This is an optimization exercise on Yosys and OpenROAD, whose aim is small area, not a production implementation. In this exercise RTL edits were held to simulation tests only and were not proved equivalent to the original. Some runs may be left out. An edit can pass the tests and still lose a function that they never use. The clock cells of run 8 come from the design's own scripts or RTL, not from TritonCTS. The clock input has no modelled driver; a real chip could not lean on it and would need a root buffer or a full tree. Power figures rest on the tool's default switching activity, not on a simulated workload.

Fig. 1: run 1, met1 routing
Scale: 3 px per um. Supply wires on this layer in gray.
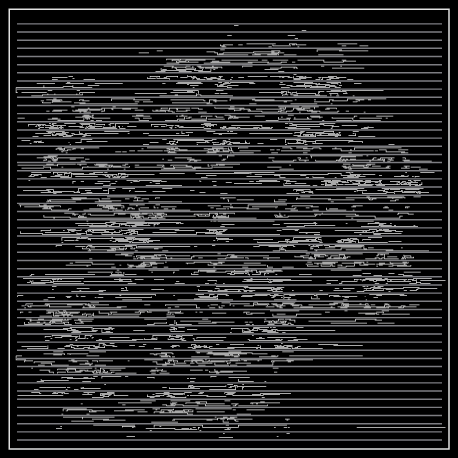
Fig. 2: run 1, met2 routing
Scale: 4 px per um.
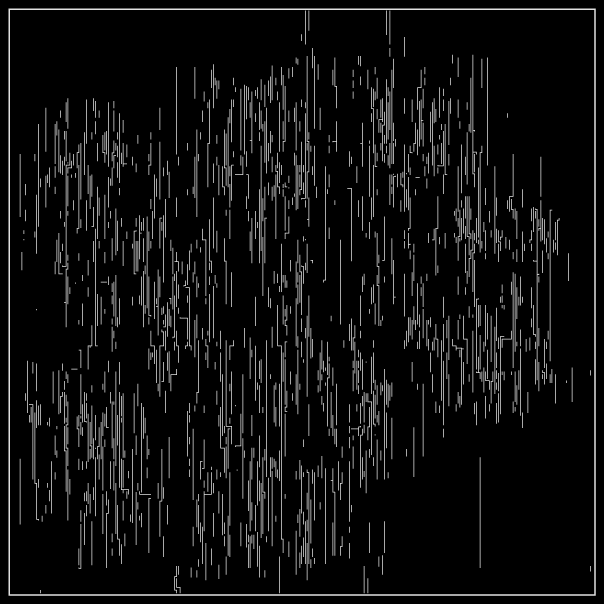
Fig. 3: run 1, M3 wires
Scale: 2 px per um.
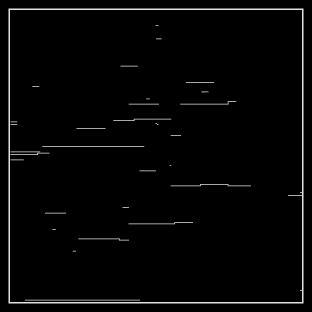
==> design/flow/design.v <==
module debounce_persist #(
  parameter [15:0] DB_CYCLES   = 16'd1000,    
  parameter [15:0] PERS_CYCLES = 16'd50000,   
  parameter [15:0] RCV_CYCLES  = 16'd5000     
)(
  input  wire clk,
  input  wire rst_n,
  input  wire sig_in,     
  output reg  sig_hi,     
  output reg  sig_pers,   
  output reg  sig_lo      
);
  reg [15:0] cnt_hi;
  reg [15:0] cnt_lo;
  always @(posedge clk or negedge rst_n) begin
    if (!rst_n) begin
      cnt_hi   <= 16'd0;
      cnt_lo   <= 16'd0;
      sig_hi   <= 1'b0;
      sig_pers <= 1'b0;
      sig_lo   <= 1'b0;
    end else begin
      if (sig_in) begin
        if (cnt_hi < PERS_CYCLES) cnt_hi <= cnt_hi + 16'd1;  
        cnt_lo <= 16'd0;
      end else begin
        if (cnt_lo < RCV_CYCLES)  cnt_lo <= cnt_lo + 16'd1;  
        cnt_hi <= 16'd0;
      end
      sig_hi   <= (cnt_hi >= DB_CYCLES);
      sig_pers <= (cnt_hi >= PERS_CYCLES);
      sig_lo   <= (cnt_lo >= RCV_CYCLES);
    end
  end
endmodule
module bms_fsm #(
  parameter integer DB_V   = 1000,
  parameter integer PERS_V = 50000,
  parameter integer RCV_V  = 5000,
  parameter integer DB_T   = 1000,
  parameter integer PERS_T = 50000,
  parameter integer RCV_T  = 5000,
  parameter integer DB_I   = 500,
  parameter integer PERS_I = 10000,
  parameter integer RCV_I  = 2000
)(
  input  wire clk,
  input  wire rst_n,
  input  wire ov_raw, uv_raw, ot_raw, ut_raw, oc_raw,
  input  wire msk_ov, msk_uv, msk_ot, msk_ut, msk_oc,
  input  wire chg_en,           
  input  wire fault_clear_en,   
  output reg  [3:0] state_1hot  
);
  wire ov, uv, ot, ut, oc;
  assign ov = ov_raw & msk_ov;
  assign uv = uv_raw & msk_uv;
  assign ot = ot_raw & msk_ot;
  assign ut = ut_raw & msk_ut;
  assign oc = oc_raw & msk_oc;
  wire ov_hi, ov_pers, ov_lo;
  wire uv_hi, uv_pers, uv_lo;
  wire ot_hi, ot_lo;
  wire ut_hi, ut_pers,  ut_lo;
  wire oc_hi, oc_pers,  oc_lo;
  debounce_persist #(.DB_CYCLES(DB_V), .PERS_CYCLES(PERS_V), .RCV_CYCLES(RCV_V))
  dp_ov (.clk(clk), .rst_n(rst_n), .sig_in(ov), .sig_hi(ov_hi), .sig_pers(ov_pers), .sig_lo(ov_lo));
  debounce_persist #(.DB_CYCLES(DB_V), .PERS_CYCLES(PERS_V), .RCV_CYCLES(RCV_V))
  dp_uv (.clk(clk), .rst_n(rst_n), .sig_in(uv), .sig_hi(uv_hi), .sig_pers(uv_pers), .sig_lo(uv_lo));
  debounce_persist #(.DB_CYCLES(DB_T), .PERS_CYCLES(PERS_T), .RCV_CYCLES(RCV_T))
  dp_ot (.clk(clk), .rst_n(rst_n), .sig_in(ot), .sig_hi(ot_hi), .sig_pers( ), .sig_lo(ot_lo));
  debounce_persist #(.DB_CYCLES(DB_T), .PERS_CYCLES(PERS_T), .RCV_CYCLES(RCV_T))
  dp_ut (.clk(clk), .rst_n(rst_n), .sig_in(ut), .sig_hi(ut_hi), .sig_pers(ut_pers), .sig_lo(ut_lo));
  debounce_persist #(.DB_CYCLES(DB_I), .PERS_CYCLES(PERS_I), .RCV_CYCLES(RCV_I))
  dp_oc (.clk(clk), .rst_n(rst_n), .sig_in(oc), .sig_hi(oc_hi), .sig_pers(oc_pers), .sig_lo(oc_lo));
  reg want_shutdown, want_fault, want_warn, clear_ok;
  always @* begin
    want_shutdown = ot_hi | (ut_hi & chg_en) | ov_hi | oc_hi | uv_pers;
    want_fault    = (ov_pers | uv_pers | oc_pers | (ut_pers & ~chg_en));
    want_warn     = (uv_hi | oc_hi | (ut_hi & ~chg_en));
    clear_ok      = ov_lo & uv_lo & ut_lo & oc_lo;  
  end
  localparam [1:0] S_NORM  = 2'd0;
  localparam [1:0] S_WARN  = 2'd1;
  localparam [1:0] S_FAULT = 2'd2;
  localparam [1:0] S_SHUT  = 2'd3;
  reg [1:0] cur, nxt;
  always @* begin
    nxt = cur;
    case (cur)
      S_SHUT: begin
        nxt = S_SHUT;
      end
      default: begin
        if (want_shutdown)
          nxt = S_SHUT;
        else if (want_fault)
          nxt = S_FAULT;
        else if (want_warn)
          nxt = S_WARN;
        else if (cur == S_WARN) begin
          if (clear_ok) nxt = S_NORM;
        end else if (cur == S_FAULT) begin
          if (fault_clear_en && clear_ok) nxt = S_WARN; 
        end else begin
          nxt = S_NORM;
        end
      end
    endcase
  end
  always @(posedge clk or negedge rst_n) begin
    if (!rst_n) cur <= S_NORM;
    else        cur <= nxt;
  end
  always @* begin
    case (cur)
      S_NORM : state_1hot = 4'b0001;
      S_WARN : state_1hot = 4'b0010;
      S_FAULT: state_1hot = 4'b0100;
      S_SHUT : state_1hot = 4'b1000;
      default: state_1hot = 4'b0001;
    endcase
  end
endmodule
==> design/flow/run.sh <==
#!/bin/bash
# synth_recipe.tcl (not shown) runs the flow's synth.tcl, then flattens the netlist and writes it again
# the make line also repeats each setting of config.mk as NAME=value (left out here)
make -C /OpenROAD-flow-scripts/flow DESIGN_CONFIG=/design/flow/config.mk WORK_HOME=/design/flow/orfs CLKGATE_MAP_FILE= SYNTH_SCRIPT=/design/flow/synth_recipe.tcl finish
==> design/flow/config.mk <==
export PLATFORM = sky130hd
export DESIGN_NAME = bms_fsm
export DESIGN_NICKNAME = bms_fsm
export VERILOG_FILES = /design/flow/design.v
export SDC_FILE = /design/flow/constraint.sdc
export NUM_CORES = 4
export LEC_CHECK = 0
export CAP_MARGIN = 20
export CORE_MARGIN = 2
export CORE_UTILIZATION = 40
export SLEW_MARGIN = 20
==> design/flow/constraint.sdc <==
create_clock -name core_clock -period 10.0 [get_ports {clk}]
set_input_delay 2.0000 -clock core_clock [delete_from_list [all_inputs] [get_ports {clk}]]
set_output_delay 2.0000 -clock core_clock [all_outputs]
set_load 0.01 [all_outputs]
==> impl_metrics.yaml, run 1 <==
outcome:
  status: "complete, no violations"
logic_synthesis:
  synth_fp_nets: 872
  ys_warn_count: 3
  synth-seq-cells: 159
  synth_area_leaders: "dfrtp_1 (49%), xnor2_1 (6.9%), nor2_1 (5.9%)"
  avgSynthCellArea_sq_um: 9.610
  synthCells: 840
  synthTopCellsByCount: "dfrtp_1 (159), nor2_1 (127), xnor2_1 (64), nand2_1 (48), nand3_1 (47)"
  yosysSeqAreaShare_pct: 49.29
  yosys.area.top_type_share_pct: 49.29
  ys_async_sr_fraction_pct: 100.0
  synth_top_cell_by_area: "dfrtp_1"
  synth_area_sq_um: 8073
  synth.distinct_cells: 58
  synth_most_common_cell: "dfrtp_1"
  synth_edf_count: 0
critical_path:
  crit_type: "flop to output pin"
  crit_path_end_kind: "output pin"
  worstPathArrival_ns: 1.71
  critical_path.slowest_cell: "clkdlybuf4s50_1"
  slowest_delay_ns: 0.61
  crit_family: "buffers and inverters"
global_routing:
  grt_overflow: 0
  grt_max_degree: 89
  grt_pass1_wl_um: 27610
  grt_pass1_vias: 5745
  antenna_found_initial: 0
clock_tree:
  root_buffer: "clkbuf_16"
  htree_levels: 4
  worstSkewPairLatency_ns: 0.42
  cts_resized: 0
  cts_setup_buffers: 0
  cts_buffer_depth: 2
  cts_buffers: 17
  clk_pin_slew_worst_paths_ns: 0.06
  hold_buffers: 0
  numClockSinks: 159
  tritoncts: "yes"
drt:
  wl_per_cell_um: 13.80
  firstDrtPassIters: 4
  ant_nets: 0
  drtIter0Drc: 381
  remaining_drc_errors: 0
power_and_ir_drop:
  powerDensity_nw_per_um2: 167.8
  p_leak_nw: 3.836
  vdd_ir_drop_max_v: 0.0001071
sta:
  period_minus_slack_ns: 3.712
  report.final.hold_viol_count: 0
  rsz0062_at_grt: "no"
  worst_slew_pin_slew_ns: 0.8913
  max_freq_ghz: 0.2694
  max-slew-margin-rel_pct: 40.58
  final.setup.tns_ns: 0
  post-route-period-util_pct: 37.12
  clock_skew_ns: 0.01189
  slew_violations: 0
placed_design:
  io_buffers: 17
  hpwl_um: 10000
  postPlaceCellArea_sq_um: 8457
finish:
  drive_above_1_share_pct: 6.068
  fill_cells: 1900
  area_delta_synth_final_pct: 12.94
  finalNetCount: 878
  post-route-cell-area_sq_um: 9117
  diodes: 0
floorplan:
  io_pins: 18
  start_util_pct: 41.07
  core_area_sq_um: 19650
  die_w_um: 146.1
  row_count: 51
  die_h_um: 146.1
  die-area_sq_um: 21330
Notes on Fig. 1 above:
wire length on this layer: 7930 um
longest straight run: 29.4 um
nets with wire on the layer: 803
main direction: horizontal
share of all routed wire: 51%
met1 Track Usage GR: 21.78%
vias: 5881
Post-Route WL: 15480 um

Notes on Fig. 2 above:
main direction: vertical
longest straight run: 48.3 um
wire length on this layer: 6910 um
share of all routed wire: 45%

Notes on Fig. 3 above:
longest straight run: 57.3 um
main direction: horizontal
share of all routed wire: 2.7%
GR met3 Demand/Resource: 4.063%

-- run 1: where the power goes --
part / switching (mW) / total, mW / internal [mW]
sequential: 0.0325 / 0.703 / 0.670
combinational: 0.0626 / 0.103 / 0.0401
clock: 0.251 / 0.724 / 0.473
total: 0.346 / 1.53 / 1.18
-- run 1: through the flow --
stage | instances | hold slack, ns | util [%] | worst slack, ns | total power, mW
final | 1122 | 0.4757 | 46.39 | 6.288 | 1.529
after global placement | 1092 | 0.4617 | 43.03 | 6.398 | 0.8149
after global routing | 1122 | 0.4963 | 46.39 | 6.204 | 1.597
after detailed placement | 1092 | 0.4631 | 43.03 | 6.387 | 0.8187
after floorplan | 840 | 0.4437 | - | 7.106 | 0.7771
after CTS | 1122 | 0.4823 | 46.37 | 6.262 | 1.552
-- run 1: area by class of cell --
cell class	instances	area [sq um]	share of cell area, %
Clock inverter	10	210.2	2.305
Sequential cell	159	3979	43.64
Timing Repair Buffer	18	178.9	1.962
Clock buffer	20	446.7	4.899
Tap cell	265	331.6	3.637
Inverter	31	116.4	1.276
Multi-Input combinational cell	619	3855	42.28
-- run 1: kinds of logic (layout without fill, tap and decap cells) --
kind of cell,after synthesis,after routing,synth area share [%]
xor gates and xnor gates,81,81,8.788
adders and majority gates,18,18,2.790
buffers and inverters,62,79,3.007
DFF,159,159,49.29
muxes,8,8,0.9920
and+or+nand+nor,361,361,22.30
AOI/OAI and AO/OA,151,151,12.83
-- run 1: registers in the layout (all words and copies together), names as in the netlist, 2 cells and up --
name	count
dp_uv.cnt_lo	16
dp_uv.cnt_hi	16
dp_oc.cnt_hi	16
dp_ov.cnt_hi	16
dp_ut.cnt_lo	16
dp_ot.cnt_hi	16
dp_oc.cnt_lo	16
dp_ut.cnt_hi	16
dp_ov.cnt_lo	16
cur	2
-- run 1: cells in the final DEF (no fill, tap or decap), types with 4 or more instances in the layout --
master             n
nand2_1           48
a2111oi_0          5
bufinv_16          6
xor2_1            17
o21ai_1            5
and3_1            15
ha_1              18
nand3_1           47
and4_1            10
nand4_1           24
and2_1            29
a31oi_1            8
clkbuf_16         17
o211ai_1          11
o21ai_0           22
or4_1              6
or3_1             14
nor2_1           127
a211oi_2           5
a21oi_1           46
dfrtp_1          159
a41o_1             5
nor3_1            19
inv_1             31
nor4_1             8
a211oi_1          12
o31ai_1            4
clkdlybuf4s50_1   16
a31o_2             5
mux2i_1            8
xnor2_1           64
-- run 1: worst paths after layout --
path / slack [ns] / to / depth (start not counted) / from
min in group asynchronous: 1.65 / dp_ut.cnt_lo[15] / 1 / rst_n
min: 0.48 / dp_oc.cnt_lo[11] / 1 / dp_oc.cnt_lo[11]
max in group asynchronous: 6.97 / dp_ut.cnt_lo[5] / 2 / rst_n
max reg2reg: 7.81 / dp_uv.cnt_hi[9] / 5 / dp_uv.cnt_hi[12]
min reg2reg: 0.48 / dp_oc.cnt_lo[11] / 1 / dp_oc.cnt_lo[11]
max: 6.29 / state_1hot[2] / 2 / cur[1]
-- run 1: per-layer routing --
| layer | track usage, % | up-vias | part of all wire (%) |
|---|---|---|---|
| li1 | - | 2967 | - |
| met1 | 21.78 | 2851 | 51 |
| met2 | 23.99 | 49 | 45 |
| met3 | 4.063 | 14 | 2.7 |
| met4 | 4.223 | 0 | 1.5 |
| met5 | 0 | - | 0 |
Fig. 4: run 1, placement view
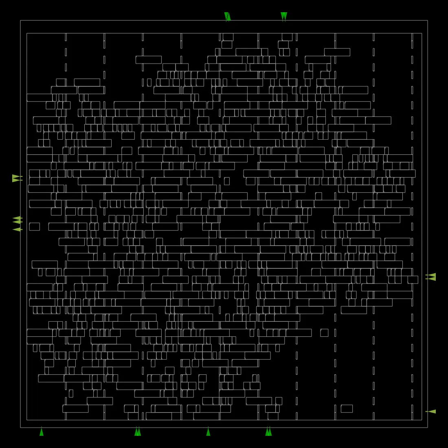

## Run 2: files that changed since run 1, shown whole
==> design/flow/design.v <==
module debounce_persist #(
  parameter integer N    = 10,
  parameter integer TA   = 2,
  parameter integer TB   = 9,
  parameter integer XNOR = 0,
  parameter [N-1:0] LOAD = {N{1'b0}},
  parameter [N-1:0] RST  = {N{1'b0}}
)(
  input  wire         clk,
  input  wire         rst_n,
  input  wire         step,
  output reg  [N-1:0] q
);
  wire fb = q[TA] ^ q[TB] ^ (XNOR != 0);
  always @(posedge clk or negedge rst_n) begin
    if (!rst_n)    q <= RST;
    else if (step) q <= {~q[N-2:0], fb};
    else           q <= LOAD;
  end
endmodule
module bms_fsm #(
  parameter integer DB_V   = 1000,
  parameter integer PERS_V = 50000,
  parameter integer RCV_V  = 5000,
  parameter integer DB_T   = 1000,
  parameter integer PERS_T = 50000,
  parameter integer RCV_T  = 5000,
  parameter integer DB_I   = 500,
  parameter integer PERS_I = 10000,
  parameter integer RCV_I  = 2000
)(
  input  wire clk,
  input  wire rst_n,
  input  wire ov_raw, uv_raw, ot_raw, ut_raw, oc_raw,
  input  wire msk_ov, msk_uv, msk_ot, msk_ut, msk_oc,
  input  wire chg_en,
  input  wire fault_clear_en,
  output reg  [3:0] state_1hot  
);
  wire ov = ov_raw & msk_ov;
  wire uv = uv_raw & msk_uv;
  wire ot = ot_raw & msk_ot;
  wire ut = ut_raw & msk_ut;
  wire oc = oc_raw & msk_oc;
  wire a  = ov | uv | ut;
  reg uv_d, ut_d, oc_d, a_d;
  wire [9:0] c_ot;
  debounce_persist #(.N(10), .TA(2), .TB(9), .XNOR(0), .LOAD(10'd97), .RST(10'd97))
    u_c_ot (.clk(clk), .rst_n(rst_n), .step(ot), .q(c_ot));
  wire [9:0] c_ov;
  debounce_persist #(.N(10), .TA(2), .TB(9), .XNOR(0), .LOAD(10'd97), .RST(10'd97))
    u_c_ov (.clk(clk), .rst_n(rst_n), .step(ov), .q(c_ov));
  wire [10:0] c_oc;
  debounce_persist #(.N(11), .TA(1), .TB(10), .XNOR(0), .LOAD(11'd2046), .RST(11'd0))
    u_c_oc (.clk(clk), .rst_n(rst_n), .step(oc == oc_d), .q(c_oc));
  wire [15:0] c_uv;
  debounce_persist #(.N(16), .TA(6), .TB(15), .XNOR(1), .LOAD(16'd33856), .RST(16'd33856))
    u_c_uv (.clk(clk), .rst_n(rst_n), .step(uv), .q(c_uv));
  wire [15:0] c_ut;
  debounce_persist #(.N(16), .TA(6), .TB(15), .XNOR(1), .LOAD(16'd49119), .RST(16'd8208))
    u_c_ut (.clk(clk), .rst_n(rst_n), .step(ut ? ut_d : ~(a | a_d)), .q(c_ut));
  wire ot_1000 = ((c_ot & 10'd765) == 10'd85);
  wire ov_1000 = ((c_ov & 10'd765) == 10'd85);
  wire oc_hi500 = ((c_oc & 11'd254) == 11'd40);
  wire oc_lo2000 = ((c_oc & 11'd1023) == 11'd511);
  wire uv_1000 = ((c_uv & 16'd5840) == 16'd4288);
  wire uv_50000 = ((c_uv & 16'd60415) == 16'd18898);
  wire ut_1000 = ((c_ut & 16'd6231) == 16'd4182);
  wire a_lo5000 = ((c_ut & 16'd46649) == 16'd13825);
  wire ut_50000 = ((c_ut & 16'd32511) == 16'd13924);
  reg shut_p;             
  reg uv_hi, ut_hi, ut_pers, a_lo, oc_lo;
  always @(posedge clk or negedge rst_n) begin
    if (!rst_n) begin
      uv_d <= 1'b0; ut_d <= 1'b0; oc_d <= 1'b0; a_d <= 1'b0;
      shut_p <= 1'b0;
      uv_hi <= 1'b0; ut_hi <= 1'b0; ut_pers <= 1'b0; a_lo <= 1'b0; oc_lo <= 1'b0;
    end else begin
      uv_d <= uv; ut_d <= ut; oc_d <= oc; a_d <= a;
      shut_p  <= ot_1000 | ov_1000 | (oc_d & oc_hi500) | uv_50000;
      uv_hi   <= uv_1000 | (uv_d & uv_hi);
      ut_hi   <= ut_d & (ut_1000 | ut_hi);
      ut_pers <= ut_d & (ut_50000 | ut_pers);
      a_lo    <= ~a_d & (a_lo5000 | a_lo);
      oc_lo   <= ~oc_d & (oc_lo2000 | oc_lo);
    end
  end
  localparam [1:0] S_NORM  = 2'd0;
  localparam [1:0] S_WARN  = 2'd1;
  localparam [1:0] S_FAULT = 2'd2;
  localparam [1:0] S_SHUT  = 2'd3;
  wire want_shutdown = shut_p | (ut_hi & chg_en);
  wire want_fault    = ut_pers & ~chg_en;
  wire want_warn     = uv_hi | (ut_hi & ~chg_en);
  wire clear_ok      = a_lo & oc_lo;
  reg [1:0] cur, nxt;
  always @* begin
    nxt = cur;
    if (cur != S_SHUT) begin
      if (want_shutdown)   nxt = S_SHUT;
      else if (want_fault) nxt = S_FAULT;
      else if (want_warn)  nxt = S_WARN;
      else if (cur == S_WARN)  begin if (clear_ok) nxt = S_NORM; end
      else if (cur == S_FAULT) begin if (fault_clear_en && clear_ok) nxt = S_WARN; end
    end
  end
  always @(posedge clk or negedge rst_n) begin
    if (!rst_n) cur <= S_NORM;
    else        cur <= nxt;
  end
  always @* begin
    case (cur)
      S_NORM : state_1hot = 4'b0001;
      S_WARN : state_1hot = 4'b0010;
      S_FAULT: state_1hot = 4'b0100;
      default: state_1hot = 4'b1000;
    endcase
  end
endmodule
==> design/flow/config.mk <==
export PLATFORM = sky130hd
export DESIGN_NAME = bms_fsm
export DESIGN_NICKNAME = bms_fsm
export VERILOG_FILES = /design/flow/design.v
export SDC_FILE = /design/flow/constraint.sdc
export NUM_CORES = 4
export LEC_CHECK = 0
export CAP_MARGIN = 20
export CORE_MARGIN = 2
export CORE_UTILIZATION = 40
export CTS_BUF_LIST = sky130_fd_sc_hd__clkbuf_4
export CTS_CLUSTER_DIAMETER = 100
export CTS_CLUSTER_SIZE = 30
export SLEW_MARGIN = 20
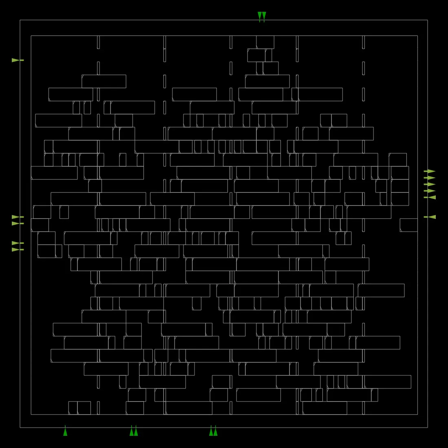
Fig. 5. Placement view (run 2).
FILL cells: 568
sequential cell count: 75
Seq area share: 61.27%
Util after Layout: 48.59%
core box area: 6350 sq um

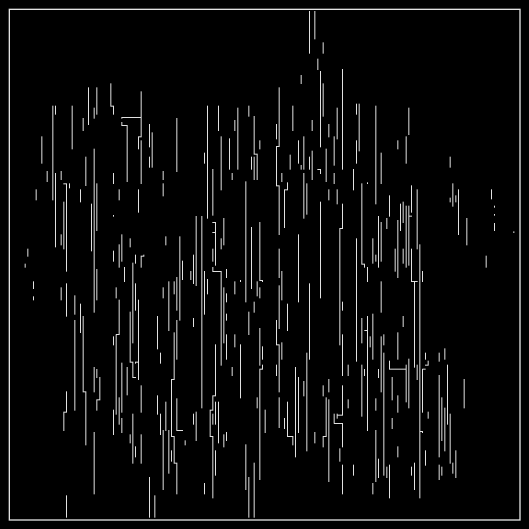
Fig. 6. Met2 routing (run 2).
Scale: 6 px per um.
main direction: vertical
nets with wire on the layer: 207
share of all routed wire: 43%
longest straight run: 42.2 um

==> run 2 against run 1 <==
Net effect:
- first-iteration DRC count down 88%
- combinational power down 63%
- critical path type unchanged
- die area down 66%
- sequential power decreased by 52%
- setup slack better by 0.14 ns
- clock skew increased by 0.0018 ns
- core utilization is 2.2 points higher
- via count fell by 74%
- critical endpoint is now state_1hot[1]
- worst hold slack lost 0.079 ns
- cell area down 66%
- power down 58%
- count of clock-buffer cells in the layout shrank 10
==> impl_metrics.yaml, run 2 <==
critical_path:
  critPathLaunchType: "flop"
  timing.rr.end: "shut_p"
  crit_required_ns: 8.00
  critPathMaxFanout: 6
  crit_path_end_kind: "output pin"
  worstPathArrival_ns: 1.58
  reg2regPathDepth: 3
  crit_type: "flop to output pin"
  r2r_start: "u_c_oc.q[2]"
  r2r_slack_ns: 8.49
job:
  maxCapViolations: 0
finish:
  multi_input_area_sq_um: 690.7
  drive_above_1_share_pct: 11.98
  area_delta_synth_final_pct: 17.93
  diodes: 0
  seqCellArea_sq_um: 1891
  layout.cells.most_common: "dfrtp_1"
  mostFrequentLayoutCells: "dfrtp_1 (64), nand2_1 (36), nor2_1 (34)"
  finalNetCount: 251
  top_regs: "u_c_ut.q (16), u_c_uv.q (16), u_c_oc.q (11)"
power_and_ir_drop:
  p_sw_share_pct: 21.50
  switchingPower_mw: 0.1366
  vdd_ir_drop_max_v: 0.00009255
  p_leak_nw: 1.391
  clkPwrFrac_pct: 40.6
  p_int_mw: 0.4986
  combPwrFrac_pct: 6.0
  powerDensity_nw_per_um2: 205.9
  p_seq_share_pct: 53.4
sta:
  setup_viol: 0
  clock_skew_ns: 0.01367
  worst_slew_pin_slew_ns: 0.9215
  slew_violations: 0
  report.final.hold_viol_count: 0
  rsz0062_at_grt: "no"
  max-slew-margin-rel_pct: 38.57
  final.setup.tns_ns: 0
  period_minus_slack_ns: 3.577
  post-route-period-util_pct: 35.77
  max_freq_ghz: 0.2796
global_routing:
  gr-usage-all-layers_pct: 12.81
  grt_max_degree: 76
  grtUsageMet3_pct: 5.837
  use_met2_pct: 16.68
  grt_pass1_vias: 1471
  gr-usage-met1_pct: 18.67
  busiest_layer: "met1"
  grt_overflow: 0
  grt_pass1_wl_um: 6996
  antenna_found_initial: 0
placed_design:
  io_buffers: 17
  hpwl_um: 2666
  place_congestion: 0.7270
clock_tree:
  htree_levels: 3
  cts_buffers: 9
  cts_resized: 0
  root_buffer: "clkbuf_4"
  worstSkewPairLatency_ns: 0.41
  clk_pin_slew_worst_paths_ns: 0.11
  numClockSinks: 75
  hold_buffers: 0
  cts_buffer_depth: 2
  tritoncts: "yes"
  cts_setup_buffers: 0
logic_synthesis:
  yosys.area.top_type_share_pct: 61.21
  ys.flop_type: "dfrtp_1"
  synth_edf_count: 0
  synth_area_sq_um: 2616
  synthTopCellsByCount: "dfrtp_1 (64), nand2_1 (36), nor2_1 (34), dfstp_2 (11)"
  synth.distinct_cells: 35
  yosysSeqAreaShare_pct: 72.26
  ys_async_sr_fraction_pct: 100.0
  synth_top_cell_by_area: "dfrtp_1"
  ys_warn_count: 5
  avgSynthCellArea_sq_um: 12.40
  synthCells: 211
  synth_most_common_cell: "dfrtp_1"
  synth-seq-cells: 75
  synth_area_leaders: "dfrtp_1 (61%), dfstp_2 (11%), nand2_1 (5.2%)"
  synth_fp_nets: 225
floorplan:
  start_util_pct: 41.20
  io_pins: 18
  die-area_sq_um: 7204
  die_h_um: 84.88
  die_w_um: 84.88
  row_count: 29
min_path:
  holdPathStages: 1
  hold_path_startpoint: "u_c_uv.q[14]"
  hold_end: "u_c_uv.q[15]"
  min_path_type: "flop to flop"
outcome:
  status: "complete, no violations"
drt:
  ant_nets: 0
  remaining_drc_errors: 0
  vias: 1538
  wl_um: 4075
  drtIter0Drc: 47
  via_per_inst: 4.821
  firstDrtPassIters: 4
  wl_per_cell_um: 12.77
==> run 2: cell count changes in the layout (fill, tap and decap cells not counted), sizes merged, moves of 28 or more <==
cell   previous run  this run
and2             30         2
nand3            48         7
nor2            128        34
xnor2            64         2
a21oi            47         2
dfrtp           159        64
==> run 2: power groups by stage <==
stage	Sequential, mW	Clock [mW]	Combinational (mW)
2_1_floorplan	0.341	0	0.0212
6_report	0.339	0.258	0.0381
3_3_place_gp	0.345	0	0.0382
4_1_cts	0.339	0.266	0.0392
5_1_grt	0.342	0.279	0.0438
3_5_place_dp	0.345	0	0.0390
==> run 2: how the worst max path moves through the flow <==
stage / end / slack (ns) / start
global placement: u_c_ut.q[5] / 6.35 / uv_raw
floorplan: u_c_ut.q[10] / 7.17 / ov_raw
global route: state_1hot[1] / 6.30 / cur[0]
detailed placement: u_c_ut.q[14] / 6.31 / msk_uv
finish: state_1hot[1] / 6.42 / cur[0]
CTS: state_1hot[1] / 6.38 / cur[0]
==> run 2: logic make-up after synthesis <==
group,after synthesis,synth area share (%)
and+or+nand+nor,107,20.33
DFF,75,72.26
AOI/OAI and AO/OA,14,4.065
buffers and inverters,9,1.339
xor gates and xnor gates,6,2.009
==> run 2: worst max-delay path, stage by stage, from the launching register on <==
cell and delay, ns:
dfrtp_1 0.44, inv_1 0.09, nor2_1 0.11, clkdlybuf4s50_1 0.54
==> run 2: final cells by class <==
class                      count  share of cell area (%)
timing repair buffer          18                   5.596
sequential                    75                   61.27
multi-input combinational    127                   22.38
tap                           77                   3.122
clock buffer                  10                   2.433
inverter                       6                  0.7299
clock inverter                 6                   4.461
==> run 2: per-layer routing <==
layer	vias up	wire [um]
li1	765	-
met1	745	2090
met2	23	1762
met3	5	161
met4	0	61
met5	-	0
==> run 2: per-stage QoR <==
step | hold WS, ns | setup slack (ns) | power, mW | instance area, sq um | cells
finish | 0.3968 | 6.423 | 0.6352 | 3085 | 319
global route | 0.4142 | 6.296 | 0.6648 | 3085 | 319
floorplan | 0.3640 | 7.172 | 0.3620 | 2616 | 211
detailed placement | 0.3860 | 6.313 | 0.3841 | 2873 | 303
global placement | 0.3803 | 6.348 | 0.3833 | 2873 | 303
CTS | 0.4025 | 6.380 | 0.6446 | 3085 | 319
Fig. 7: run 2, met1 routing
Scale: 6 px per um. Supply wires on this layer in gray.
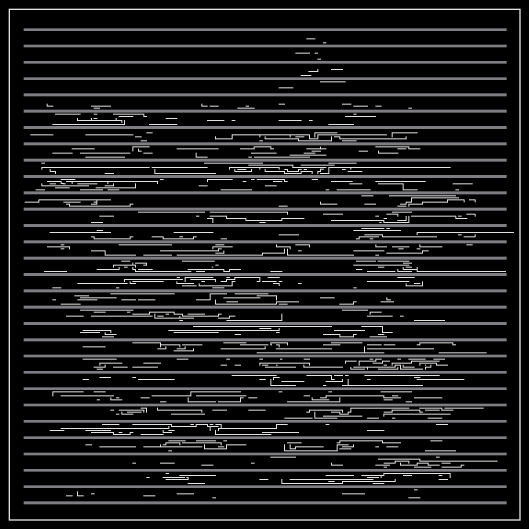

==> run 2 -> run 3 <==
--- a/design/flow/config.mk
+++ b/design/flow/config.mk
@@ -8,7 +8,4 @@
 export CAP_MARGIN = 20
 export CORE_MARGIN = 2
 export CORE_UTILIZATION = 40
-export CTS_BUF_LIST = sky130_fd_sc_hd__clkbuf_4
-export CTS_CLUSTER_DIAMETER = 100
-export CTS_CLUSTER_SIZE = 30
 export SLEW_MARGIN = 20
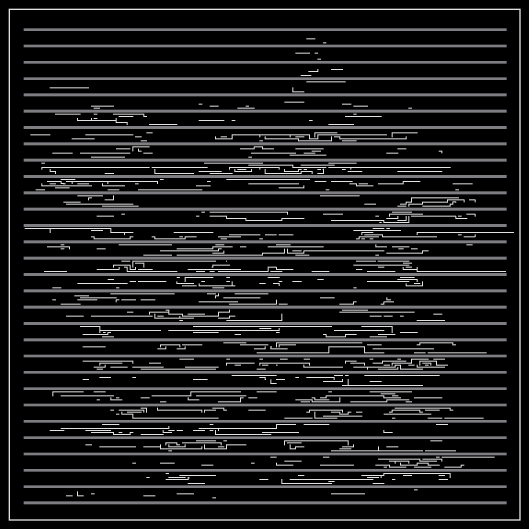
Fig. 8. Met1 routing (run 3).
Scale: 6 px per um. Supply wires on this layer in gray.
main direction: horizontal
nets with wire on the layer: 228
Post-Route WL: 4121 um
vias: 1565
met1 Track Usage GR: 19.00%

==> run 3 against run 2 <==
Net effect:
- register-to-register slack about the same
- sequential power about the same
- die area unchanged
- combinational power about the same
- synthesized cell count unchanged
- worst hold slack worse by 0.0085 ns
- power up 6.7%
- via count up 1.8%
- clock power up 16%
- setup slack better by 0.080 ns
- maximum frequency up 2.3%
- largest cell class unchanged
==> impl_metrics.yaml, run 3 <==
logic_synthesis:
  synthCells: 211
  synth-seq-cells: 75
  ys_warn_count: 5
  ys_async_sr_fraction_pct: 100.0
  synth_edf_count: 0
  synth_area_leaders: "dfrtp_1 (61%), dfstp_2 (11%), nand2_1 (5.2%)"
  yosysSeqAreaShare_pct: 72.26
  avgSynthCellArea_sq_um: 12.40
  synth_most_common_cell: "dfrtp_1"
  synth_fp_nets: 225
  ys.flop_type: "dfrtp_1"
  yosys.area.top_type_share_pct: 61.21
sta:
  period_minus_slack_ns: 3.497
  setup_viol: 0
  rsz0062_at_grt: "no"
  setup_ws_ns: 6.503
  report.final.hold_viol_count: 0
  max_freq_ghz: 0.2859
  max-slew-margin-rel_pct: 39.56
  slew_violations: 0
  clock_skew_ns: 0.009289
  worst_slew_pin_slew_ns: 0.9066
  post-route-period-util_pct: 34.97
critical_path:
  critPathLaunchType: "flop"
  r2r_start: "u_c_oc.q[2]"
  critPathMaxFanout: 6
  crit_path_end_kind: "output pin"
  worstPathArrival_ns: 1.50
  r2r_slack_ns: 8.49
  crit_required_ns: 8.00
  reg2regPathDepth: 3
placed_design:
  io_buffers: 17
  dp_cells: 303
  postPlaceCellArea_sq_um: 2873
  place_congestion: 0.7270
  hpwl_um: 2666
  place_ws_ns: 6.313
clock_tree:
  clk_pin_slew_worst_paths_ns: 0.07
  cts_buffers: 9
  numClockSinks: 75
  cts_setup_buffers: 0
  htree_levels: 3
  cts_buffer_depth: 2
  worstSkewPairLatency_ns: 0.34
  cts_resized: 0
  hold_buffers: 0
  tritoncts: "yes"
global_routing:
  gr-usage-all-layers_pct: 13.06
  antenna_found_initial: 0
  grt_pass1_wl_um: 7155
  grt_overflow: 0
  grt_pass1_vias: 1490
finish:
  drive_above_1_share_pct: 11.57
  finalNetCount: 251
  mostFrequentLayoutCells: "dfrtp_1 (64), nand2_1 (36), nor2_1 (34)"
  area_delta_synth_final_pct: 19.94
  top_regs: "u_c_ut.q (16), u_c_uv.q (16), u_c_oc.q (11)"
power_and_ir_drop:
  total_power_mw: 0.6779
  p_leak_nw: 1.410
  vdd_ir_drop_max_v: 0.0001036
  powerDensity_nw_per_um2: 216.0
min_path:
  hold_end: "u_c_uv.q[15]"
  min_path_type: "flop to flop"
floorplan:
  die-area_sq_um: 7204
  die_w_um: 84.88
  core_area_sq_um: 6350
  start_util_pct: 41.20
  row_count: 29
drt:
  via_per_inst: 4.906
  remaining_drc_errors: 0
  firstDrtPassIters: 4
outcome:
  status: "complete, no violations"
job:
  maxCapViolations: 0
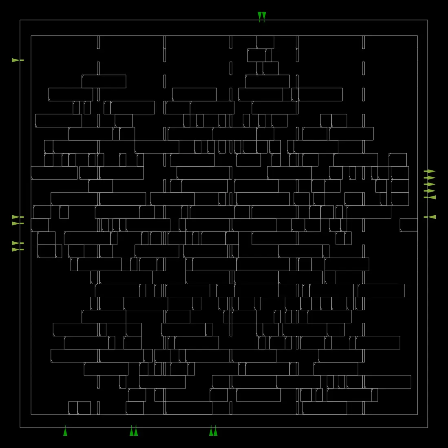
Fig. 9. Placement view (run 3).
Util after Layout: 49.42%
Seq area share: 60.25%
Layout Cells excl Fill: 319

## run 3: cell count changes in the layout (fill, tap and decap cells not counted)
cell	change
clkbuf_8	+9
clkbuf_1	+1
clkbuf_4	-10
## run 3: cells by family after synthesis
group	count (synthesis)	synth area share [%]
simple gates	107	20.33
flops	75	72.26
compound gates	14	4.065
buf+inv	9	1.339
xor+xnor	6	2.009
## run 3: layout make-up
| type | instances | share of cell area, % |
|---|---|---|
| flip-flops and latches | 75 | 60.25 |
| multi-input cells | 127 | 22.01 |
| clock buffers | 10 | 4.067 |
| clock inverters | 6 | 4.386 |
| well taps | 77 | 3.070 |
| inverters | 6 | 0.7177 |
| repair buffers | 18 | 5.502 |
## run 3: worst max-delay path by stage
stage | from | end | slack, ns | cells past startpoint
after global routing | cur[0] | state_1hot[1] | 6.40 | 3
final | cur[0] | state_1hot[1] | 6.50 | 3
after global placement | uv_raw | u_c_ut.q[5] | 6.35 | 4
after floorplan | ov_raw | u_c_ut.q[10] | 7.17 | 4
after detailed placement | msk_uv | u_c_ut.q[14] | 6.31 | 4
after CTS | cur[0] | state_1hot[1] | 6.47 | 3
## run 3: power by group
| group | switching (mW) | leakage, nW | internal (mW) |
|---|---|---|---|
| registers | 0.0135 | 0.893 | 0.326 |
| clock network | 0.109 | 0.131 | 0.192 |
| logic | 0.0207 | 0.387 | 0.0174 |
| total | 0.143 | 1.41 | 0.535 |
## run 3: worst max-delay path: stages (launching register included)
cell,delay (ns)
dfrtp_1,0.43
inv_1,0.09
nor2_1,0.11
clkdlybuf4s50_1,0.54
## run 3: metal layers
layer	vias to the layer above	global-route usage, %	part of all wire [%]
met1	770	19.00	51
met3	10	4.961	3.5
met2	22	17.39	44
li1	763	-	-
met5	-	0	0
met4	0	6.061	2.2
Fig. 10: run 3, flops by top-level scope
Scale: 6 px per um.
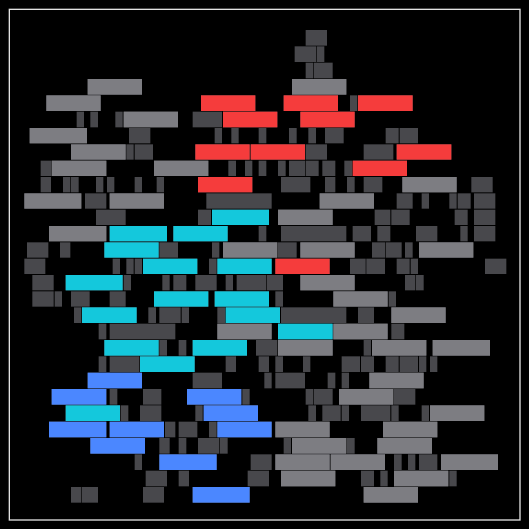

==> run 3 -> run 4 <==
--- a/design/flow/config.mk
+++ b/design/flow/config.mk
@@ -8,4 +8,7 @@
 export CAP_MARGIN = 20
 export CORE_MARGIN = 2
 export CORE_UTILIZATION = 40
+export CTS_BUF_LIST = sky130_fd_sc_hd__clkbuf_2 sky130_fd_sc_hd__clkbuf_4
+export CTS_CLUSTER_DIAMETER = 60
+export CTS_CLUSTER_SIZE = 20
 export SLEW_MARGIN = 20
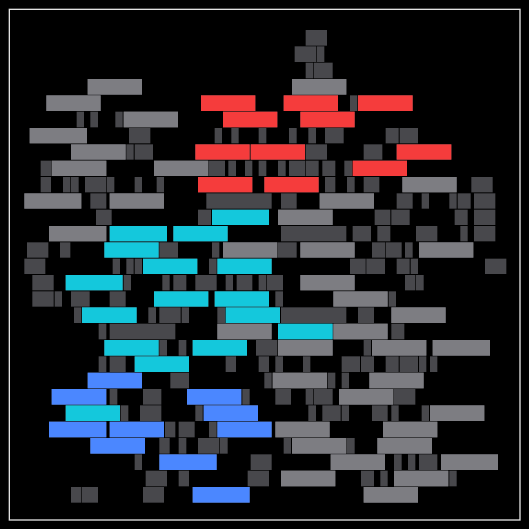
Fig. 11. Flops by top-level scope (run 4).
Scale: 6 px per um.
| color | scope | flops |
|---|---|---|
| blue | u_c_ov | 10 |
| red | u_c_oc | 11 |
| cyan | u_c_uv | 16 |
area of the die: 7204 sq um
Util after Layout: 48.59%

==> run 4 against run 3 <==
Net effect:
- global-route usage down 0.25 points
- first-iteration DRC count down 41%
- register-to-register slack about the same
- wire length down 1.1%
- critical path depth unchanged
- worst hold slack better by 0.0085 ns
- synthesized area unchanged
- maximum frequency down 2.2%
- critical path type unchanged
==> impl_metrics.yaml, run 4 <==
placed_design:
  place_congestion: 0.7270
  io_buffers: 17
  place_ws_ns: 6.313
  hpwl_um: 2666
drt:
  via_per_inst: 4.821
  remaining_drc_errors: 0
  drtIter0Drc: 47
global_routing:
  grt_pass1_wl_um: 6996
  gr-usage-all-layers_pct: 12.81
  grt_overflow: 0
  antenna_found_initial: 0
finish:
  area_delta_synth_final_pct: 17.93
  drive_above_1_share_pct: 11.98
  mostFrequentLayoutCells: "dfrtp_1 (64), nand2_1 (36), nor2_1 (34)"
  diodes: 0
  fill_cells: 568
  top_regs: "u_c_ut.q (16), u_c_uv.q (16), u_c_oc.q (11)"
  finalNetCount: 251
power_and_ir_drop:
  p_int_mw: 0.4986
  combPwrFrac_pct: 6.0
  powerDensity_nw_per_um2: 205.9
  vdd_ir_drop_max_v: 0.00009255
  p_sw_share_pct: 21.50
  p_seq_share_pct: 53.4
  p_leak_nw: 1.391
  switchingPower_mw: 0.1366
clock_tree:
  clk_pin_slew_worst_paths_ns: 0.11
  hold_buffers: 0
  cts_setup_buffers: 0
  cts_buffer_depth: 2
  tritoncts: "yes"
  worstSkewPairLatency_ns: 0.41
  htree_levels: 3
  cts_buffers: 9
logic_synthesis:
  synth_top_cell_by_area: "dfrtp_1"
  synthAdderAreaFrac_pct: 0
  ys_warn_count: 5
  synth_edf_count: 0
  synth_area_sq_um: 2616
  synth-seq-cells: 75
  synth.distinct_cells: 35
  avgSynthCellArea_sq_um: 12.40
  synthSimpleGateAreaFrac_pct: 20.33
  yosysSeqAreaShare_pct: 72.26
  ys_async_sr_fraction_pct: 100.0
  synthTopCellsByCount: "dfrtp_1 (64), nand2_1 (36), nor2_1 (34), dfstp_2 (11)"
  yosys.area_share.xor_xnor_pct: 2.009
  synth_top_family_by_area: "simple AND/OR/NAND/NOR gates"
  ys.flop_type: "dfrtp_1"
  synthCells: 211
  yosys.area.top_type_share_pct: 61.21
  synth.area.mux_share_pct: 0
  synth_most_common_cell: "dfrtp_1"
  synth-compound-area-share_pct: 4.065
critical_path:
  crit_path_end_kind: "output pin"
  crit_required_ns: 8.00
  crit_type: "flop to output pin"
  worstPathArrival_ns: 1.58
sta:
  final.setup.tns_ns: 0
  max_freq_ghz: 0.2796
  worst_slew_pin_slew_ns: 0.9215
  setup_viol: 0
  clock_skew_ns: 0.01367
  report.final.hold_viol_count: 0
  max-slew-margin-rel_pct: 38.57
  setup_ws_ns: 6.423
floorplan:
  start_util_pct: 41.20
  die_h_um: 84.88
  core_area_sq_um: 6350
  io_pins: 18
  die_w_um: 84.88
outcome:
  status: "complete, no violations"
job:
  maxCapViolations: 0
min_path:
  min_path_type: "flop to flop"
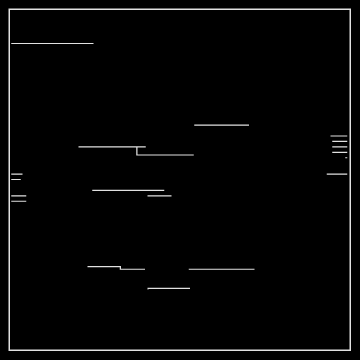
Fig. 12. M3 wires (run 4).
Scale: 4 px per um.
wire length on this layer: 162 um
longest straight run: 20.2 um
nets with wire on the layer: 12
Post-Route WL: 4075 um
GR met3 Demand/Resource: 5.837%
vias: 1538

## run 4: critical path: stages, from the launching register on
cell and delay, ns:
dfrtp_1 0.44, inv_1 0.09, nor2_1 0.11, clkdlybuf4s50_1 0.54
## run 4: layer usage
layer	track usage, %	share of wire (%)	routed length [um]	vias up
met3	5.837	4.0	161	5
met4	5.195	1.5	61	0
met5	0	0	0	-
li1	-	-	-	765
met1	18.67	51	2090	745
met2	16.68	43	1762	23
## run 4: cells by family after synthesis
logic type | count (synthesis)
AOI/OAI and AO/OA | 14
and+or+nand+nor | 107
buffers and inverters | 9
DFF | 75
xor gates and xnor gates | 6
## run 4: layout make-up
cell class | instances | area (sq um) | area share [%]
clock buffers | 10 | 75.07 | 2.433
well taps | 77 | 96.34 | 3.122
repair buffers | 18 | 172.7 | 5.596
multi-input cells | 127 | 690.7 | 22.38
flip-flops and latches | 75 | 1891 | 61.27
inverters | 6 | 22.52 | 0.7299
clock inverters | 6 | 137.6 | 4.461
## run 4: stage by stage
stage          instance area (sq um)  hold slack (ns)  utilization [%]  instances  power [mW]
2_1_floorplan                   2616           0.3640                -        211      0.3620
3_3_place_gp                    2873           0.3803            45.24        303      0.3833
3_5_place_dp                    2873           0.3860            45.24        303      0.3841
4_1_cts                         3085           0.4025            48.59        319      0.6446
5_1_grt                         3085           0.4142            48.59        319      0.6648
6_report                        3085           0.3968            48.59        319      0.6352
## run 4: final timing paths
| path | from | end | slack, ns | cells past startpoint |
|---|---|---|---|---|
| max | cur[0] | state_1hot[1] | 6.42 | 3 |
| min | u_c_uv.q[14] | u_c_uv.q[15] | 0.40 | 1 |
| max reg2reg | u_c_oc.q[2] | shut_p | 8.49 | 3 |
| min reg2reg | u_c_uv.q[14] | u_c_uv.q[15] | 0.40 | 1 |
| max in group asynchronous | rst_n | u_c_oc.q[4] | 7.60 | 2 |
| min in group asynchronous | rst_n | u_c_ov.q[3] | 1.77 | 2 |
## run 4: power groups by stage
stage,clock (mW),sequential [mW],combinational [mW]
after floorplan,0,0.341,0.0212
after global placement,0,0.345,0.0382
after detailed placement,0,0.345,0.0390
after CTS,0.266,0.339,0.0392
after global routing,0.279,0.342,0.0438
final,0.258,0.339,0.0381
--- run 5 (changed files replaced; the others as in run 4) ---
removed: design/flow/run.sh
==> design/flow/design.v <==
module debounce_persist #(
  parameter integer N     = 10,
  parameter integer TA    = 2,
  parameter integer TB    = 9,
  parameter integer XNOR  = 0,
  parameter [N-1:0] LOAD  = {N{1'b0}},
  parameter [N-1:0] LOAD1 = {N{1'b0}}
)(
  input  wire         clk,
  input  wire         step,
  input  wire         ld1,
  output reg  [N-1:0] q
);
  wire fb = q[TA] ^ q[TB] ^ (XNOR != 0);
  always @(posedge clk) begin
    if (step)     q <= {~q[N-2:0], fb};
    else if (ld1) q <= LOAD1;
    else          q <= LOAD;
  end
endmodule
module bms_fsm #(
  parameter integer DB_V   = 1000,
  parameter integer PERS_V = 50000,
  parameter integer RCV_V  = 5000,
  parameter integer DB_T   = 1000,
  parameter integer PERS_T = 50000,
  parameter integer RCV_T  = 5000,
  parameter integer DB_I   = 500,
  parameter integer PERS_I = 10000,
  parameter integer RCV_I  = 2000
)(
  input  wire clk,
  input  wire rst_n,
  input  wire ov_raw, uv_raw, ot_raw, ut_raw, oc_raw,
  input  wire msk_ov, msk_uv, msk_ot, msk_ut, msk_oc,
  input  wire chg_en,
  input  wire fault_clear_en,
  output reg  [3:0] state_1hot  
);
  wire ov = ov_raw & msk_ov;
  wire uv = uv_raw & msk_uv;
  wire ot = ot_raw & msk_ot;
  wire ut = ut_raw & msk_ut;
  wire oc = oc_raw & msk_oc;
  wire a  = ov | uv | ut;
  reg run;
  reg uv_d, ut_d, oc_d, a_d;
  always @(posedge clk) begin
    uv_d <= uv; ut_d <= ut; oc_d <= oc; a_d <= a;
  end
  wire [9:0] c_ot;
  debounce_persist #(.N(10), .TA(2), .TB(9), .XNOR(0), .LOAD(10'd682), .LOAD1(10'd683))
    u_c_ot (.clk(clk), .step(ot & run), .ld1(ot), .q(c_ot));
  wire [9:0] c_ov;
  debounce_persist #(.N(10), .TA(2), .TB(9), .XNOR(0), .LOAD(10'd682), .LOAD1(10'd683))
    u_c_ov (.clk(clk), .step(ov & run), .ld1(ov), .q(c_ov));
  wire [10:0] c_oc;
  debounce_persist #(.N(11), .TA(1), .TB(10), .XNOR(0), .LOAD(11'd955), .LOAD1(11'd955))
    u_c_oc (.clk(clk), .step(run & (oc == oc_d)), .ld1(1'b0), .q(c_oc));
  wire [15:0] c_uv;
  debounce_persist #(.N(16), .TA(6), .TB(15), .XNOR(0), .LOAD(16'd5488), .LOAD1(16'd5488))
    u_c_uv (.clk(clk), .step(run & uv & uv_d), .ld1(1'b0), .q(c_uv));
  wire [15:0] c_ut;
  debounce_persist #(.N(16), .TA(6), .TB(15), .XNOR(1), .LOAD(16'd40678), .LOAD1(16'd40678))
    u_c_ut (.clk(clk), .step(run & (ut ? ut_d : ~(a | a_d))), .ld1(1'b0), .q(c_ut));
  wire ot_1000 = ((c_ot & 10'd1023) == 10'd555);
  wire ov_1000 = ((c_ov & 10'd1023) == 10'd555);
  wire oc_hi500 = ((c_oc & 11'd1961) == 11'd32);
  wire oc_lo2000 = ((c_oc & 11'd1979) == 11'd1297);
  wire uv_1000 = ((c_uv & 16'd3597) == 16'd1029);
  wire uv_50000 = ((c_uv & 16'd16367) == 16'd5700);
  wire ut_1000 = ((c_ut & 16'd25680) == 16'd17408);
  wire a_lo5000 = ((c_ut & 16'd42361) == 16'd1049);
  wire ut_50000 = ((c_ut & 16'd32703) == 16'd30983);
  reg shut_p;             
  reg uv_hi, ut_hi, ut_pers, a_lo, oc_lo;
  always @(posedge clk) begin
    shut_p  <= run & (ot_1000 | ov_1000 | (oc_d & oc_hi500) | uv_50000);
    uv_hi   <= run & uv_d & (uv_1000 | uv_hi);
    ut_hi   <= run & ut_d & (ut_1000 | ut_hi);
    ut_pers <= run & ut_d & (ut_50000 | ut_pers);
    a_lo    <= run & ~a_d & (a_lo5000 | a_lo);
    oc_lo   <= run & ~oc_d & (oc_lo2000 | oc_lo);
  end
  localparam [1:0] S_NORM  = 2'd0;
  localparam [1:0] S_WARN  = 2'd1;
  localparam [1:0] S_FAULT = 2'd2;
  localparam [1:0] S_SHUT  = 2'd3;
  wire want_shutdown = shut_p | (ut_hi & chg_en);
  wire want_fault    = ut_pers & ~chg_en;
  wire want_warn     = uv_hi | (ut_hi & ~chg_en);
  wire clear_ok      = a_lo & oc_lo;
  reg [1:0] cur, nxt;
  always @* begin
    nxt = cur;
    if (!run) nxt = S_NORM;
    else if (cur != S_SHUT) begin
      if (want_shutdown)   nxt = S_SHUT;
      else if (want_fault) nxt = S_FAULT;
      else if (want_warn)  nxt = S_WARN;
      else if (cur == S_WARN)  begin if (clear_ok) nxt = S_NORM; end
      else if (cur == S_FAULT) begin if (fault_clear_en && clear_ok) nxt = S_WARN; end
    end
  end
  always @(posedge clk or negedge rst_n) begin
    if (!rst_n) begin
      run <= 1'b0;
      cur <= S_NORM;
    end else begin
      run <= 1'b1;
      cur <= nxt;
    end
  end
  always @* begin
    case (cur)
      S_NORM : state_1hot = 4'b0001;
      S_WARN : state_1hot = 4'b0010;
      S_FAULT: state_1hot = 4'b0100;
      default: state_1hot = 4'b1000;
    endcase
  end
endmodule
==> design/flow/flow/run.sh <==
#!/bin/bash
# Own layout flow: the standard flow (standard.sh) with three changes:
# the port buffers are buf_1 cells, and CTS inserts no dummy loads and uses
# clkbuf_4 with large sink clusters.  make's full output goes to flow.log.
set -euo pipefail
CTS="-sink_clustering_enable -repair_clock_nets -dont_use_dummy_load -buf_list sky130_fd_sc_hd__clkbuf_4 -sink_clustering_size 30 -sink_clustering_max_diameter 100"
bash standard.sh "CTS_ARGS=$CTS" "BUFFER_PORTS_ARGS=-buffer_cell sky130_fd_sc_hd__buf_1" finish > flow.log 2>&1
==> design/flow/standard.sh <==
#!/bin/bash
# synth_recipe.tcl (not shown) runs the flow's synth.tcl, then flattens the netlist and writes it again
# the make line also repeats each setting of config.mk as NAME=value (left out here)
make -C /OpenROAD-flow-scripts/flow DESIGN_CONFIG=/design/flow/config.mk WORK_HOME=/design/flow/orfs CLKGATE_MAP_FILE= SYNTH_SCRIPT=/design/flow/synth_recipe.tcl "${@:-finish}"
==> design/flow/config.mk <==
export PLATFORM = sky130hd
export DESIGN_NAME = bms_fsm
export DESIGN_NICKNAME = bms_fsm
export VERILOG_FILES = /design/flow/design.v
export SDC_FILE = /design/flow/constraint.sdc
export NUM_CORES = 4
export LEC_CHECK = 0
export CAP_MARGIN = 20
export CORE_MARGIN = 2
export CORE_UTILIZATION = 40
export SLEW_MARGIN = 20
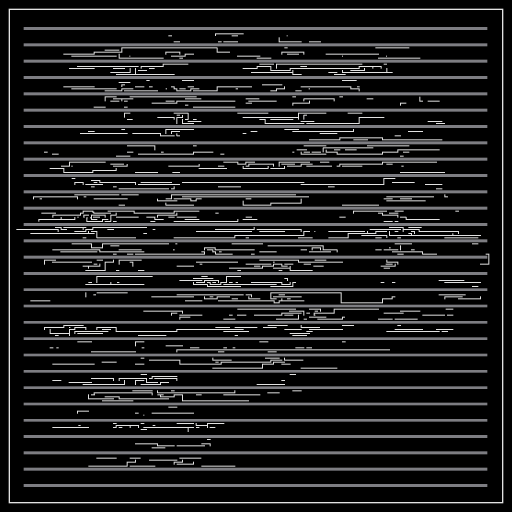
Fig. 13. Met1 routing (run 5).
Scale: 6 px per um. Supply wires on this layer in gray.
longest straight run: 35.4 um
nets with wire on the layer: 253
share of all routed wire: 50%
main direction: horizontal
vias: 1644
Post-Route WL: 4166 um
met1 Track Usage GR: 19.36%

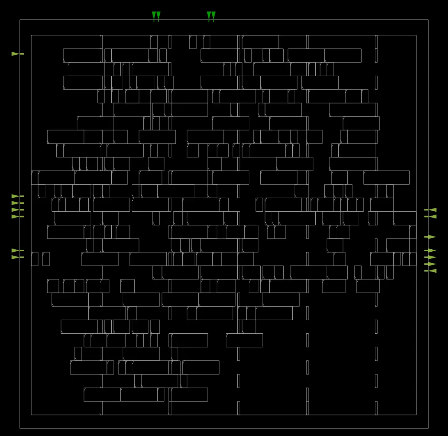
Fig. 14. Placement view (run 5).
core box area: 5886 sq um
num tapcells: 75
cell row count: 28

==> run 5 against run 4 <==
Net effect:
- still clean on timing, DRC and antenna
- clock power fell by about 50%
- critical path depth did not move
- final cell count rose by 3.1%
- flip-flop and latch count rose by 1
- sequential power fell by 6.8%
- critical endpoint is now state_1hot[0]
==> impl_metrics.yaml, run 5 <==
finish:
  post-route-cell-area_sq_um: 2630
  finalNetCount: 276
  top_regs: "u_c_ut.q (16), u_c_uv.q (16), u_c_oc.q (11)"
  drive_above_1_share_pct: 3.937
  diodes: 0
  layout.cells.most_common: "dfxtp_1"
  mostFrequentLayoutCells: "dfxtp_1 (73), nor2_1 (32), nand2_1 (28)"
  area_delta_synth_final_pct: 8.127
drt:
  via_per_inst: 4.997
  wl_per_cell_um: 12.66
  drtIter0Drc: 105
  remaining_drc_errors: 0
  firstDrtPassIters: 6
  ant_nets: 0
placed_design:
  io_buffers: 17
  postPlaceCellArea_sq_um: 2562
  hpwl_um: 3048
  place_ws_ns: 6.663
  place_congestion: 0.7887
clock_tree:
  cts_buffer_depth: 2
  clk_pin_slew_worst_paths_ns: 0.11
  cts_buffers: 9
  cts_setup_buffers: 0
  numClockSinks: 76
  root_buffer: "clkbuf_4"
  hold_buffers: 0
  htree_levels: 3
  worstSkewPairLatency_ns: 0.41
  tritoncts: "yes"
  cts_resized: 0
sta:
  max_freq_ghz: 0.3019
  rsz0062_at_grt: "no"
  report.final.hold_viol_count: 0
  period_minus_slack_ns: 3.312
  final.setup.tns_ns: 0
  setup_ws_ns: 6.688
  max-slew-margin-rel_pct: 50.74
  slew_violations: 0
  clock_skew_ns: 0.04025
  worst_slew_pin_slew_ns: 0.7389
  post-route-period-util_pct: 33.12
  setup_viol: 0
critical_path:
  critPathMaxFanout: 5
  crit_type: "flop to output pin"
  critPathLaunchType: "flop"
  crit_required_ns: 8.00
  worstPathArrival_ns: 1.31
  crit_path_end_kind: "output pin"
floorplan:
  io_pins: 18
  die-area_sq_um: 6721
  die_h_um: 81.98
  die_w_um: 81.98
  start_util_pct: 41.33
global_routing:
  grt_pass1_wl_um: 7203
  use_met2_pct: 20.89
  busiest_layer: "met2"
  grt_pass1_vias: 1561
  grt_overflow: 0
  grtUsageMet3_pct: 5.385
  gr-usage-all-layers_pct: 14.65
  antenna_found_initial: 0
  grt_max_degree: 24
logic_synthesis:
  avgSynthCellArea_sq_um: 10.44
  synth_top_cell_by_area: "dfxtp_1"
  synth_most_common_cell: "dfxtp_1"
  ys.flop_type: "dfxtp_1"
  yosys.area.top_type_share_pct: 60.08
  synth-seq-cells: 76
  synthCells: 233
  ys_warn_count: 5
  synth_area_leaders: "dfxtp_1 (60%), nor2_1 (4.9%), nand2_1 (4.3%)"
  synth_edf_count: 0
  synth.distinct_cells: 40
  ys_async_sr_fraction_pct: 3.947
  yosysSeqAreaShare_pct: 63.17
  synthTopCellsByCount: "dfxtp_1 (73), nor2_1 (32), nand2_1 (28), nand3_1 (14)"
  synth_area_sq_um: 2432
  synth_fp_nets: 253
job:
  maxCapViolations: 0
power_and_ir_drop:
  powerDensity_nw_per_um2: 175.2
  p_leak_nw: 0.9824
  vdd_ir_drop_max_v: 0.00007602
outcome:
  status: "complete, no violations"
min_path:
  min_path_type: "flop to flop"
[run 5: cell count changes after synthesis, moves of 4 or more]
cell      previous run  this run
and4b_1              0         4
dfrtp_1             64         3
dfstp_2             11         0
dfxtp_1              0        73
ha_1                 0         6
nand2_1             36        28
nand3_1              7        14
nor2b_1              5         1
nor3_1               0         9
nor4bb_1             7         3
[run 5: layout make-up]
type / count / area, sq um
fillers: 594 / 3256
multi-input cells: 143 / 834.6
repair buffers: 17 / 63.81
well taps: 75 / 93.84
inverters: 9 / 33.78
flip-flops and latches: 76 / 1536
clock buffers: 9 / 67.56
[run 5: worst paths after layout]
path,start,end,slack (ns),cells after the start
setup / recovery,cur[1],state_1hot[0],6.69,3
hold / removal,u_c_oc.q[6],u_c_oc.q[7],0.37,1
setup reg to reg,run,u_c_ov.q[5],8.17,3
hold reg to reg,u_c_oc.q[6],u_c_oc.q[7],0.37,1
max in group asynchronous,rst_n,cur[1],8.45,1
min in group asynchronous,rst_n,run,1.37,1
[run 5: power by group]
| part | internal (mW) | switching (mW) | total, mW | leakage (nW) |
|---|---|---|---|---|
| Combinational | 0.00647 | 0.00969 | 0.0162 | 0.307 |
| Sequential | 0.310 | 0.00609 | 0.316 | 0.634 |
| Clock | 0.0419 | 0.0864 | 0.128 | 0.0414 |
| Total | 0.358 | 0.102 | 0.461 | 0.982 |
[run 5: stage by stage]
step                      hold slack (ns)  util (%)  power [mW]  cells
after CTS                          0.3763     44.69      0.4657    329
after global placement             0.3456     43.54      0.3393    320
after global routing               0.3905     44.69      0.4861    329
after detailed placement           0.3487     43.54      0.3394    320
final                              0.3741     44.69      0.4607    329
after floorplan                    0.3434         -      0.3332    233
[run 5: cells by family (layout without fill, tap and decap cells)]
| family | Yosys count | in the layout | synth area share (%) |
|---|---|---|---|
| AO/OA/AOI/OAI | 22 | 22 | 6.791 |
| XOR/XNOR | 5 | 5 | 1.800 |
| adder cells (fa/ha/maj) | 6 | 6 | 3.086 |
| buffers and inverters | 14 | 35 | 2.520 |
| flip-flops | 76 | 76 | 63.17 |
| other | 1 | 1 | 0.1542 |
| AND/OR/NAND/NOR | 109 | 109 | 22.48 |
[run 5: worst max-delay path: stages, from the launching register on]
cell and delay (ns):
dfrtp_1 0.43, inv_1 0.17, ha_1 0.17, buf_1 0.15
[run 5: metal layers]
| metal | up-vias | routed length (um) | share of wire, % |
|---|---|---|---|
| met3 | 8 | 227 | 5.4 |
| met1 | 751 | 2079 | 50 |
| met4 | 0 | 78 | 1.9 |
| li1 | 842 | - | - |
| met5 | - | 0 | 0 |
| met2 | 43 | 1780 | 43 |
Fig. 15: run 5, M3 wires
Scale: 4 px per um.
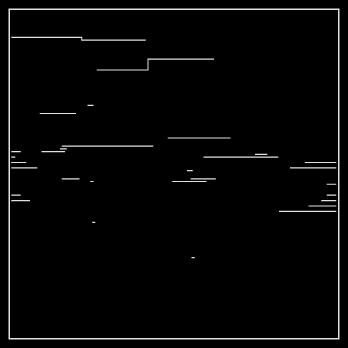

==> run 5 -> run 6 <==
==> design/flow/run.sh (new file) <==
#!/bin/bash
# synth_recipe.tcl (not shown) runs the flow's synth.tcl, then flattens the netlist and writes it again
# the make line also repeats each setting of config.mk as NAME=value (left out here)
make -C /OpenROAD-flow-scripts/flow DESIGN_CONFIG=/design/flow/config.mk WORK_HOME=/design/flow/orfs CLKGATE_MAP_FILE= SYNTH_SCRIPT=/design/flow/synth_recipe.tcl finish
removed: design/flow/flow/run.sh
removed: design/flow/standard.sh
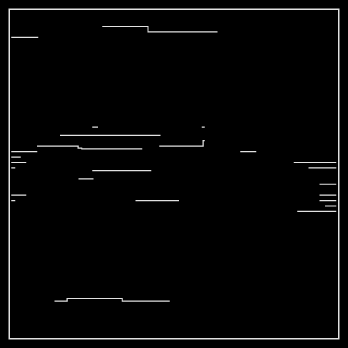
Fig. 16. M3 wires (run 6).
Scale: 4 px per um.
longest straight run: 24.8 um
wire length on this layer: 221 um
main direction: horizontal
nets with wire on the layer: 18
Post-Route WL: 4281 um
GR met3 Demand/Resource: 5.604%
vias: 1616

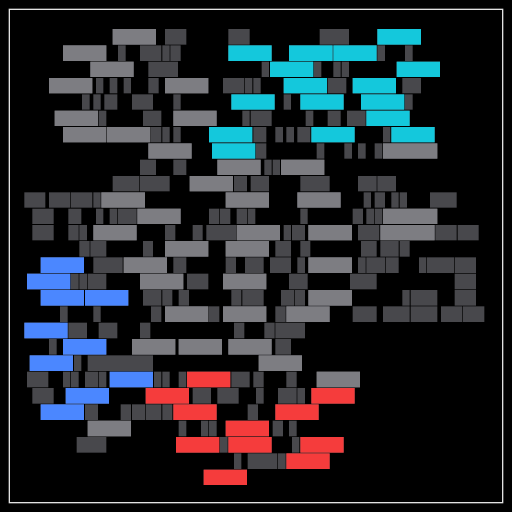
Fig. 17. Flops by top-level scope (run 6).
Scale: 6 px per um.
| color | scope | flops |
|---|---|---|
| cyan | u_c_uv | 16 |
| red | u_c_oc | 11 |
| blue | u_c_ov | 10 |
not colored: 39
Util after Layout: 48.60%
Layout Cells excl Fill: 336
area of the die: 6721 sq um

==> run 6 against run 5 <==
Net effect:
- final cell count up 2.1%
- wire length is 2.8% higher
- setup slack got worse by 0.32 ns
- die area is the same
- still clean on timing, DRC and antenna
- core utilization grew 3.9 points
- maximum frequency fell by 8.8%
==> impl_metrics.yaml, run 6 <==
clock_tree:
  cts_resized: 0
  cts_buffer_depth: 2
  cts_setup_buffers: 0
  cts_buffers: 9
  tritoncts: "yes"
  worstSkewPairLatency_ns: 0.35
  numClockSinks: 76
  clk_pin_slew_worst_paths_ns: 0.07
  root_buffer: "clkbuf_8"
  htree_levels: 3
  hold_buffers: 0
logic_synthesis:
  yosysSeqAreaShare_pct: 63.17
  synth_fp_nets: 253
  synth-compound-area-share_pct: 6.790
  synthCells: 233
  ys.flop_type: "dfxtp_1"
  ys_async_sr_fraction_pct: 3.947
  avgSynthCellArea_sq_um: 10.44
  synth_most_common_cell: "dfxtp_1"
  synth_top_cell_by_area: "dfxtp_1"
  synth-seq-cells: 76
  synth_top_family_by_area: "simple AND/OR/NAND/NOR gates"
  synthAdderAreaFrac_pct: 3.086
  synth_area_sq_um: 2432
  synth_edf_count: 0
  ys_warn_count: 5
  synth.distinct_cells: 40
  yosys.area_share.xor_xnor_pct: 1.800
  synth_area_leaders: "dfxtp_1 (60%), nor2_1 (4.9%), nand2_1 (4.3%)"
  yosys.area.top_type_share_pct: 60.08
  synth.area.mux_share_pct: 0
  synthSimpleGateAreaFrac_pct: 22.48
  synthTopCellsByCount: "dfxtp_1 (73), nor2_1 (32), nand2_1 (28), nand3_1 (14)"
placed_design:
  hpwl_um: 3067
  io_buffers: 17
  place_congestion: 0.7670
floorplan:
  row_count: 28
  io_pins: 18
  die_w_um: 81.98
  core_area_sq_um: 5886
  die_h_um: 81.98
  start_util_pct: 41.33
sta:
  whs_ns: 0.3643
  worst_slew_pin_slew_ns: 0.7350
  max-slew-margin-rel_pct: 51.00
  setup_viol: 0
  clock_skew_ns: 0.01053
  rsz0062_at_grt: "no"
  slew_violations: 0
  final.setup.tns_ns: 0
  report.final.hold_viol_count: 0
  post-route-period-util_pct: 36.30
  max_freq_ghz: 0.2755
  period_minus_slack_ns: 3.630
finish:
  finalNetCount: 276
  seqCellArea_sq_um: 1536
  mostFrequentLayoutCells: "dfxtp_1 (73), nor2_1 (32), nand2_1 (28)"
  multi_input_area_sq_um: 834.6
  diodes: 0
  drive_above_1_share_pct: 6.513
  top_regs: "u_c_ut.q (16), u_c_uv.q (16), u_c_oc.q (11)"
  fill_cells: 572
  area_delta_synth_final_pct: 17.59
  layout.cells.most_common: "dfxtp_1"
critical_path:
  r2r_slack_ns: 8.17
  crit_path_end_kind: "output pin"
  crit_required_ns: 8.00
  critPathLaunchType: "flop"
  crit_type: "flop to output pin"
  worstPathArrival_ns: 1.63
  critPathMaxFanout: 5
min_path:
  min_path_type: "flop to flop"
global_routing:
  grt_pass1_wl_um: 7038
  grt_overflow: 0
  grt_max_degree: 24
  antenna_found_initial: 0
  gr-usage-all-layers_pct: 14.56
  grt_pass1_vias: 1549
drt:
  firstDrtPassIters: 4
  ant_nets: 0
  remaining_drc_errors: 0
  wl_per_cell_um: 12.74
  via_per_inst: 4.810
  drtIter0Drc: 72
job:
  maxCapViolations: 0
power_and_ir_drop:
  powerDensity_nw_per_um2: 195.3
  p_leak_nw: 1.077
  vdd_ir_drop_max_v: 0.0001081
outcome:
  status: "complete, no violations"
-- run 6: changes by cell type in the layout (fill, tap and decap cells not counted), sizes merged --
cell,delta
buf,-17
clkdlybuf4s50,+17
clkinv,+3
clkinvlp,+3
bufinv,+1
-- run 6: area by class of cell --
class	instances	area share [%]
tap	75	3.281
clock buffer	9	4.331
sequential	76	53.72
clock inverter	7	2.362
multi-input combinational	143	29.18
inverter	9	1.181
timing repair buffer	17	5.949
-- run 6: per-layer routing --
layer  global-route usage (%)  share of wire [%]
met1                    19.28                 51
met3                    5.604                5.1
met5                        0                  0
met2                    20.24                 42
met4                    8.000                2.2
-- run 6: kinds of logic after synthesis --
family	Yosys count
adders and majority gates	6
AOI/OAI and AO/OA	22
other	1
DFF	76
buffers and inverters	14
and+or+nand+nor	109
xor gates and xnor gates	5
-- run 6: worst paths after layout --
path,endpoint,from,cells past startpoint
min in group asynchronous,run,rst_n,1
setup reg to reg,u_c_ov.q[3],run,3
max in group asynchronous,cur[1],rst_n,1
hold / removal,u_c_oc.q[7],u_c_oc.q[6],1
setup / recovery,state_1hot[0],cur[1],3
hold reg to reg,u_c_oc.q[7],u_c_oc.q[6],1
-- run 6: power by group --
part           internal (mW)  leakage [nW]  switching (mW)
logic                0.00985         0.352         0.00959
clock network          0.114        0.0910           0.109
registers              0.310         0.634         0.00629
-- run 6: worst max-delay path: stages (launching register included) --
cell,delay [ns]
dfrtp_1,0.42
inv_1,0.16
ha_1,0.18
clkdlybuf4s50_1,0.53
-- run 6: metrics by stage --
step	power (mW)	setup WS [ns]	instances	area (sq um)
4_1_cts	0.5656	6.334	336	2860
3_5_place_dp	0.3429	6.307	320	2669
6_report	0.5586	6.370	336	2860
3_3_place_gp	0.3428	6.370	320	2669
2_1_floorplan	0.3332	7.021	233	2432
5_1_grt	0.5845	6.275	336	2860
Fig. 18: run 6, met2 routing
Scale: 6 px per um.
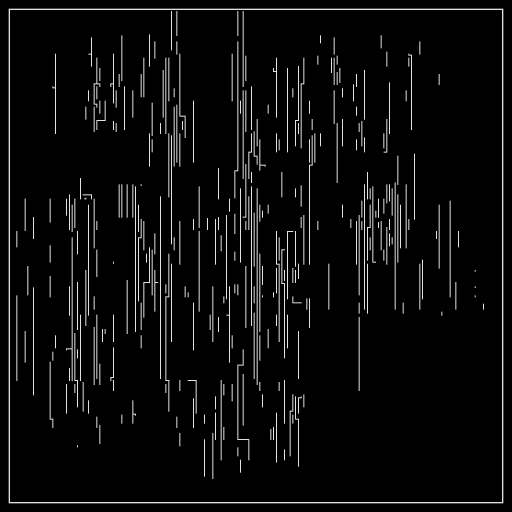

==> run 6 -> run 7 <==
--- a/design/flow/design.v
+++ b/design/flow/design.v
@@ -82,41 +82,32 @@
     a_lo    <= run & ~a_d & (a_lo5000 | a_lo);
     oc_lo   <= run & ~oc_d & (oc_lo2000 | oc_lo);
   end
-  localparam [1:0] S_NORM  = 2'd0;
-  localparam [1:0] S_WARN  = 2'd1;
-  localparam [1:0] S_FAULT = 2'd2;
-  localparam [1:0] S_SHUT  = 2'd3;
   wire want_shutdown = shut_p | (ut_hi & chg_en);
   wire want_fault    = ut_pers & ~chg_en;
   wire want_warn     = uv_hi | (ut_hi & ~chg_en);
   wire clear_ok      = a_lo & oc_lo;
-  reg [1:0] cur, nxt;
-  always @* begin
-    nxt = cur;
-    if (!run) nxt = S_NORM;
-    else if (cur != S_SHUT) begin
-      if (want_shutdown)   nxt = S_SHUT;
-      else if (want_fault) nxt = S_FAULT;
-      else if (want_warn)  nxt = S_WARN;
-      else if (cur == S_WARN)  begin if (clear_ok) nxt = S_NORM; end
-      else if (cur == S_FAULT) begin if (fault_clear_en && clear_ok) nxt = S_WARN; end
-    end
-  end
+  reg  [1:0] cur;
+  wire is_warn  = ~cur[1] &  cur[0];
+  wire is_fault =  cur[1] & ~cur[0];
+  wire is_shut  =  cur[1] &  cur[0];
+  wire to_shut  = is_shut | want_shutdown;
+  wire to_fault = ~to_shut & (want_fault | (~want_warn & is_fault & ~(fault_clear_en & clear_ok)));
+  wire to_warn  = ~to_shut & ~want_fault &
+                  (want_warn | (is_warn & ~clear_ok) | (is_fault & fault_clear_en & clear_ok));
+  wire [1:0] nxt = {run & (to_shut | to_fault), run & (to_shut | to_warn)};
   always @(posedge clk or negedge rst_n) begin
     if (!rst_n) begin
       run <= 1'b0;
-      cur <= S_NORM;
+      cur <= 2'b00;
     end else begin
       run <= 1'b1;
       cur <= nxt;
     end
   end
   always @* begin
-    case (cur)
-      S_NORM : state_1hot = 4'b0001;
-      S_WARN : state_1hot = 4'b0010;
-      S_FAULT: state_1hot = 4'b0100;
-      default: state_1hot = 4'b1000;
-    endcase
+    state_1hot[0] = ~cur[1] & ~cur[0];
+    state_1hot[1] = is_warn;
+    state_1hot[2] = is_fault;
+    state_1hot[3] = is_shut;
   end
 endmodule
==> design/flow/flow/run.sh (new file) <==
#!/bin/bash
# Own layout flow: the standard flow (standard.sh) with three changes:
# the port buffers are buf_1 cells, and CTS inserts no dummy loads and uses
# clkbuf_4 with large sink clusters.  make's full output goes to flow.log.
set -euo pipefail
CTS="-sink_clustering_enable -repair_clock_nets -dont_use_dummy_load -buf_list sky130_fd_sc_hd__clkbuf_4 -sink_clustering_size 30 -sink_clustering_max_diameter 100"
bash standard.sh "CTS_ARGS=$CTS" "BUFFER_PORTS_ARGS=-buffer_cell sky130_fd_sc_hd__buf_1" finish > flow.log 2>&1
==> design/flow/standard.sh (new file) <==
#!/bin/bash
# synth_recipe.tcl (not shown) runs the flow's synth.tcl, then flattens the netlist and writes it again
# the make line also repeats each setting of config.mk as NAME=value (left out here)
make -C /OpenROAD-flow-scripts/flow DESIGN_CONFIG=/design/flow/config.mk WORK_HOME=/design/flow/orfs CLKGATE_MAP_FILE= SYNTH_SCRIPT=/design/flow/synth_recipe.tcl "${@:-finish}"
removed: design/flow/run.sh
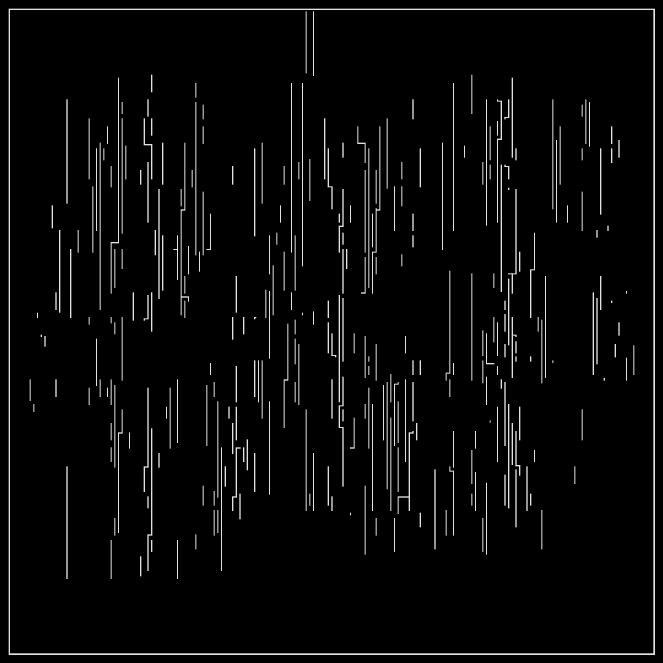
Fig. 19. Met2 routing (run 7).
Scale: 8 px per um.
wire length on this layer: 1540 um
main direction: vertical
nets with wire on the layer: 222
Post-Route WL: 3758 um
vias: 1499
met2 usage: 19.75%

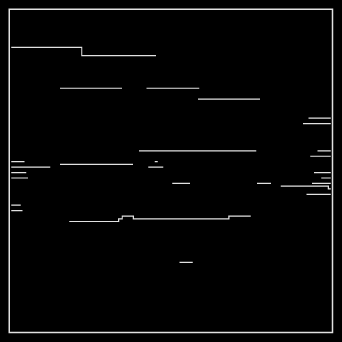
Fig. 20. M3 wires (run 7).
Scale: 4 px per um.
share of all routed wire: 7.0%
longest straight run: 29.0 um
wire length on this layer: 263 um
main direction: horizontal
nets with wire on the layer: 21

==> run 7 against run 6 <==
Net effect:
- critical path depth shrank 1
- count of clock-buffer cells in the layout did not move
- clock power is 43% lower
- synthesized cell count fell by 2.6%
- worst hold slack gained 0.0022 ns
- still clean
- highest routed layer unchanged
- maximum frequency grew 14%
==> impl_metrics.yaml, run 7 <==
outcome:
  status: "complete, no violations"
logic_synthesis:
  synthTopCellsByCount: "dfxtp_1 (73), nand2_1 (44), nor2_1 (31), and2_1 (6), inv_1 (6)"
  synth_edf_count: 0
  avgSynthCellArea_sq_um: 10.29
  synth-seq-cells: 76
  yosysSeqAreaShare_pct: 65.77
  synth.distinct_cells: 39
  synthCells: 227
  ys.flop_type: "dfxtp_1"
  synth_area_sq_um: 2336
  synth_most_common_cell: "dfxtp_1"
  synth_top_cell_by_area: "dfxtp_1"
  synth_fp_nets: 241
  synth_area_leaders: "dfxtp_1 (63%), nand2_1 (7.1%), nor2_1 (5.0%)"
  yosys.area.top_type_share_pct: 62.56
  ys_warn_count: 5
  ys_async_sr_fraction_pct: 3.947
finish:
  finalNetCount: 261
  drive_above_1_share_pct: 3.673
  final_core_util_pct: 44.98
  area_delta_synth_final_pct: 7.338
  post-route-cell-area_sq_um: 2507
  stdcell_count: 317
  top_regs: "u_c_ut.q (16), u_c_uv.q (16), u_c_oc.q (11)"
  mostFrequentLayoutCells: "dfxtp_1 (73), nand2_1 (44), nor2_1 (31)"
  layout.cells.most_common: "dfxtp_1"
  diodes: 0
floorplan:
  core_area_sq_um: 5574
  io_pins: 18
  row_count: 27
  die_w_um: 80.42
  die-area_sq_um: 6467
  die_h_um: 80.42
  start_util_pct: 41.91
drt:
  drtIter0Drc: 46
  wl_per_cell_um: 11.85
  via_per_inst: 4.729
  remaining_drc_errors: 0
  ant_nets: 0
  firstDrtPassIters: 4
clock_tree:
  root_buffer: "clkbuf_4"
  numClockSinks: 76
  worstSkewPairLatency_ns: 0.40
  cts_resized: 0
  cts_buffers: 9
  clk_pin_slew_worst_paths_ns: 0.10
  tritoncts: "yes"
  hold_buffers: 0
  cts_buffer_depth: 2
  htree_levels: 3
  cts_setup_buffers: 0
global_routing:
  grt_pass1_wl_um: 6534
  grt_max_degree: 20
  gr-usage-all-layers_pct: 13.73
  antenna_found_initial: 0
  grt_overflow: 0
  grt_pass1_vias: 1459
critical_path:
  r2r_slack_ns: 8.58
  cp_num_buf_inv: 1
  critical_path.slowest_cell: "dfrtp_1"
  timing.rr.end: "shut_p"
  critPathLaunchType: "flop"
  crit_required_ns: 8.00
  crit_path_start: "cur[0]"
  critPathMaxFanout: 4
  worstPathArrival_ns: 1.19
  crit_family: "flip-flops"
  crit_path_cell_trace: "nor2b_1, buf_1"
  crit_type: "flop to output pin"
  crit_path_end_kind: "output pin"
  reg2regPathDepth: 3
  slowest_delay_ns: 0.41
  r2r_start: "u_c_uv.q[7]"
sta:
  clock_skew_ns: 0.02743
  slew_violations: 0
  max_freq_ghz: 0.3139
  rsz0062_at_grt: "no"
  worst_slew_pin_slew_ns: 0.5108
  report.final.hold_viol_count: 0
  max-slew-margin-rel_pct: 65.95
  post-route-period-util_pct: 31.86
  final.setup.tns_ns: 0
  period_minus_slack_ns: 3.186
  setup_viol: 0
placed_design:
  dp_cells: 308
  place_congestion: 0.7544
  hpwl_um: 2808
  io_buffers: 17
  postPlaceCellArea_sq_um: 2440
power_and_ir_drop:
  p_leak_nw: 0.9638
  vdd_ir_drop_max_v: 0.00009983
  powerDensity_nw_per_um2: 182.5
min_path:
  hold_path_startpoint: "u_c_ut.q[5]"
  hold_end: "u_c_ut.q[6]"
  min_path_type: "flop to flop"
  holdPathStages: 1
job:
  maxCapViolations: 0
-- run 7: how the worst max path moves through the flow --
stage	to	slack, ns	depth (start not counted)
after CTS	state_1hot[2]	6.78	2
after global routing	state_1hot[2]	6.72	2
after floorplan	u_c_ut.q[7]	7.05	5
final	state_1hot[2]	6.81	2
after global placement	u_c_ut.q[12]	6.72	5
after detailed placement	u_c_ut.q[12]	6.68	5
-- run 7: cells by family (layout without fill, tap and decap cells) --
| kind of cell | after synthesis | in the layout | share of synthesized area (%) |
|---|---|---|---|
| AND/OR/NAND/NOR | 114 | 114 | 23.62 |
| flip-flops | 76 | 76 | 65.77 |
| AO/OA/AOI/OAI | 16 | 16 | 5.089 |
| buffers and inverters | 14 | 32 | 3.106 |
| XOR/XNOR | 6 | 6 | 2.250 |
| other | 1 | 1 | 0.1605 |
-- run 7: per-layer routing --
metal	routed length, um	vias to the layer above	global-route usage, %	part of all wire [%]
met1	1894	666	17.58	50
met5	0	-	0	0
li1	-	790	-	-
met3	262	6	6.292	7.0
met4	57	0	6.102	1.5
met2	1543	37	19.75	41
-- run 7: area by class of cell --
type | instances | area (sq um)
fillers | 559 | 3067
flip-flops and latches | 76 | 1536
multi-input cells | 137 | 726.9
well taps | 72 | 90.09
clock buffers | 9 | 67.56
repair buffers | 17 | 63.81
inverters | 6 | 22.52
-- run 7: where the power goes --
part	internal, mW	switching (mW)	total (mW)	leakage (nW)
logic	0.00636	0.00865	0.0150	0.288
clock network	0.0419	0.0848	0.127	0.0414
registers	0.311	0.00549	0.316	0.634
-- run 7: worst register-to-register path: cells and delay by family, from the launching register on --
kind	cells	cell delay [ns]
flops	1	0.32
simple gates	2	0.85
compound gates	1	0.19
-- run 7: through the flow --
stage	total power, mW	hold slack, ns	setup WS, ns
2_1_floorplan	0.3325	0.3434	7.051
3_3_place_gp	0.3382	0.3449	6.723
3_5_place_dp	0.3385	0.3515	6.684
4_1_cts	0.4644	0.3707	6.782
5_1_grt	0.4801	0.3824	6.717
6_report	0.4577	0.3665	6.814
Fig. 21: run 7, met1 routing
Scale: 6 px per um. Supply wires on this layer in gray.
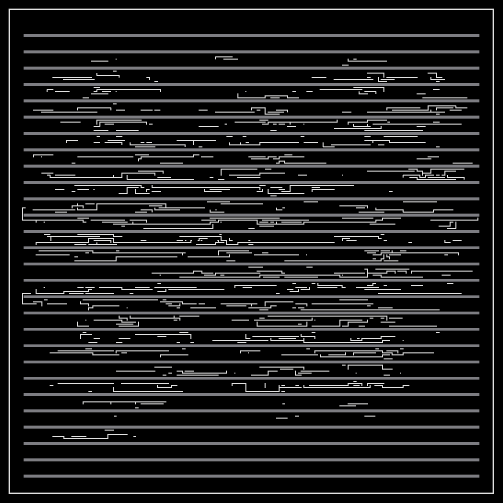

==> run 7 -> run 8 <==
--- a/design/flow/design.v
+++ b/design/flow/design.v
@@ -87,25 +87,28 @@
   wire want_warn     = uv_hi | (ut_hi & ~chg_en);
   wire clear_ok      = a_lo & oc_lo;
   reg  [1:0] cur;
-  wire is_warn  = ~cur[1] &  cur[0];
-  wire is_fault =  cur[1] & ~cur[0];
-  wire is_shut  =  cur[1] &  cur[0];
+  wire is_norm  = (cur == 2'b00);
+  wire is_warn  = (cur == 2'b11);
+  wire is_fault = (cur == 2'b01);
+  wire is_shut  = (cur == 2'b10);
   wire to_shut  = is_shut | want_shutdown;
   wire to_fault = ~to_shut & (want_fault | (~want_warn & is_fault & ~(fault_clear_en & clear_ok)));
   wire to_warn  = ~to_shut & ~want_fault &
                   (want_warn | (is_warn & ~clear_ok) | (is_fault & fault_clear_en & clear_ok));
-  wire [1:0] nxt = {run & (to_shut | to_fault), run & (to_shut | to_warn)};
+  wire to_norm  = ~to_shut & ~to_fault & ~to_warn;
+  wire [1:0] nxt = run ? (({2{to_norm}} & 2'b00) | ({2{to_warn}} & 2'b11) |
+                          ({2{to_fault}} & 2'b01) | ({2{to_shut}} & 2'b10)) : 2'b00;
   always @(posedge clk or negedge rst_n) begin
     if (!rst_n) begin
       run <= 1'b0;
       cur <= 2'b00;
     end else begin
-      run <= 1'b1;
+      run <= rst_n;    
       cur <= nxt;
     end
   end
   always @* begin
-    state_1hot[0] = ~cur[1] & ~cur[0];
+    state_1hot[0] = is_norm;
     state_1hot[1] = is_warn;
     state_1hot[2] = is_fault;
     state_1hot[3] = is_shut;
==> design/flow/flow/run.sh (replaced) <==
#!/bin/bash
# Own layout flow: the standard flow (standard.sh) with two changes:
#  * the port buffers are buf_1 cells;
#  * the clock tree is built by flow/my_cts.tcl (via the PRE_CTS_TCL hook in
#    flow/cts_hook.tcl): clock port -> one root inverter -> 4 leaf inverters
#    -> the flip-flops.
# make's full output (all tools) goes to flow.log; ORFS's per-step logs stay
# under orfs/logs/.
set -euo pipefail
bash standard.sh "PRE_CTS_TCL=$PWD/flow/cts_hook.tcl" \
  "BUFFER_PORTS_ARGS=-buffer_cell sky130_fd_sc_hd__buf_1" finish > flow.log 2>&1
==> design/flow/flow/cts_hook.tcl (new file) <==
# PRE_CTS_TCL hook: ORFS's cts.tcl calls clock_tree_synthesis next; this
# replaces that command with my_cts2 (my_cts.tcl).  The rest of cts.tcl
# (legalisation, timing repair, writing the results) runs as usual.
source [file join [file dirname [info script]] my_cts.tcl]
rename clock_tree_synthesis orfs_clock_tree_synthesis
proc clock_tree_synthesis {args} {
  my_cts2 4 sky130_fd_sc_hd__inv_4 sky130_fd_sc_hd__inv_8
  set_propagated_clock [all_clocks]
}
==> design/flow/flow/my_cts.tcl (new file) <==
# Clock tree for this design, used in place of ORFS's clock_tree_synthesis
# (see cts_hook.tcl).  The clock port drives one root inverter, which drives
# K leaf inverters; each leaf drives one group of clock sinks, grouped by
# k-means on their placed positions.  The two inversions keep the clock's
# polarity, and every sink sees the same two stages.
proc my_cts2 {K root leaf} {
  set block [ord::get_db_block]
  set db [ord::get_db]
  set clknet [$block findNet clk]
  set pts {}
  foreach it [$clknet getITerms] {
    set inst [$it getInst]
    set bb [$inst getBBox]
    lappend pts [list [expr {([$bb xMin]+[$bb xMax])/2.0}] [expr {([$bb yMin]+[$bb yMax])/2.0}] $it]
  }
  set n [llength $pts]
  set srt [lsort -real -index 0 $pts]
  set cs {}
  for {set k 0} {$k < $K} {incr k} {
    set q [lindex $srt [expr {int(($k+0.5)*$n/$K)}]]
    lappend cs [list [lindex $q 0] [lindex $q 1]]
  }
  for {set iter 0} {$iter < 50} {incr iter} {
    set grp {}
    for {set k 0} {$k < $K} {incr k} { lappend grp {} }
    foreach q $pts {
      set best 0; set bd 1e30
      for {set k 0} {$k < $K} {incr k} {
        set c [lindex $cs $k]
        set d [expr {abs([lindex $q 0]-[lindex $c 0]) + abs([lindex $q 1]-[lindex $c 1])}]
        if {$d < $bd} {set bd $d; set best $k}
      }
      lset grp $best [concat [lindex $grp $best] [list $q]]
    }
    set cs {}
    for {set k 0} {$k < $K} {incr k} {
      set sx 0; set sy 0; set m [llength [lindex $grp $k]]
      foreach q [lindex $grp $k] { set sx [expr {$sx+[lindex $q 0]}]; set sy [expr {$sy+[lindex $q 1]}] }
      if {$m == 0} {set m 1}
      lappend cs [list [expr {$sx/$m}] [expr {$sy/$m}]]
    }
  }
  set rx 0; set ry 0
  foreach c $cs { set rx [expr {$rx+[lindex $c 0]}]; set ry [expr {$ry+[lindex $c 1]}] }
  set rx [expr {int($rx/$K)}]; set ry [expr {int($ry/$K)}]
  set rnet [odb::dbNet_create $block clknet_root]
  $rnet setSigType CLOCK
  set rinst [odb::dbInst_create $block [$db findMaster $root] clkinv_root]
  [$rinst findITerm A] connect $clknet
  [$rinst findITerm Y] connect $rnet
  $rinst setLocation $rx $ry
  $rinst setPlacementStatus PLACED
  for {set k 0} {$k < $K} {incr k} {
    set g [lindex $grp $k]
    if {[llength $g] == 0} continue
    set lnet [odb::dbNet_create $block clknet_leaf_$k]
    $lnet setSigType CLOCK
    set linst [odb::dbInst_create $block [$db findMaster $leaf] clkinv_leaf_$k]
    [$linst findITerm A] connect $rnet
    [$linst findITerm Y] connect $lnet
    set c [lindex $cs $k]
    $linst setLocation [expr {int([lindex $c 0])}] [expr {int([lindex $c 1])}]
    $linst setPlacementStatus PLACED
    foreach q $g {
      set it [lindex $q 2]
      $it disconnect
      $it connect $lnet
    }
    puts "my_cts2: clkinv_leaf_$k drives [llength $g] sinks"
  }
}
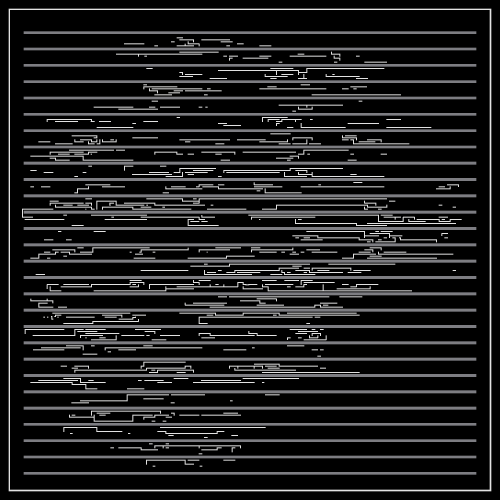
Fig. 22. Met1 routing (run 8).
Scale: 6 px per um. Supply wires on this layer in gray.
wire length on this layer: 1970 um
nets with wire on the layer: 239

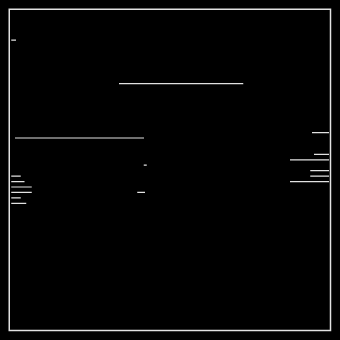
Fig. 23. M3 wires (run 8).
Scale: 4 px per um.
longest straight run: 32.0 um
share of all routed wire: 3.3%
nets with wire on the layer: 14
wire length on this layer: 121 um
main direction: horizontal
GR met3 Demand/Resource: 1.471%
vias: 1479
Post-Route WL: 3645 um

==> run 8 against run 7 <==
Net effect:
- first-iteration DRC count up 39%
- power down 2.2%
- die area down 1.2%
- clock power down 9%
- core utilization down 0.47 points
- register-to-register slack worse by 0.06 ns
==> impl_metrics.yaml, run 8 <==
logic_synthesis:
  synth_area_sq_um: 2307
  yosysSeqAreaShare_pct: 66.59
  synthCells: 226
  synth_top_cell_by_area: "dfxtp_1"
  synth_edf_count: 0
  synth_area_leaders: "dfxtp_1 (63%), nand2_1 (7.3%), nor2_1 (5.7%)"
  yosys.area.top_type_share_pct: 63.34
  synth-seq-cells: 76
  synth.distinct_cells: 34
  ys.flop_type: "dfxtp_1"
  avgSynthCellArea_sq_um: 10.21
  ys_warn_count: 5
  synth_fp_nets: 240
  synthTopCellsByCount: "dfxtp_1 (73), nand2_1 (45), nor2_1 (35), and2_1 (6)"
  ys_async_sr_fraction_pct: 3.947
  synth_most_common_cell: "dfxtp_1"
outcome:
  status: "complete, no violations"
finish:
  layout.cells.most_common: "dfxtp_1"
  stdcell_count: 312
  finalNetCount: 256
  area_delta_synth_final_pct: 6.887
  mostFrequentLayoutCells: "dfxtp_1 (73), nand2_1 (45), nor2_1 (35)"
  final_core_util_pct: 44.51
  drive_above_1_share_pct: 2.917
  diodes: 0
  post-route-cell-area_sq_um: 2466
  top_regs: "u_c_ut.q (16), u_c_uv.q (16), u_c_oc.q (11)"
sta:
  setup_ws_ns: 6.947
  rsz0062_at_grt: "no"
  post-route-period-util_pct: 30.53
  whs_ns: 0.3681
  worst_slew_pin_slew_ns: 0.5172
  period_minus_slack_ns: 3.053
  final.setup.tns_ns: 0
  report.final.hold_viol_count: 0
  setup_viol: 0
  max-slew-margin-rel_pct: 65.52
  max_freq_ghz: 0.3276
  slew_violations: 0
  clock_skew_ns: 0.02269
power_and_ir_drop:
  total_power_mw: 0.4475
  vdd_ir_drop_max_v: 0.00009267
  combPwrFrac_pct: 3.3
  powerDensity_nw_per_um2: 181.4
  switchingPower_mw: 0.1148
  p_leak_nw: 0.9319
  p_sw_share_pct: 25.65
  p_int_mw: 0.3327
  clkPwrFrac_pct: 25.9
  p_seq_share_pct: 70.7
floorplan:
  start_util_pct: 41.64
  die-area_sq_um: 6391
  die_w_um: 79.95
  die_h_um: 79.95
  io_pins: 18
  row_count: 27
  core_area_sq_um: 5540
drt:
  ant_nets: 0
  firstDrtPassIters: 4
  wl_per_cell_um: 11.68
  drtIter0Drc: 64
  via_per_inst: 4.740
  remaining_drc_errors: 0
placed_design:
  hpwl_um: 2717
  postPlaceCellArea_sq_um: 2415
  dp_cells: 307
  io_buffers: 17
  place_ws_ns: 6.712
  place_congestion: 0.7194
global_routing:
  grt_max_degree: 24
  grt_overflow: 0
  antenna_found_initial: 0
  gr-usage-all-layers_pct: 12.06
  grt_pass1_wl_um: 6368
  use_met2_pct: 17.67
  grt_pass1_vias: 1370
  gr-usage-met1_pct: 19.15
  busiest_layer: "met1"
clock_tree:
  worstSkewPairLatency_ns: 0.21
  clk_pin_slew_worst_paths_ns: 0.09
  cts_setup_buffers: 0
  hold_buffers: 0
  cts_resized: 0
critical_path:
  cp_num_buf_inv: 1
  crit_family: "compound AO/OA/AOI/OAI gates"
  critPathMaxFanout: 10
  reg2regPathDepth: 3
  r2r_start: "run"
  worstPathArrival_ns: 3.15
  crit_required_ns: 10.09
  crit_type: "input pin to flop"
  slowest_delay_ns: 0.45
  crit_path_cell_trace: "buf_1, a222oi_1, a22o_1, and2_1, nand2_1"
  timing.rr.end: "u_c_ov.q[1]"
  critical_path.slowest_cell: "a222oi_1"
  crit_path_end_kind: "flop"
  r2r_slack_ns: 8.52
  critPathLaunchType: "input pin"
min_path:
  hold_end: "u_c_uv.q[5]"
  holdPathStages: 1
  hold_path_startpoint: "u_c_uv.q[4]"
  min_path_type: "flop to flop"
job:
  maxCapViolations: 0
## run 8: metal layers
metal | vias up | wire length [um]
li1 | 775 | -
met1 | 682 | 1966
met2 | 17 | 1506
met3 | 5 | 120
met4 | 0 | 51
met5 | - | 0
## run 8: cell families (layout without fill, tap and decap cells)
family                    after synthesis  count (layout)  synth area share (%)
buffers and inverters                  13              27                 2.820
xor gates and xnor gates                6               6                 2.278
DFF                                    76              76                 66.59
AOI/OAI and AO/OA                      17              17                 5.207
and+or+nand+nor                       114             114                 23.10
## run 8: power groups by stage
| stage | clock network [mW] | registers, mW | logic [mW] |
|---|---|---|---|
| floorplan | 0 | 0.321 | 0.0112 |
| global placement | 0 | 0.323 | 0.0148 |
| detailed placement | 0 | 0.323 | 0.0152 |
| CTS | 0.122 | 0.317 | 0.0152 |
| global route | 0.132 | 0.318 | 0.0177 |
| finish | 0.116 | 0.316 | 0.0149 |
## run 8: layout make-up
type,instances,area (sq um)
inverters,10,70.07
fillers,546,3074
multi-input cells,137,705.7
flip-flops and latches,76,1536
repair buffers,17,63.81
well taps,72,90.09
## run 8: worst max path at each step
stage	start	endpoint	slack (ns)	cells past startpoint
2_1_floorplan	ut_raw	u_c_ut.q[7]	7.02	5
6_report	ut_raw	u_c_ut.q[12]	6.95	5
4_1_cts	ut_raw	u_c_ut.q[12]	6.94	5
3_3_place_gp	ut_raw	u_c_ut.q[12]	6.77	5
5_1_grt	ut_raw	u_c_ut.q[15]	6.77	5
3_5_place_dp	ut_raw	u_c_ut.q[12]	6.71	5
## run 8: worst reg2reg max path, cell delays in order, from the launching register on
cell and delay [ns]:
dfrtp_1 0.68, inv_1 0.26, nor2_1 0.33, nand2_1 0.09

what the ideal ports hide:
The flow's constraints put no driver on any port. The routed layouts listed below were extracted and timed again, unchanged, in two steps.
Step 1: set_driving_cell puts a clkbuf_16 on clk and a buf_2 on each other input, an assumption about the parent block.
Step 2 moves the port delays by t, midway between the first and last clock arrival at a register: inputs arrive t later, outputs are due t later. That takes back most of the time a late clock gives input paths.
Slacks: no drivers / after step 1 / after step 2; pairs: no drivers / after step 1.
| run | t, ns | slack for setup (ns) | worst hold slack (ns) | worst slew at a driven data input, ns |
|---|---|---|---|---|
| run 1 | 0.458 | 6.288 / 6.246 / 6.488 | 0.476 / 0.476 / 0.476 | 0.05 |
| run 2 | 0.432 | 6.423 / 6.396 / 6.299 | 0.397 / 0.397 / 0.397 | 0.03 |
| run 3 | 0.369 | 6.503 / 6.473 / 6.309 | 0.388 / 0.388 / 0.388 | 0.03 |
| run 4 | 0.432 | 6.423 / 6.396 / 6.299 | 0.397 / 0.397 / 0.397 | 0.03 |
| run 5 | 0.413 | 6.688 / 6.665 / 6.612 | 0.374 / 0.374 / 0.374 | 0.03 |
| run 6 | 0.374 | 6.370 / 6.343 / 6.292 | 0.364 / 0.364 / 0.364 | 0.03 |
| run 7 | 0.415 | 6.814 / 6.789 / 6.719 | 0.366 / 0.366 / 0.366 | 0.03 |
| run 8 | 0.231 | 6.947 / 6.952 / 6.727 | 0.368 / 0.368 / 0.368 | 0.03 |
After both steps every run listed still meets setup and hold. The setup slack of run 8, which loses most, moves by +0.005 ns with the drivers and by -0.220 ns with both steps.
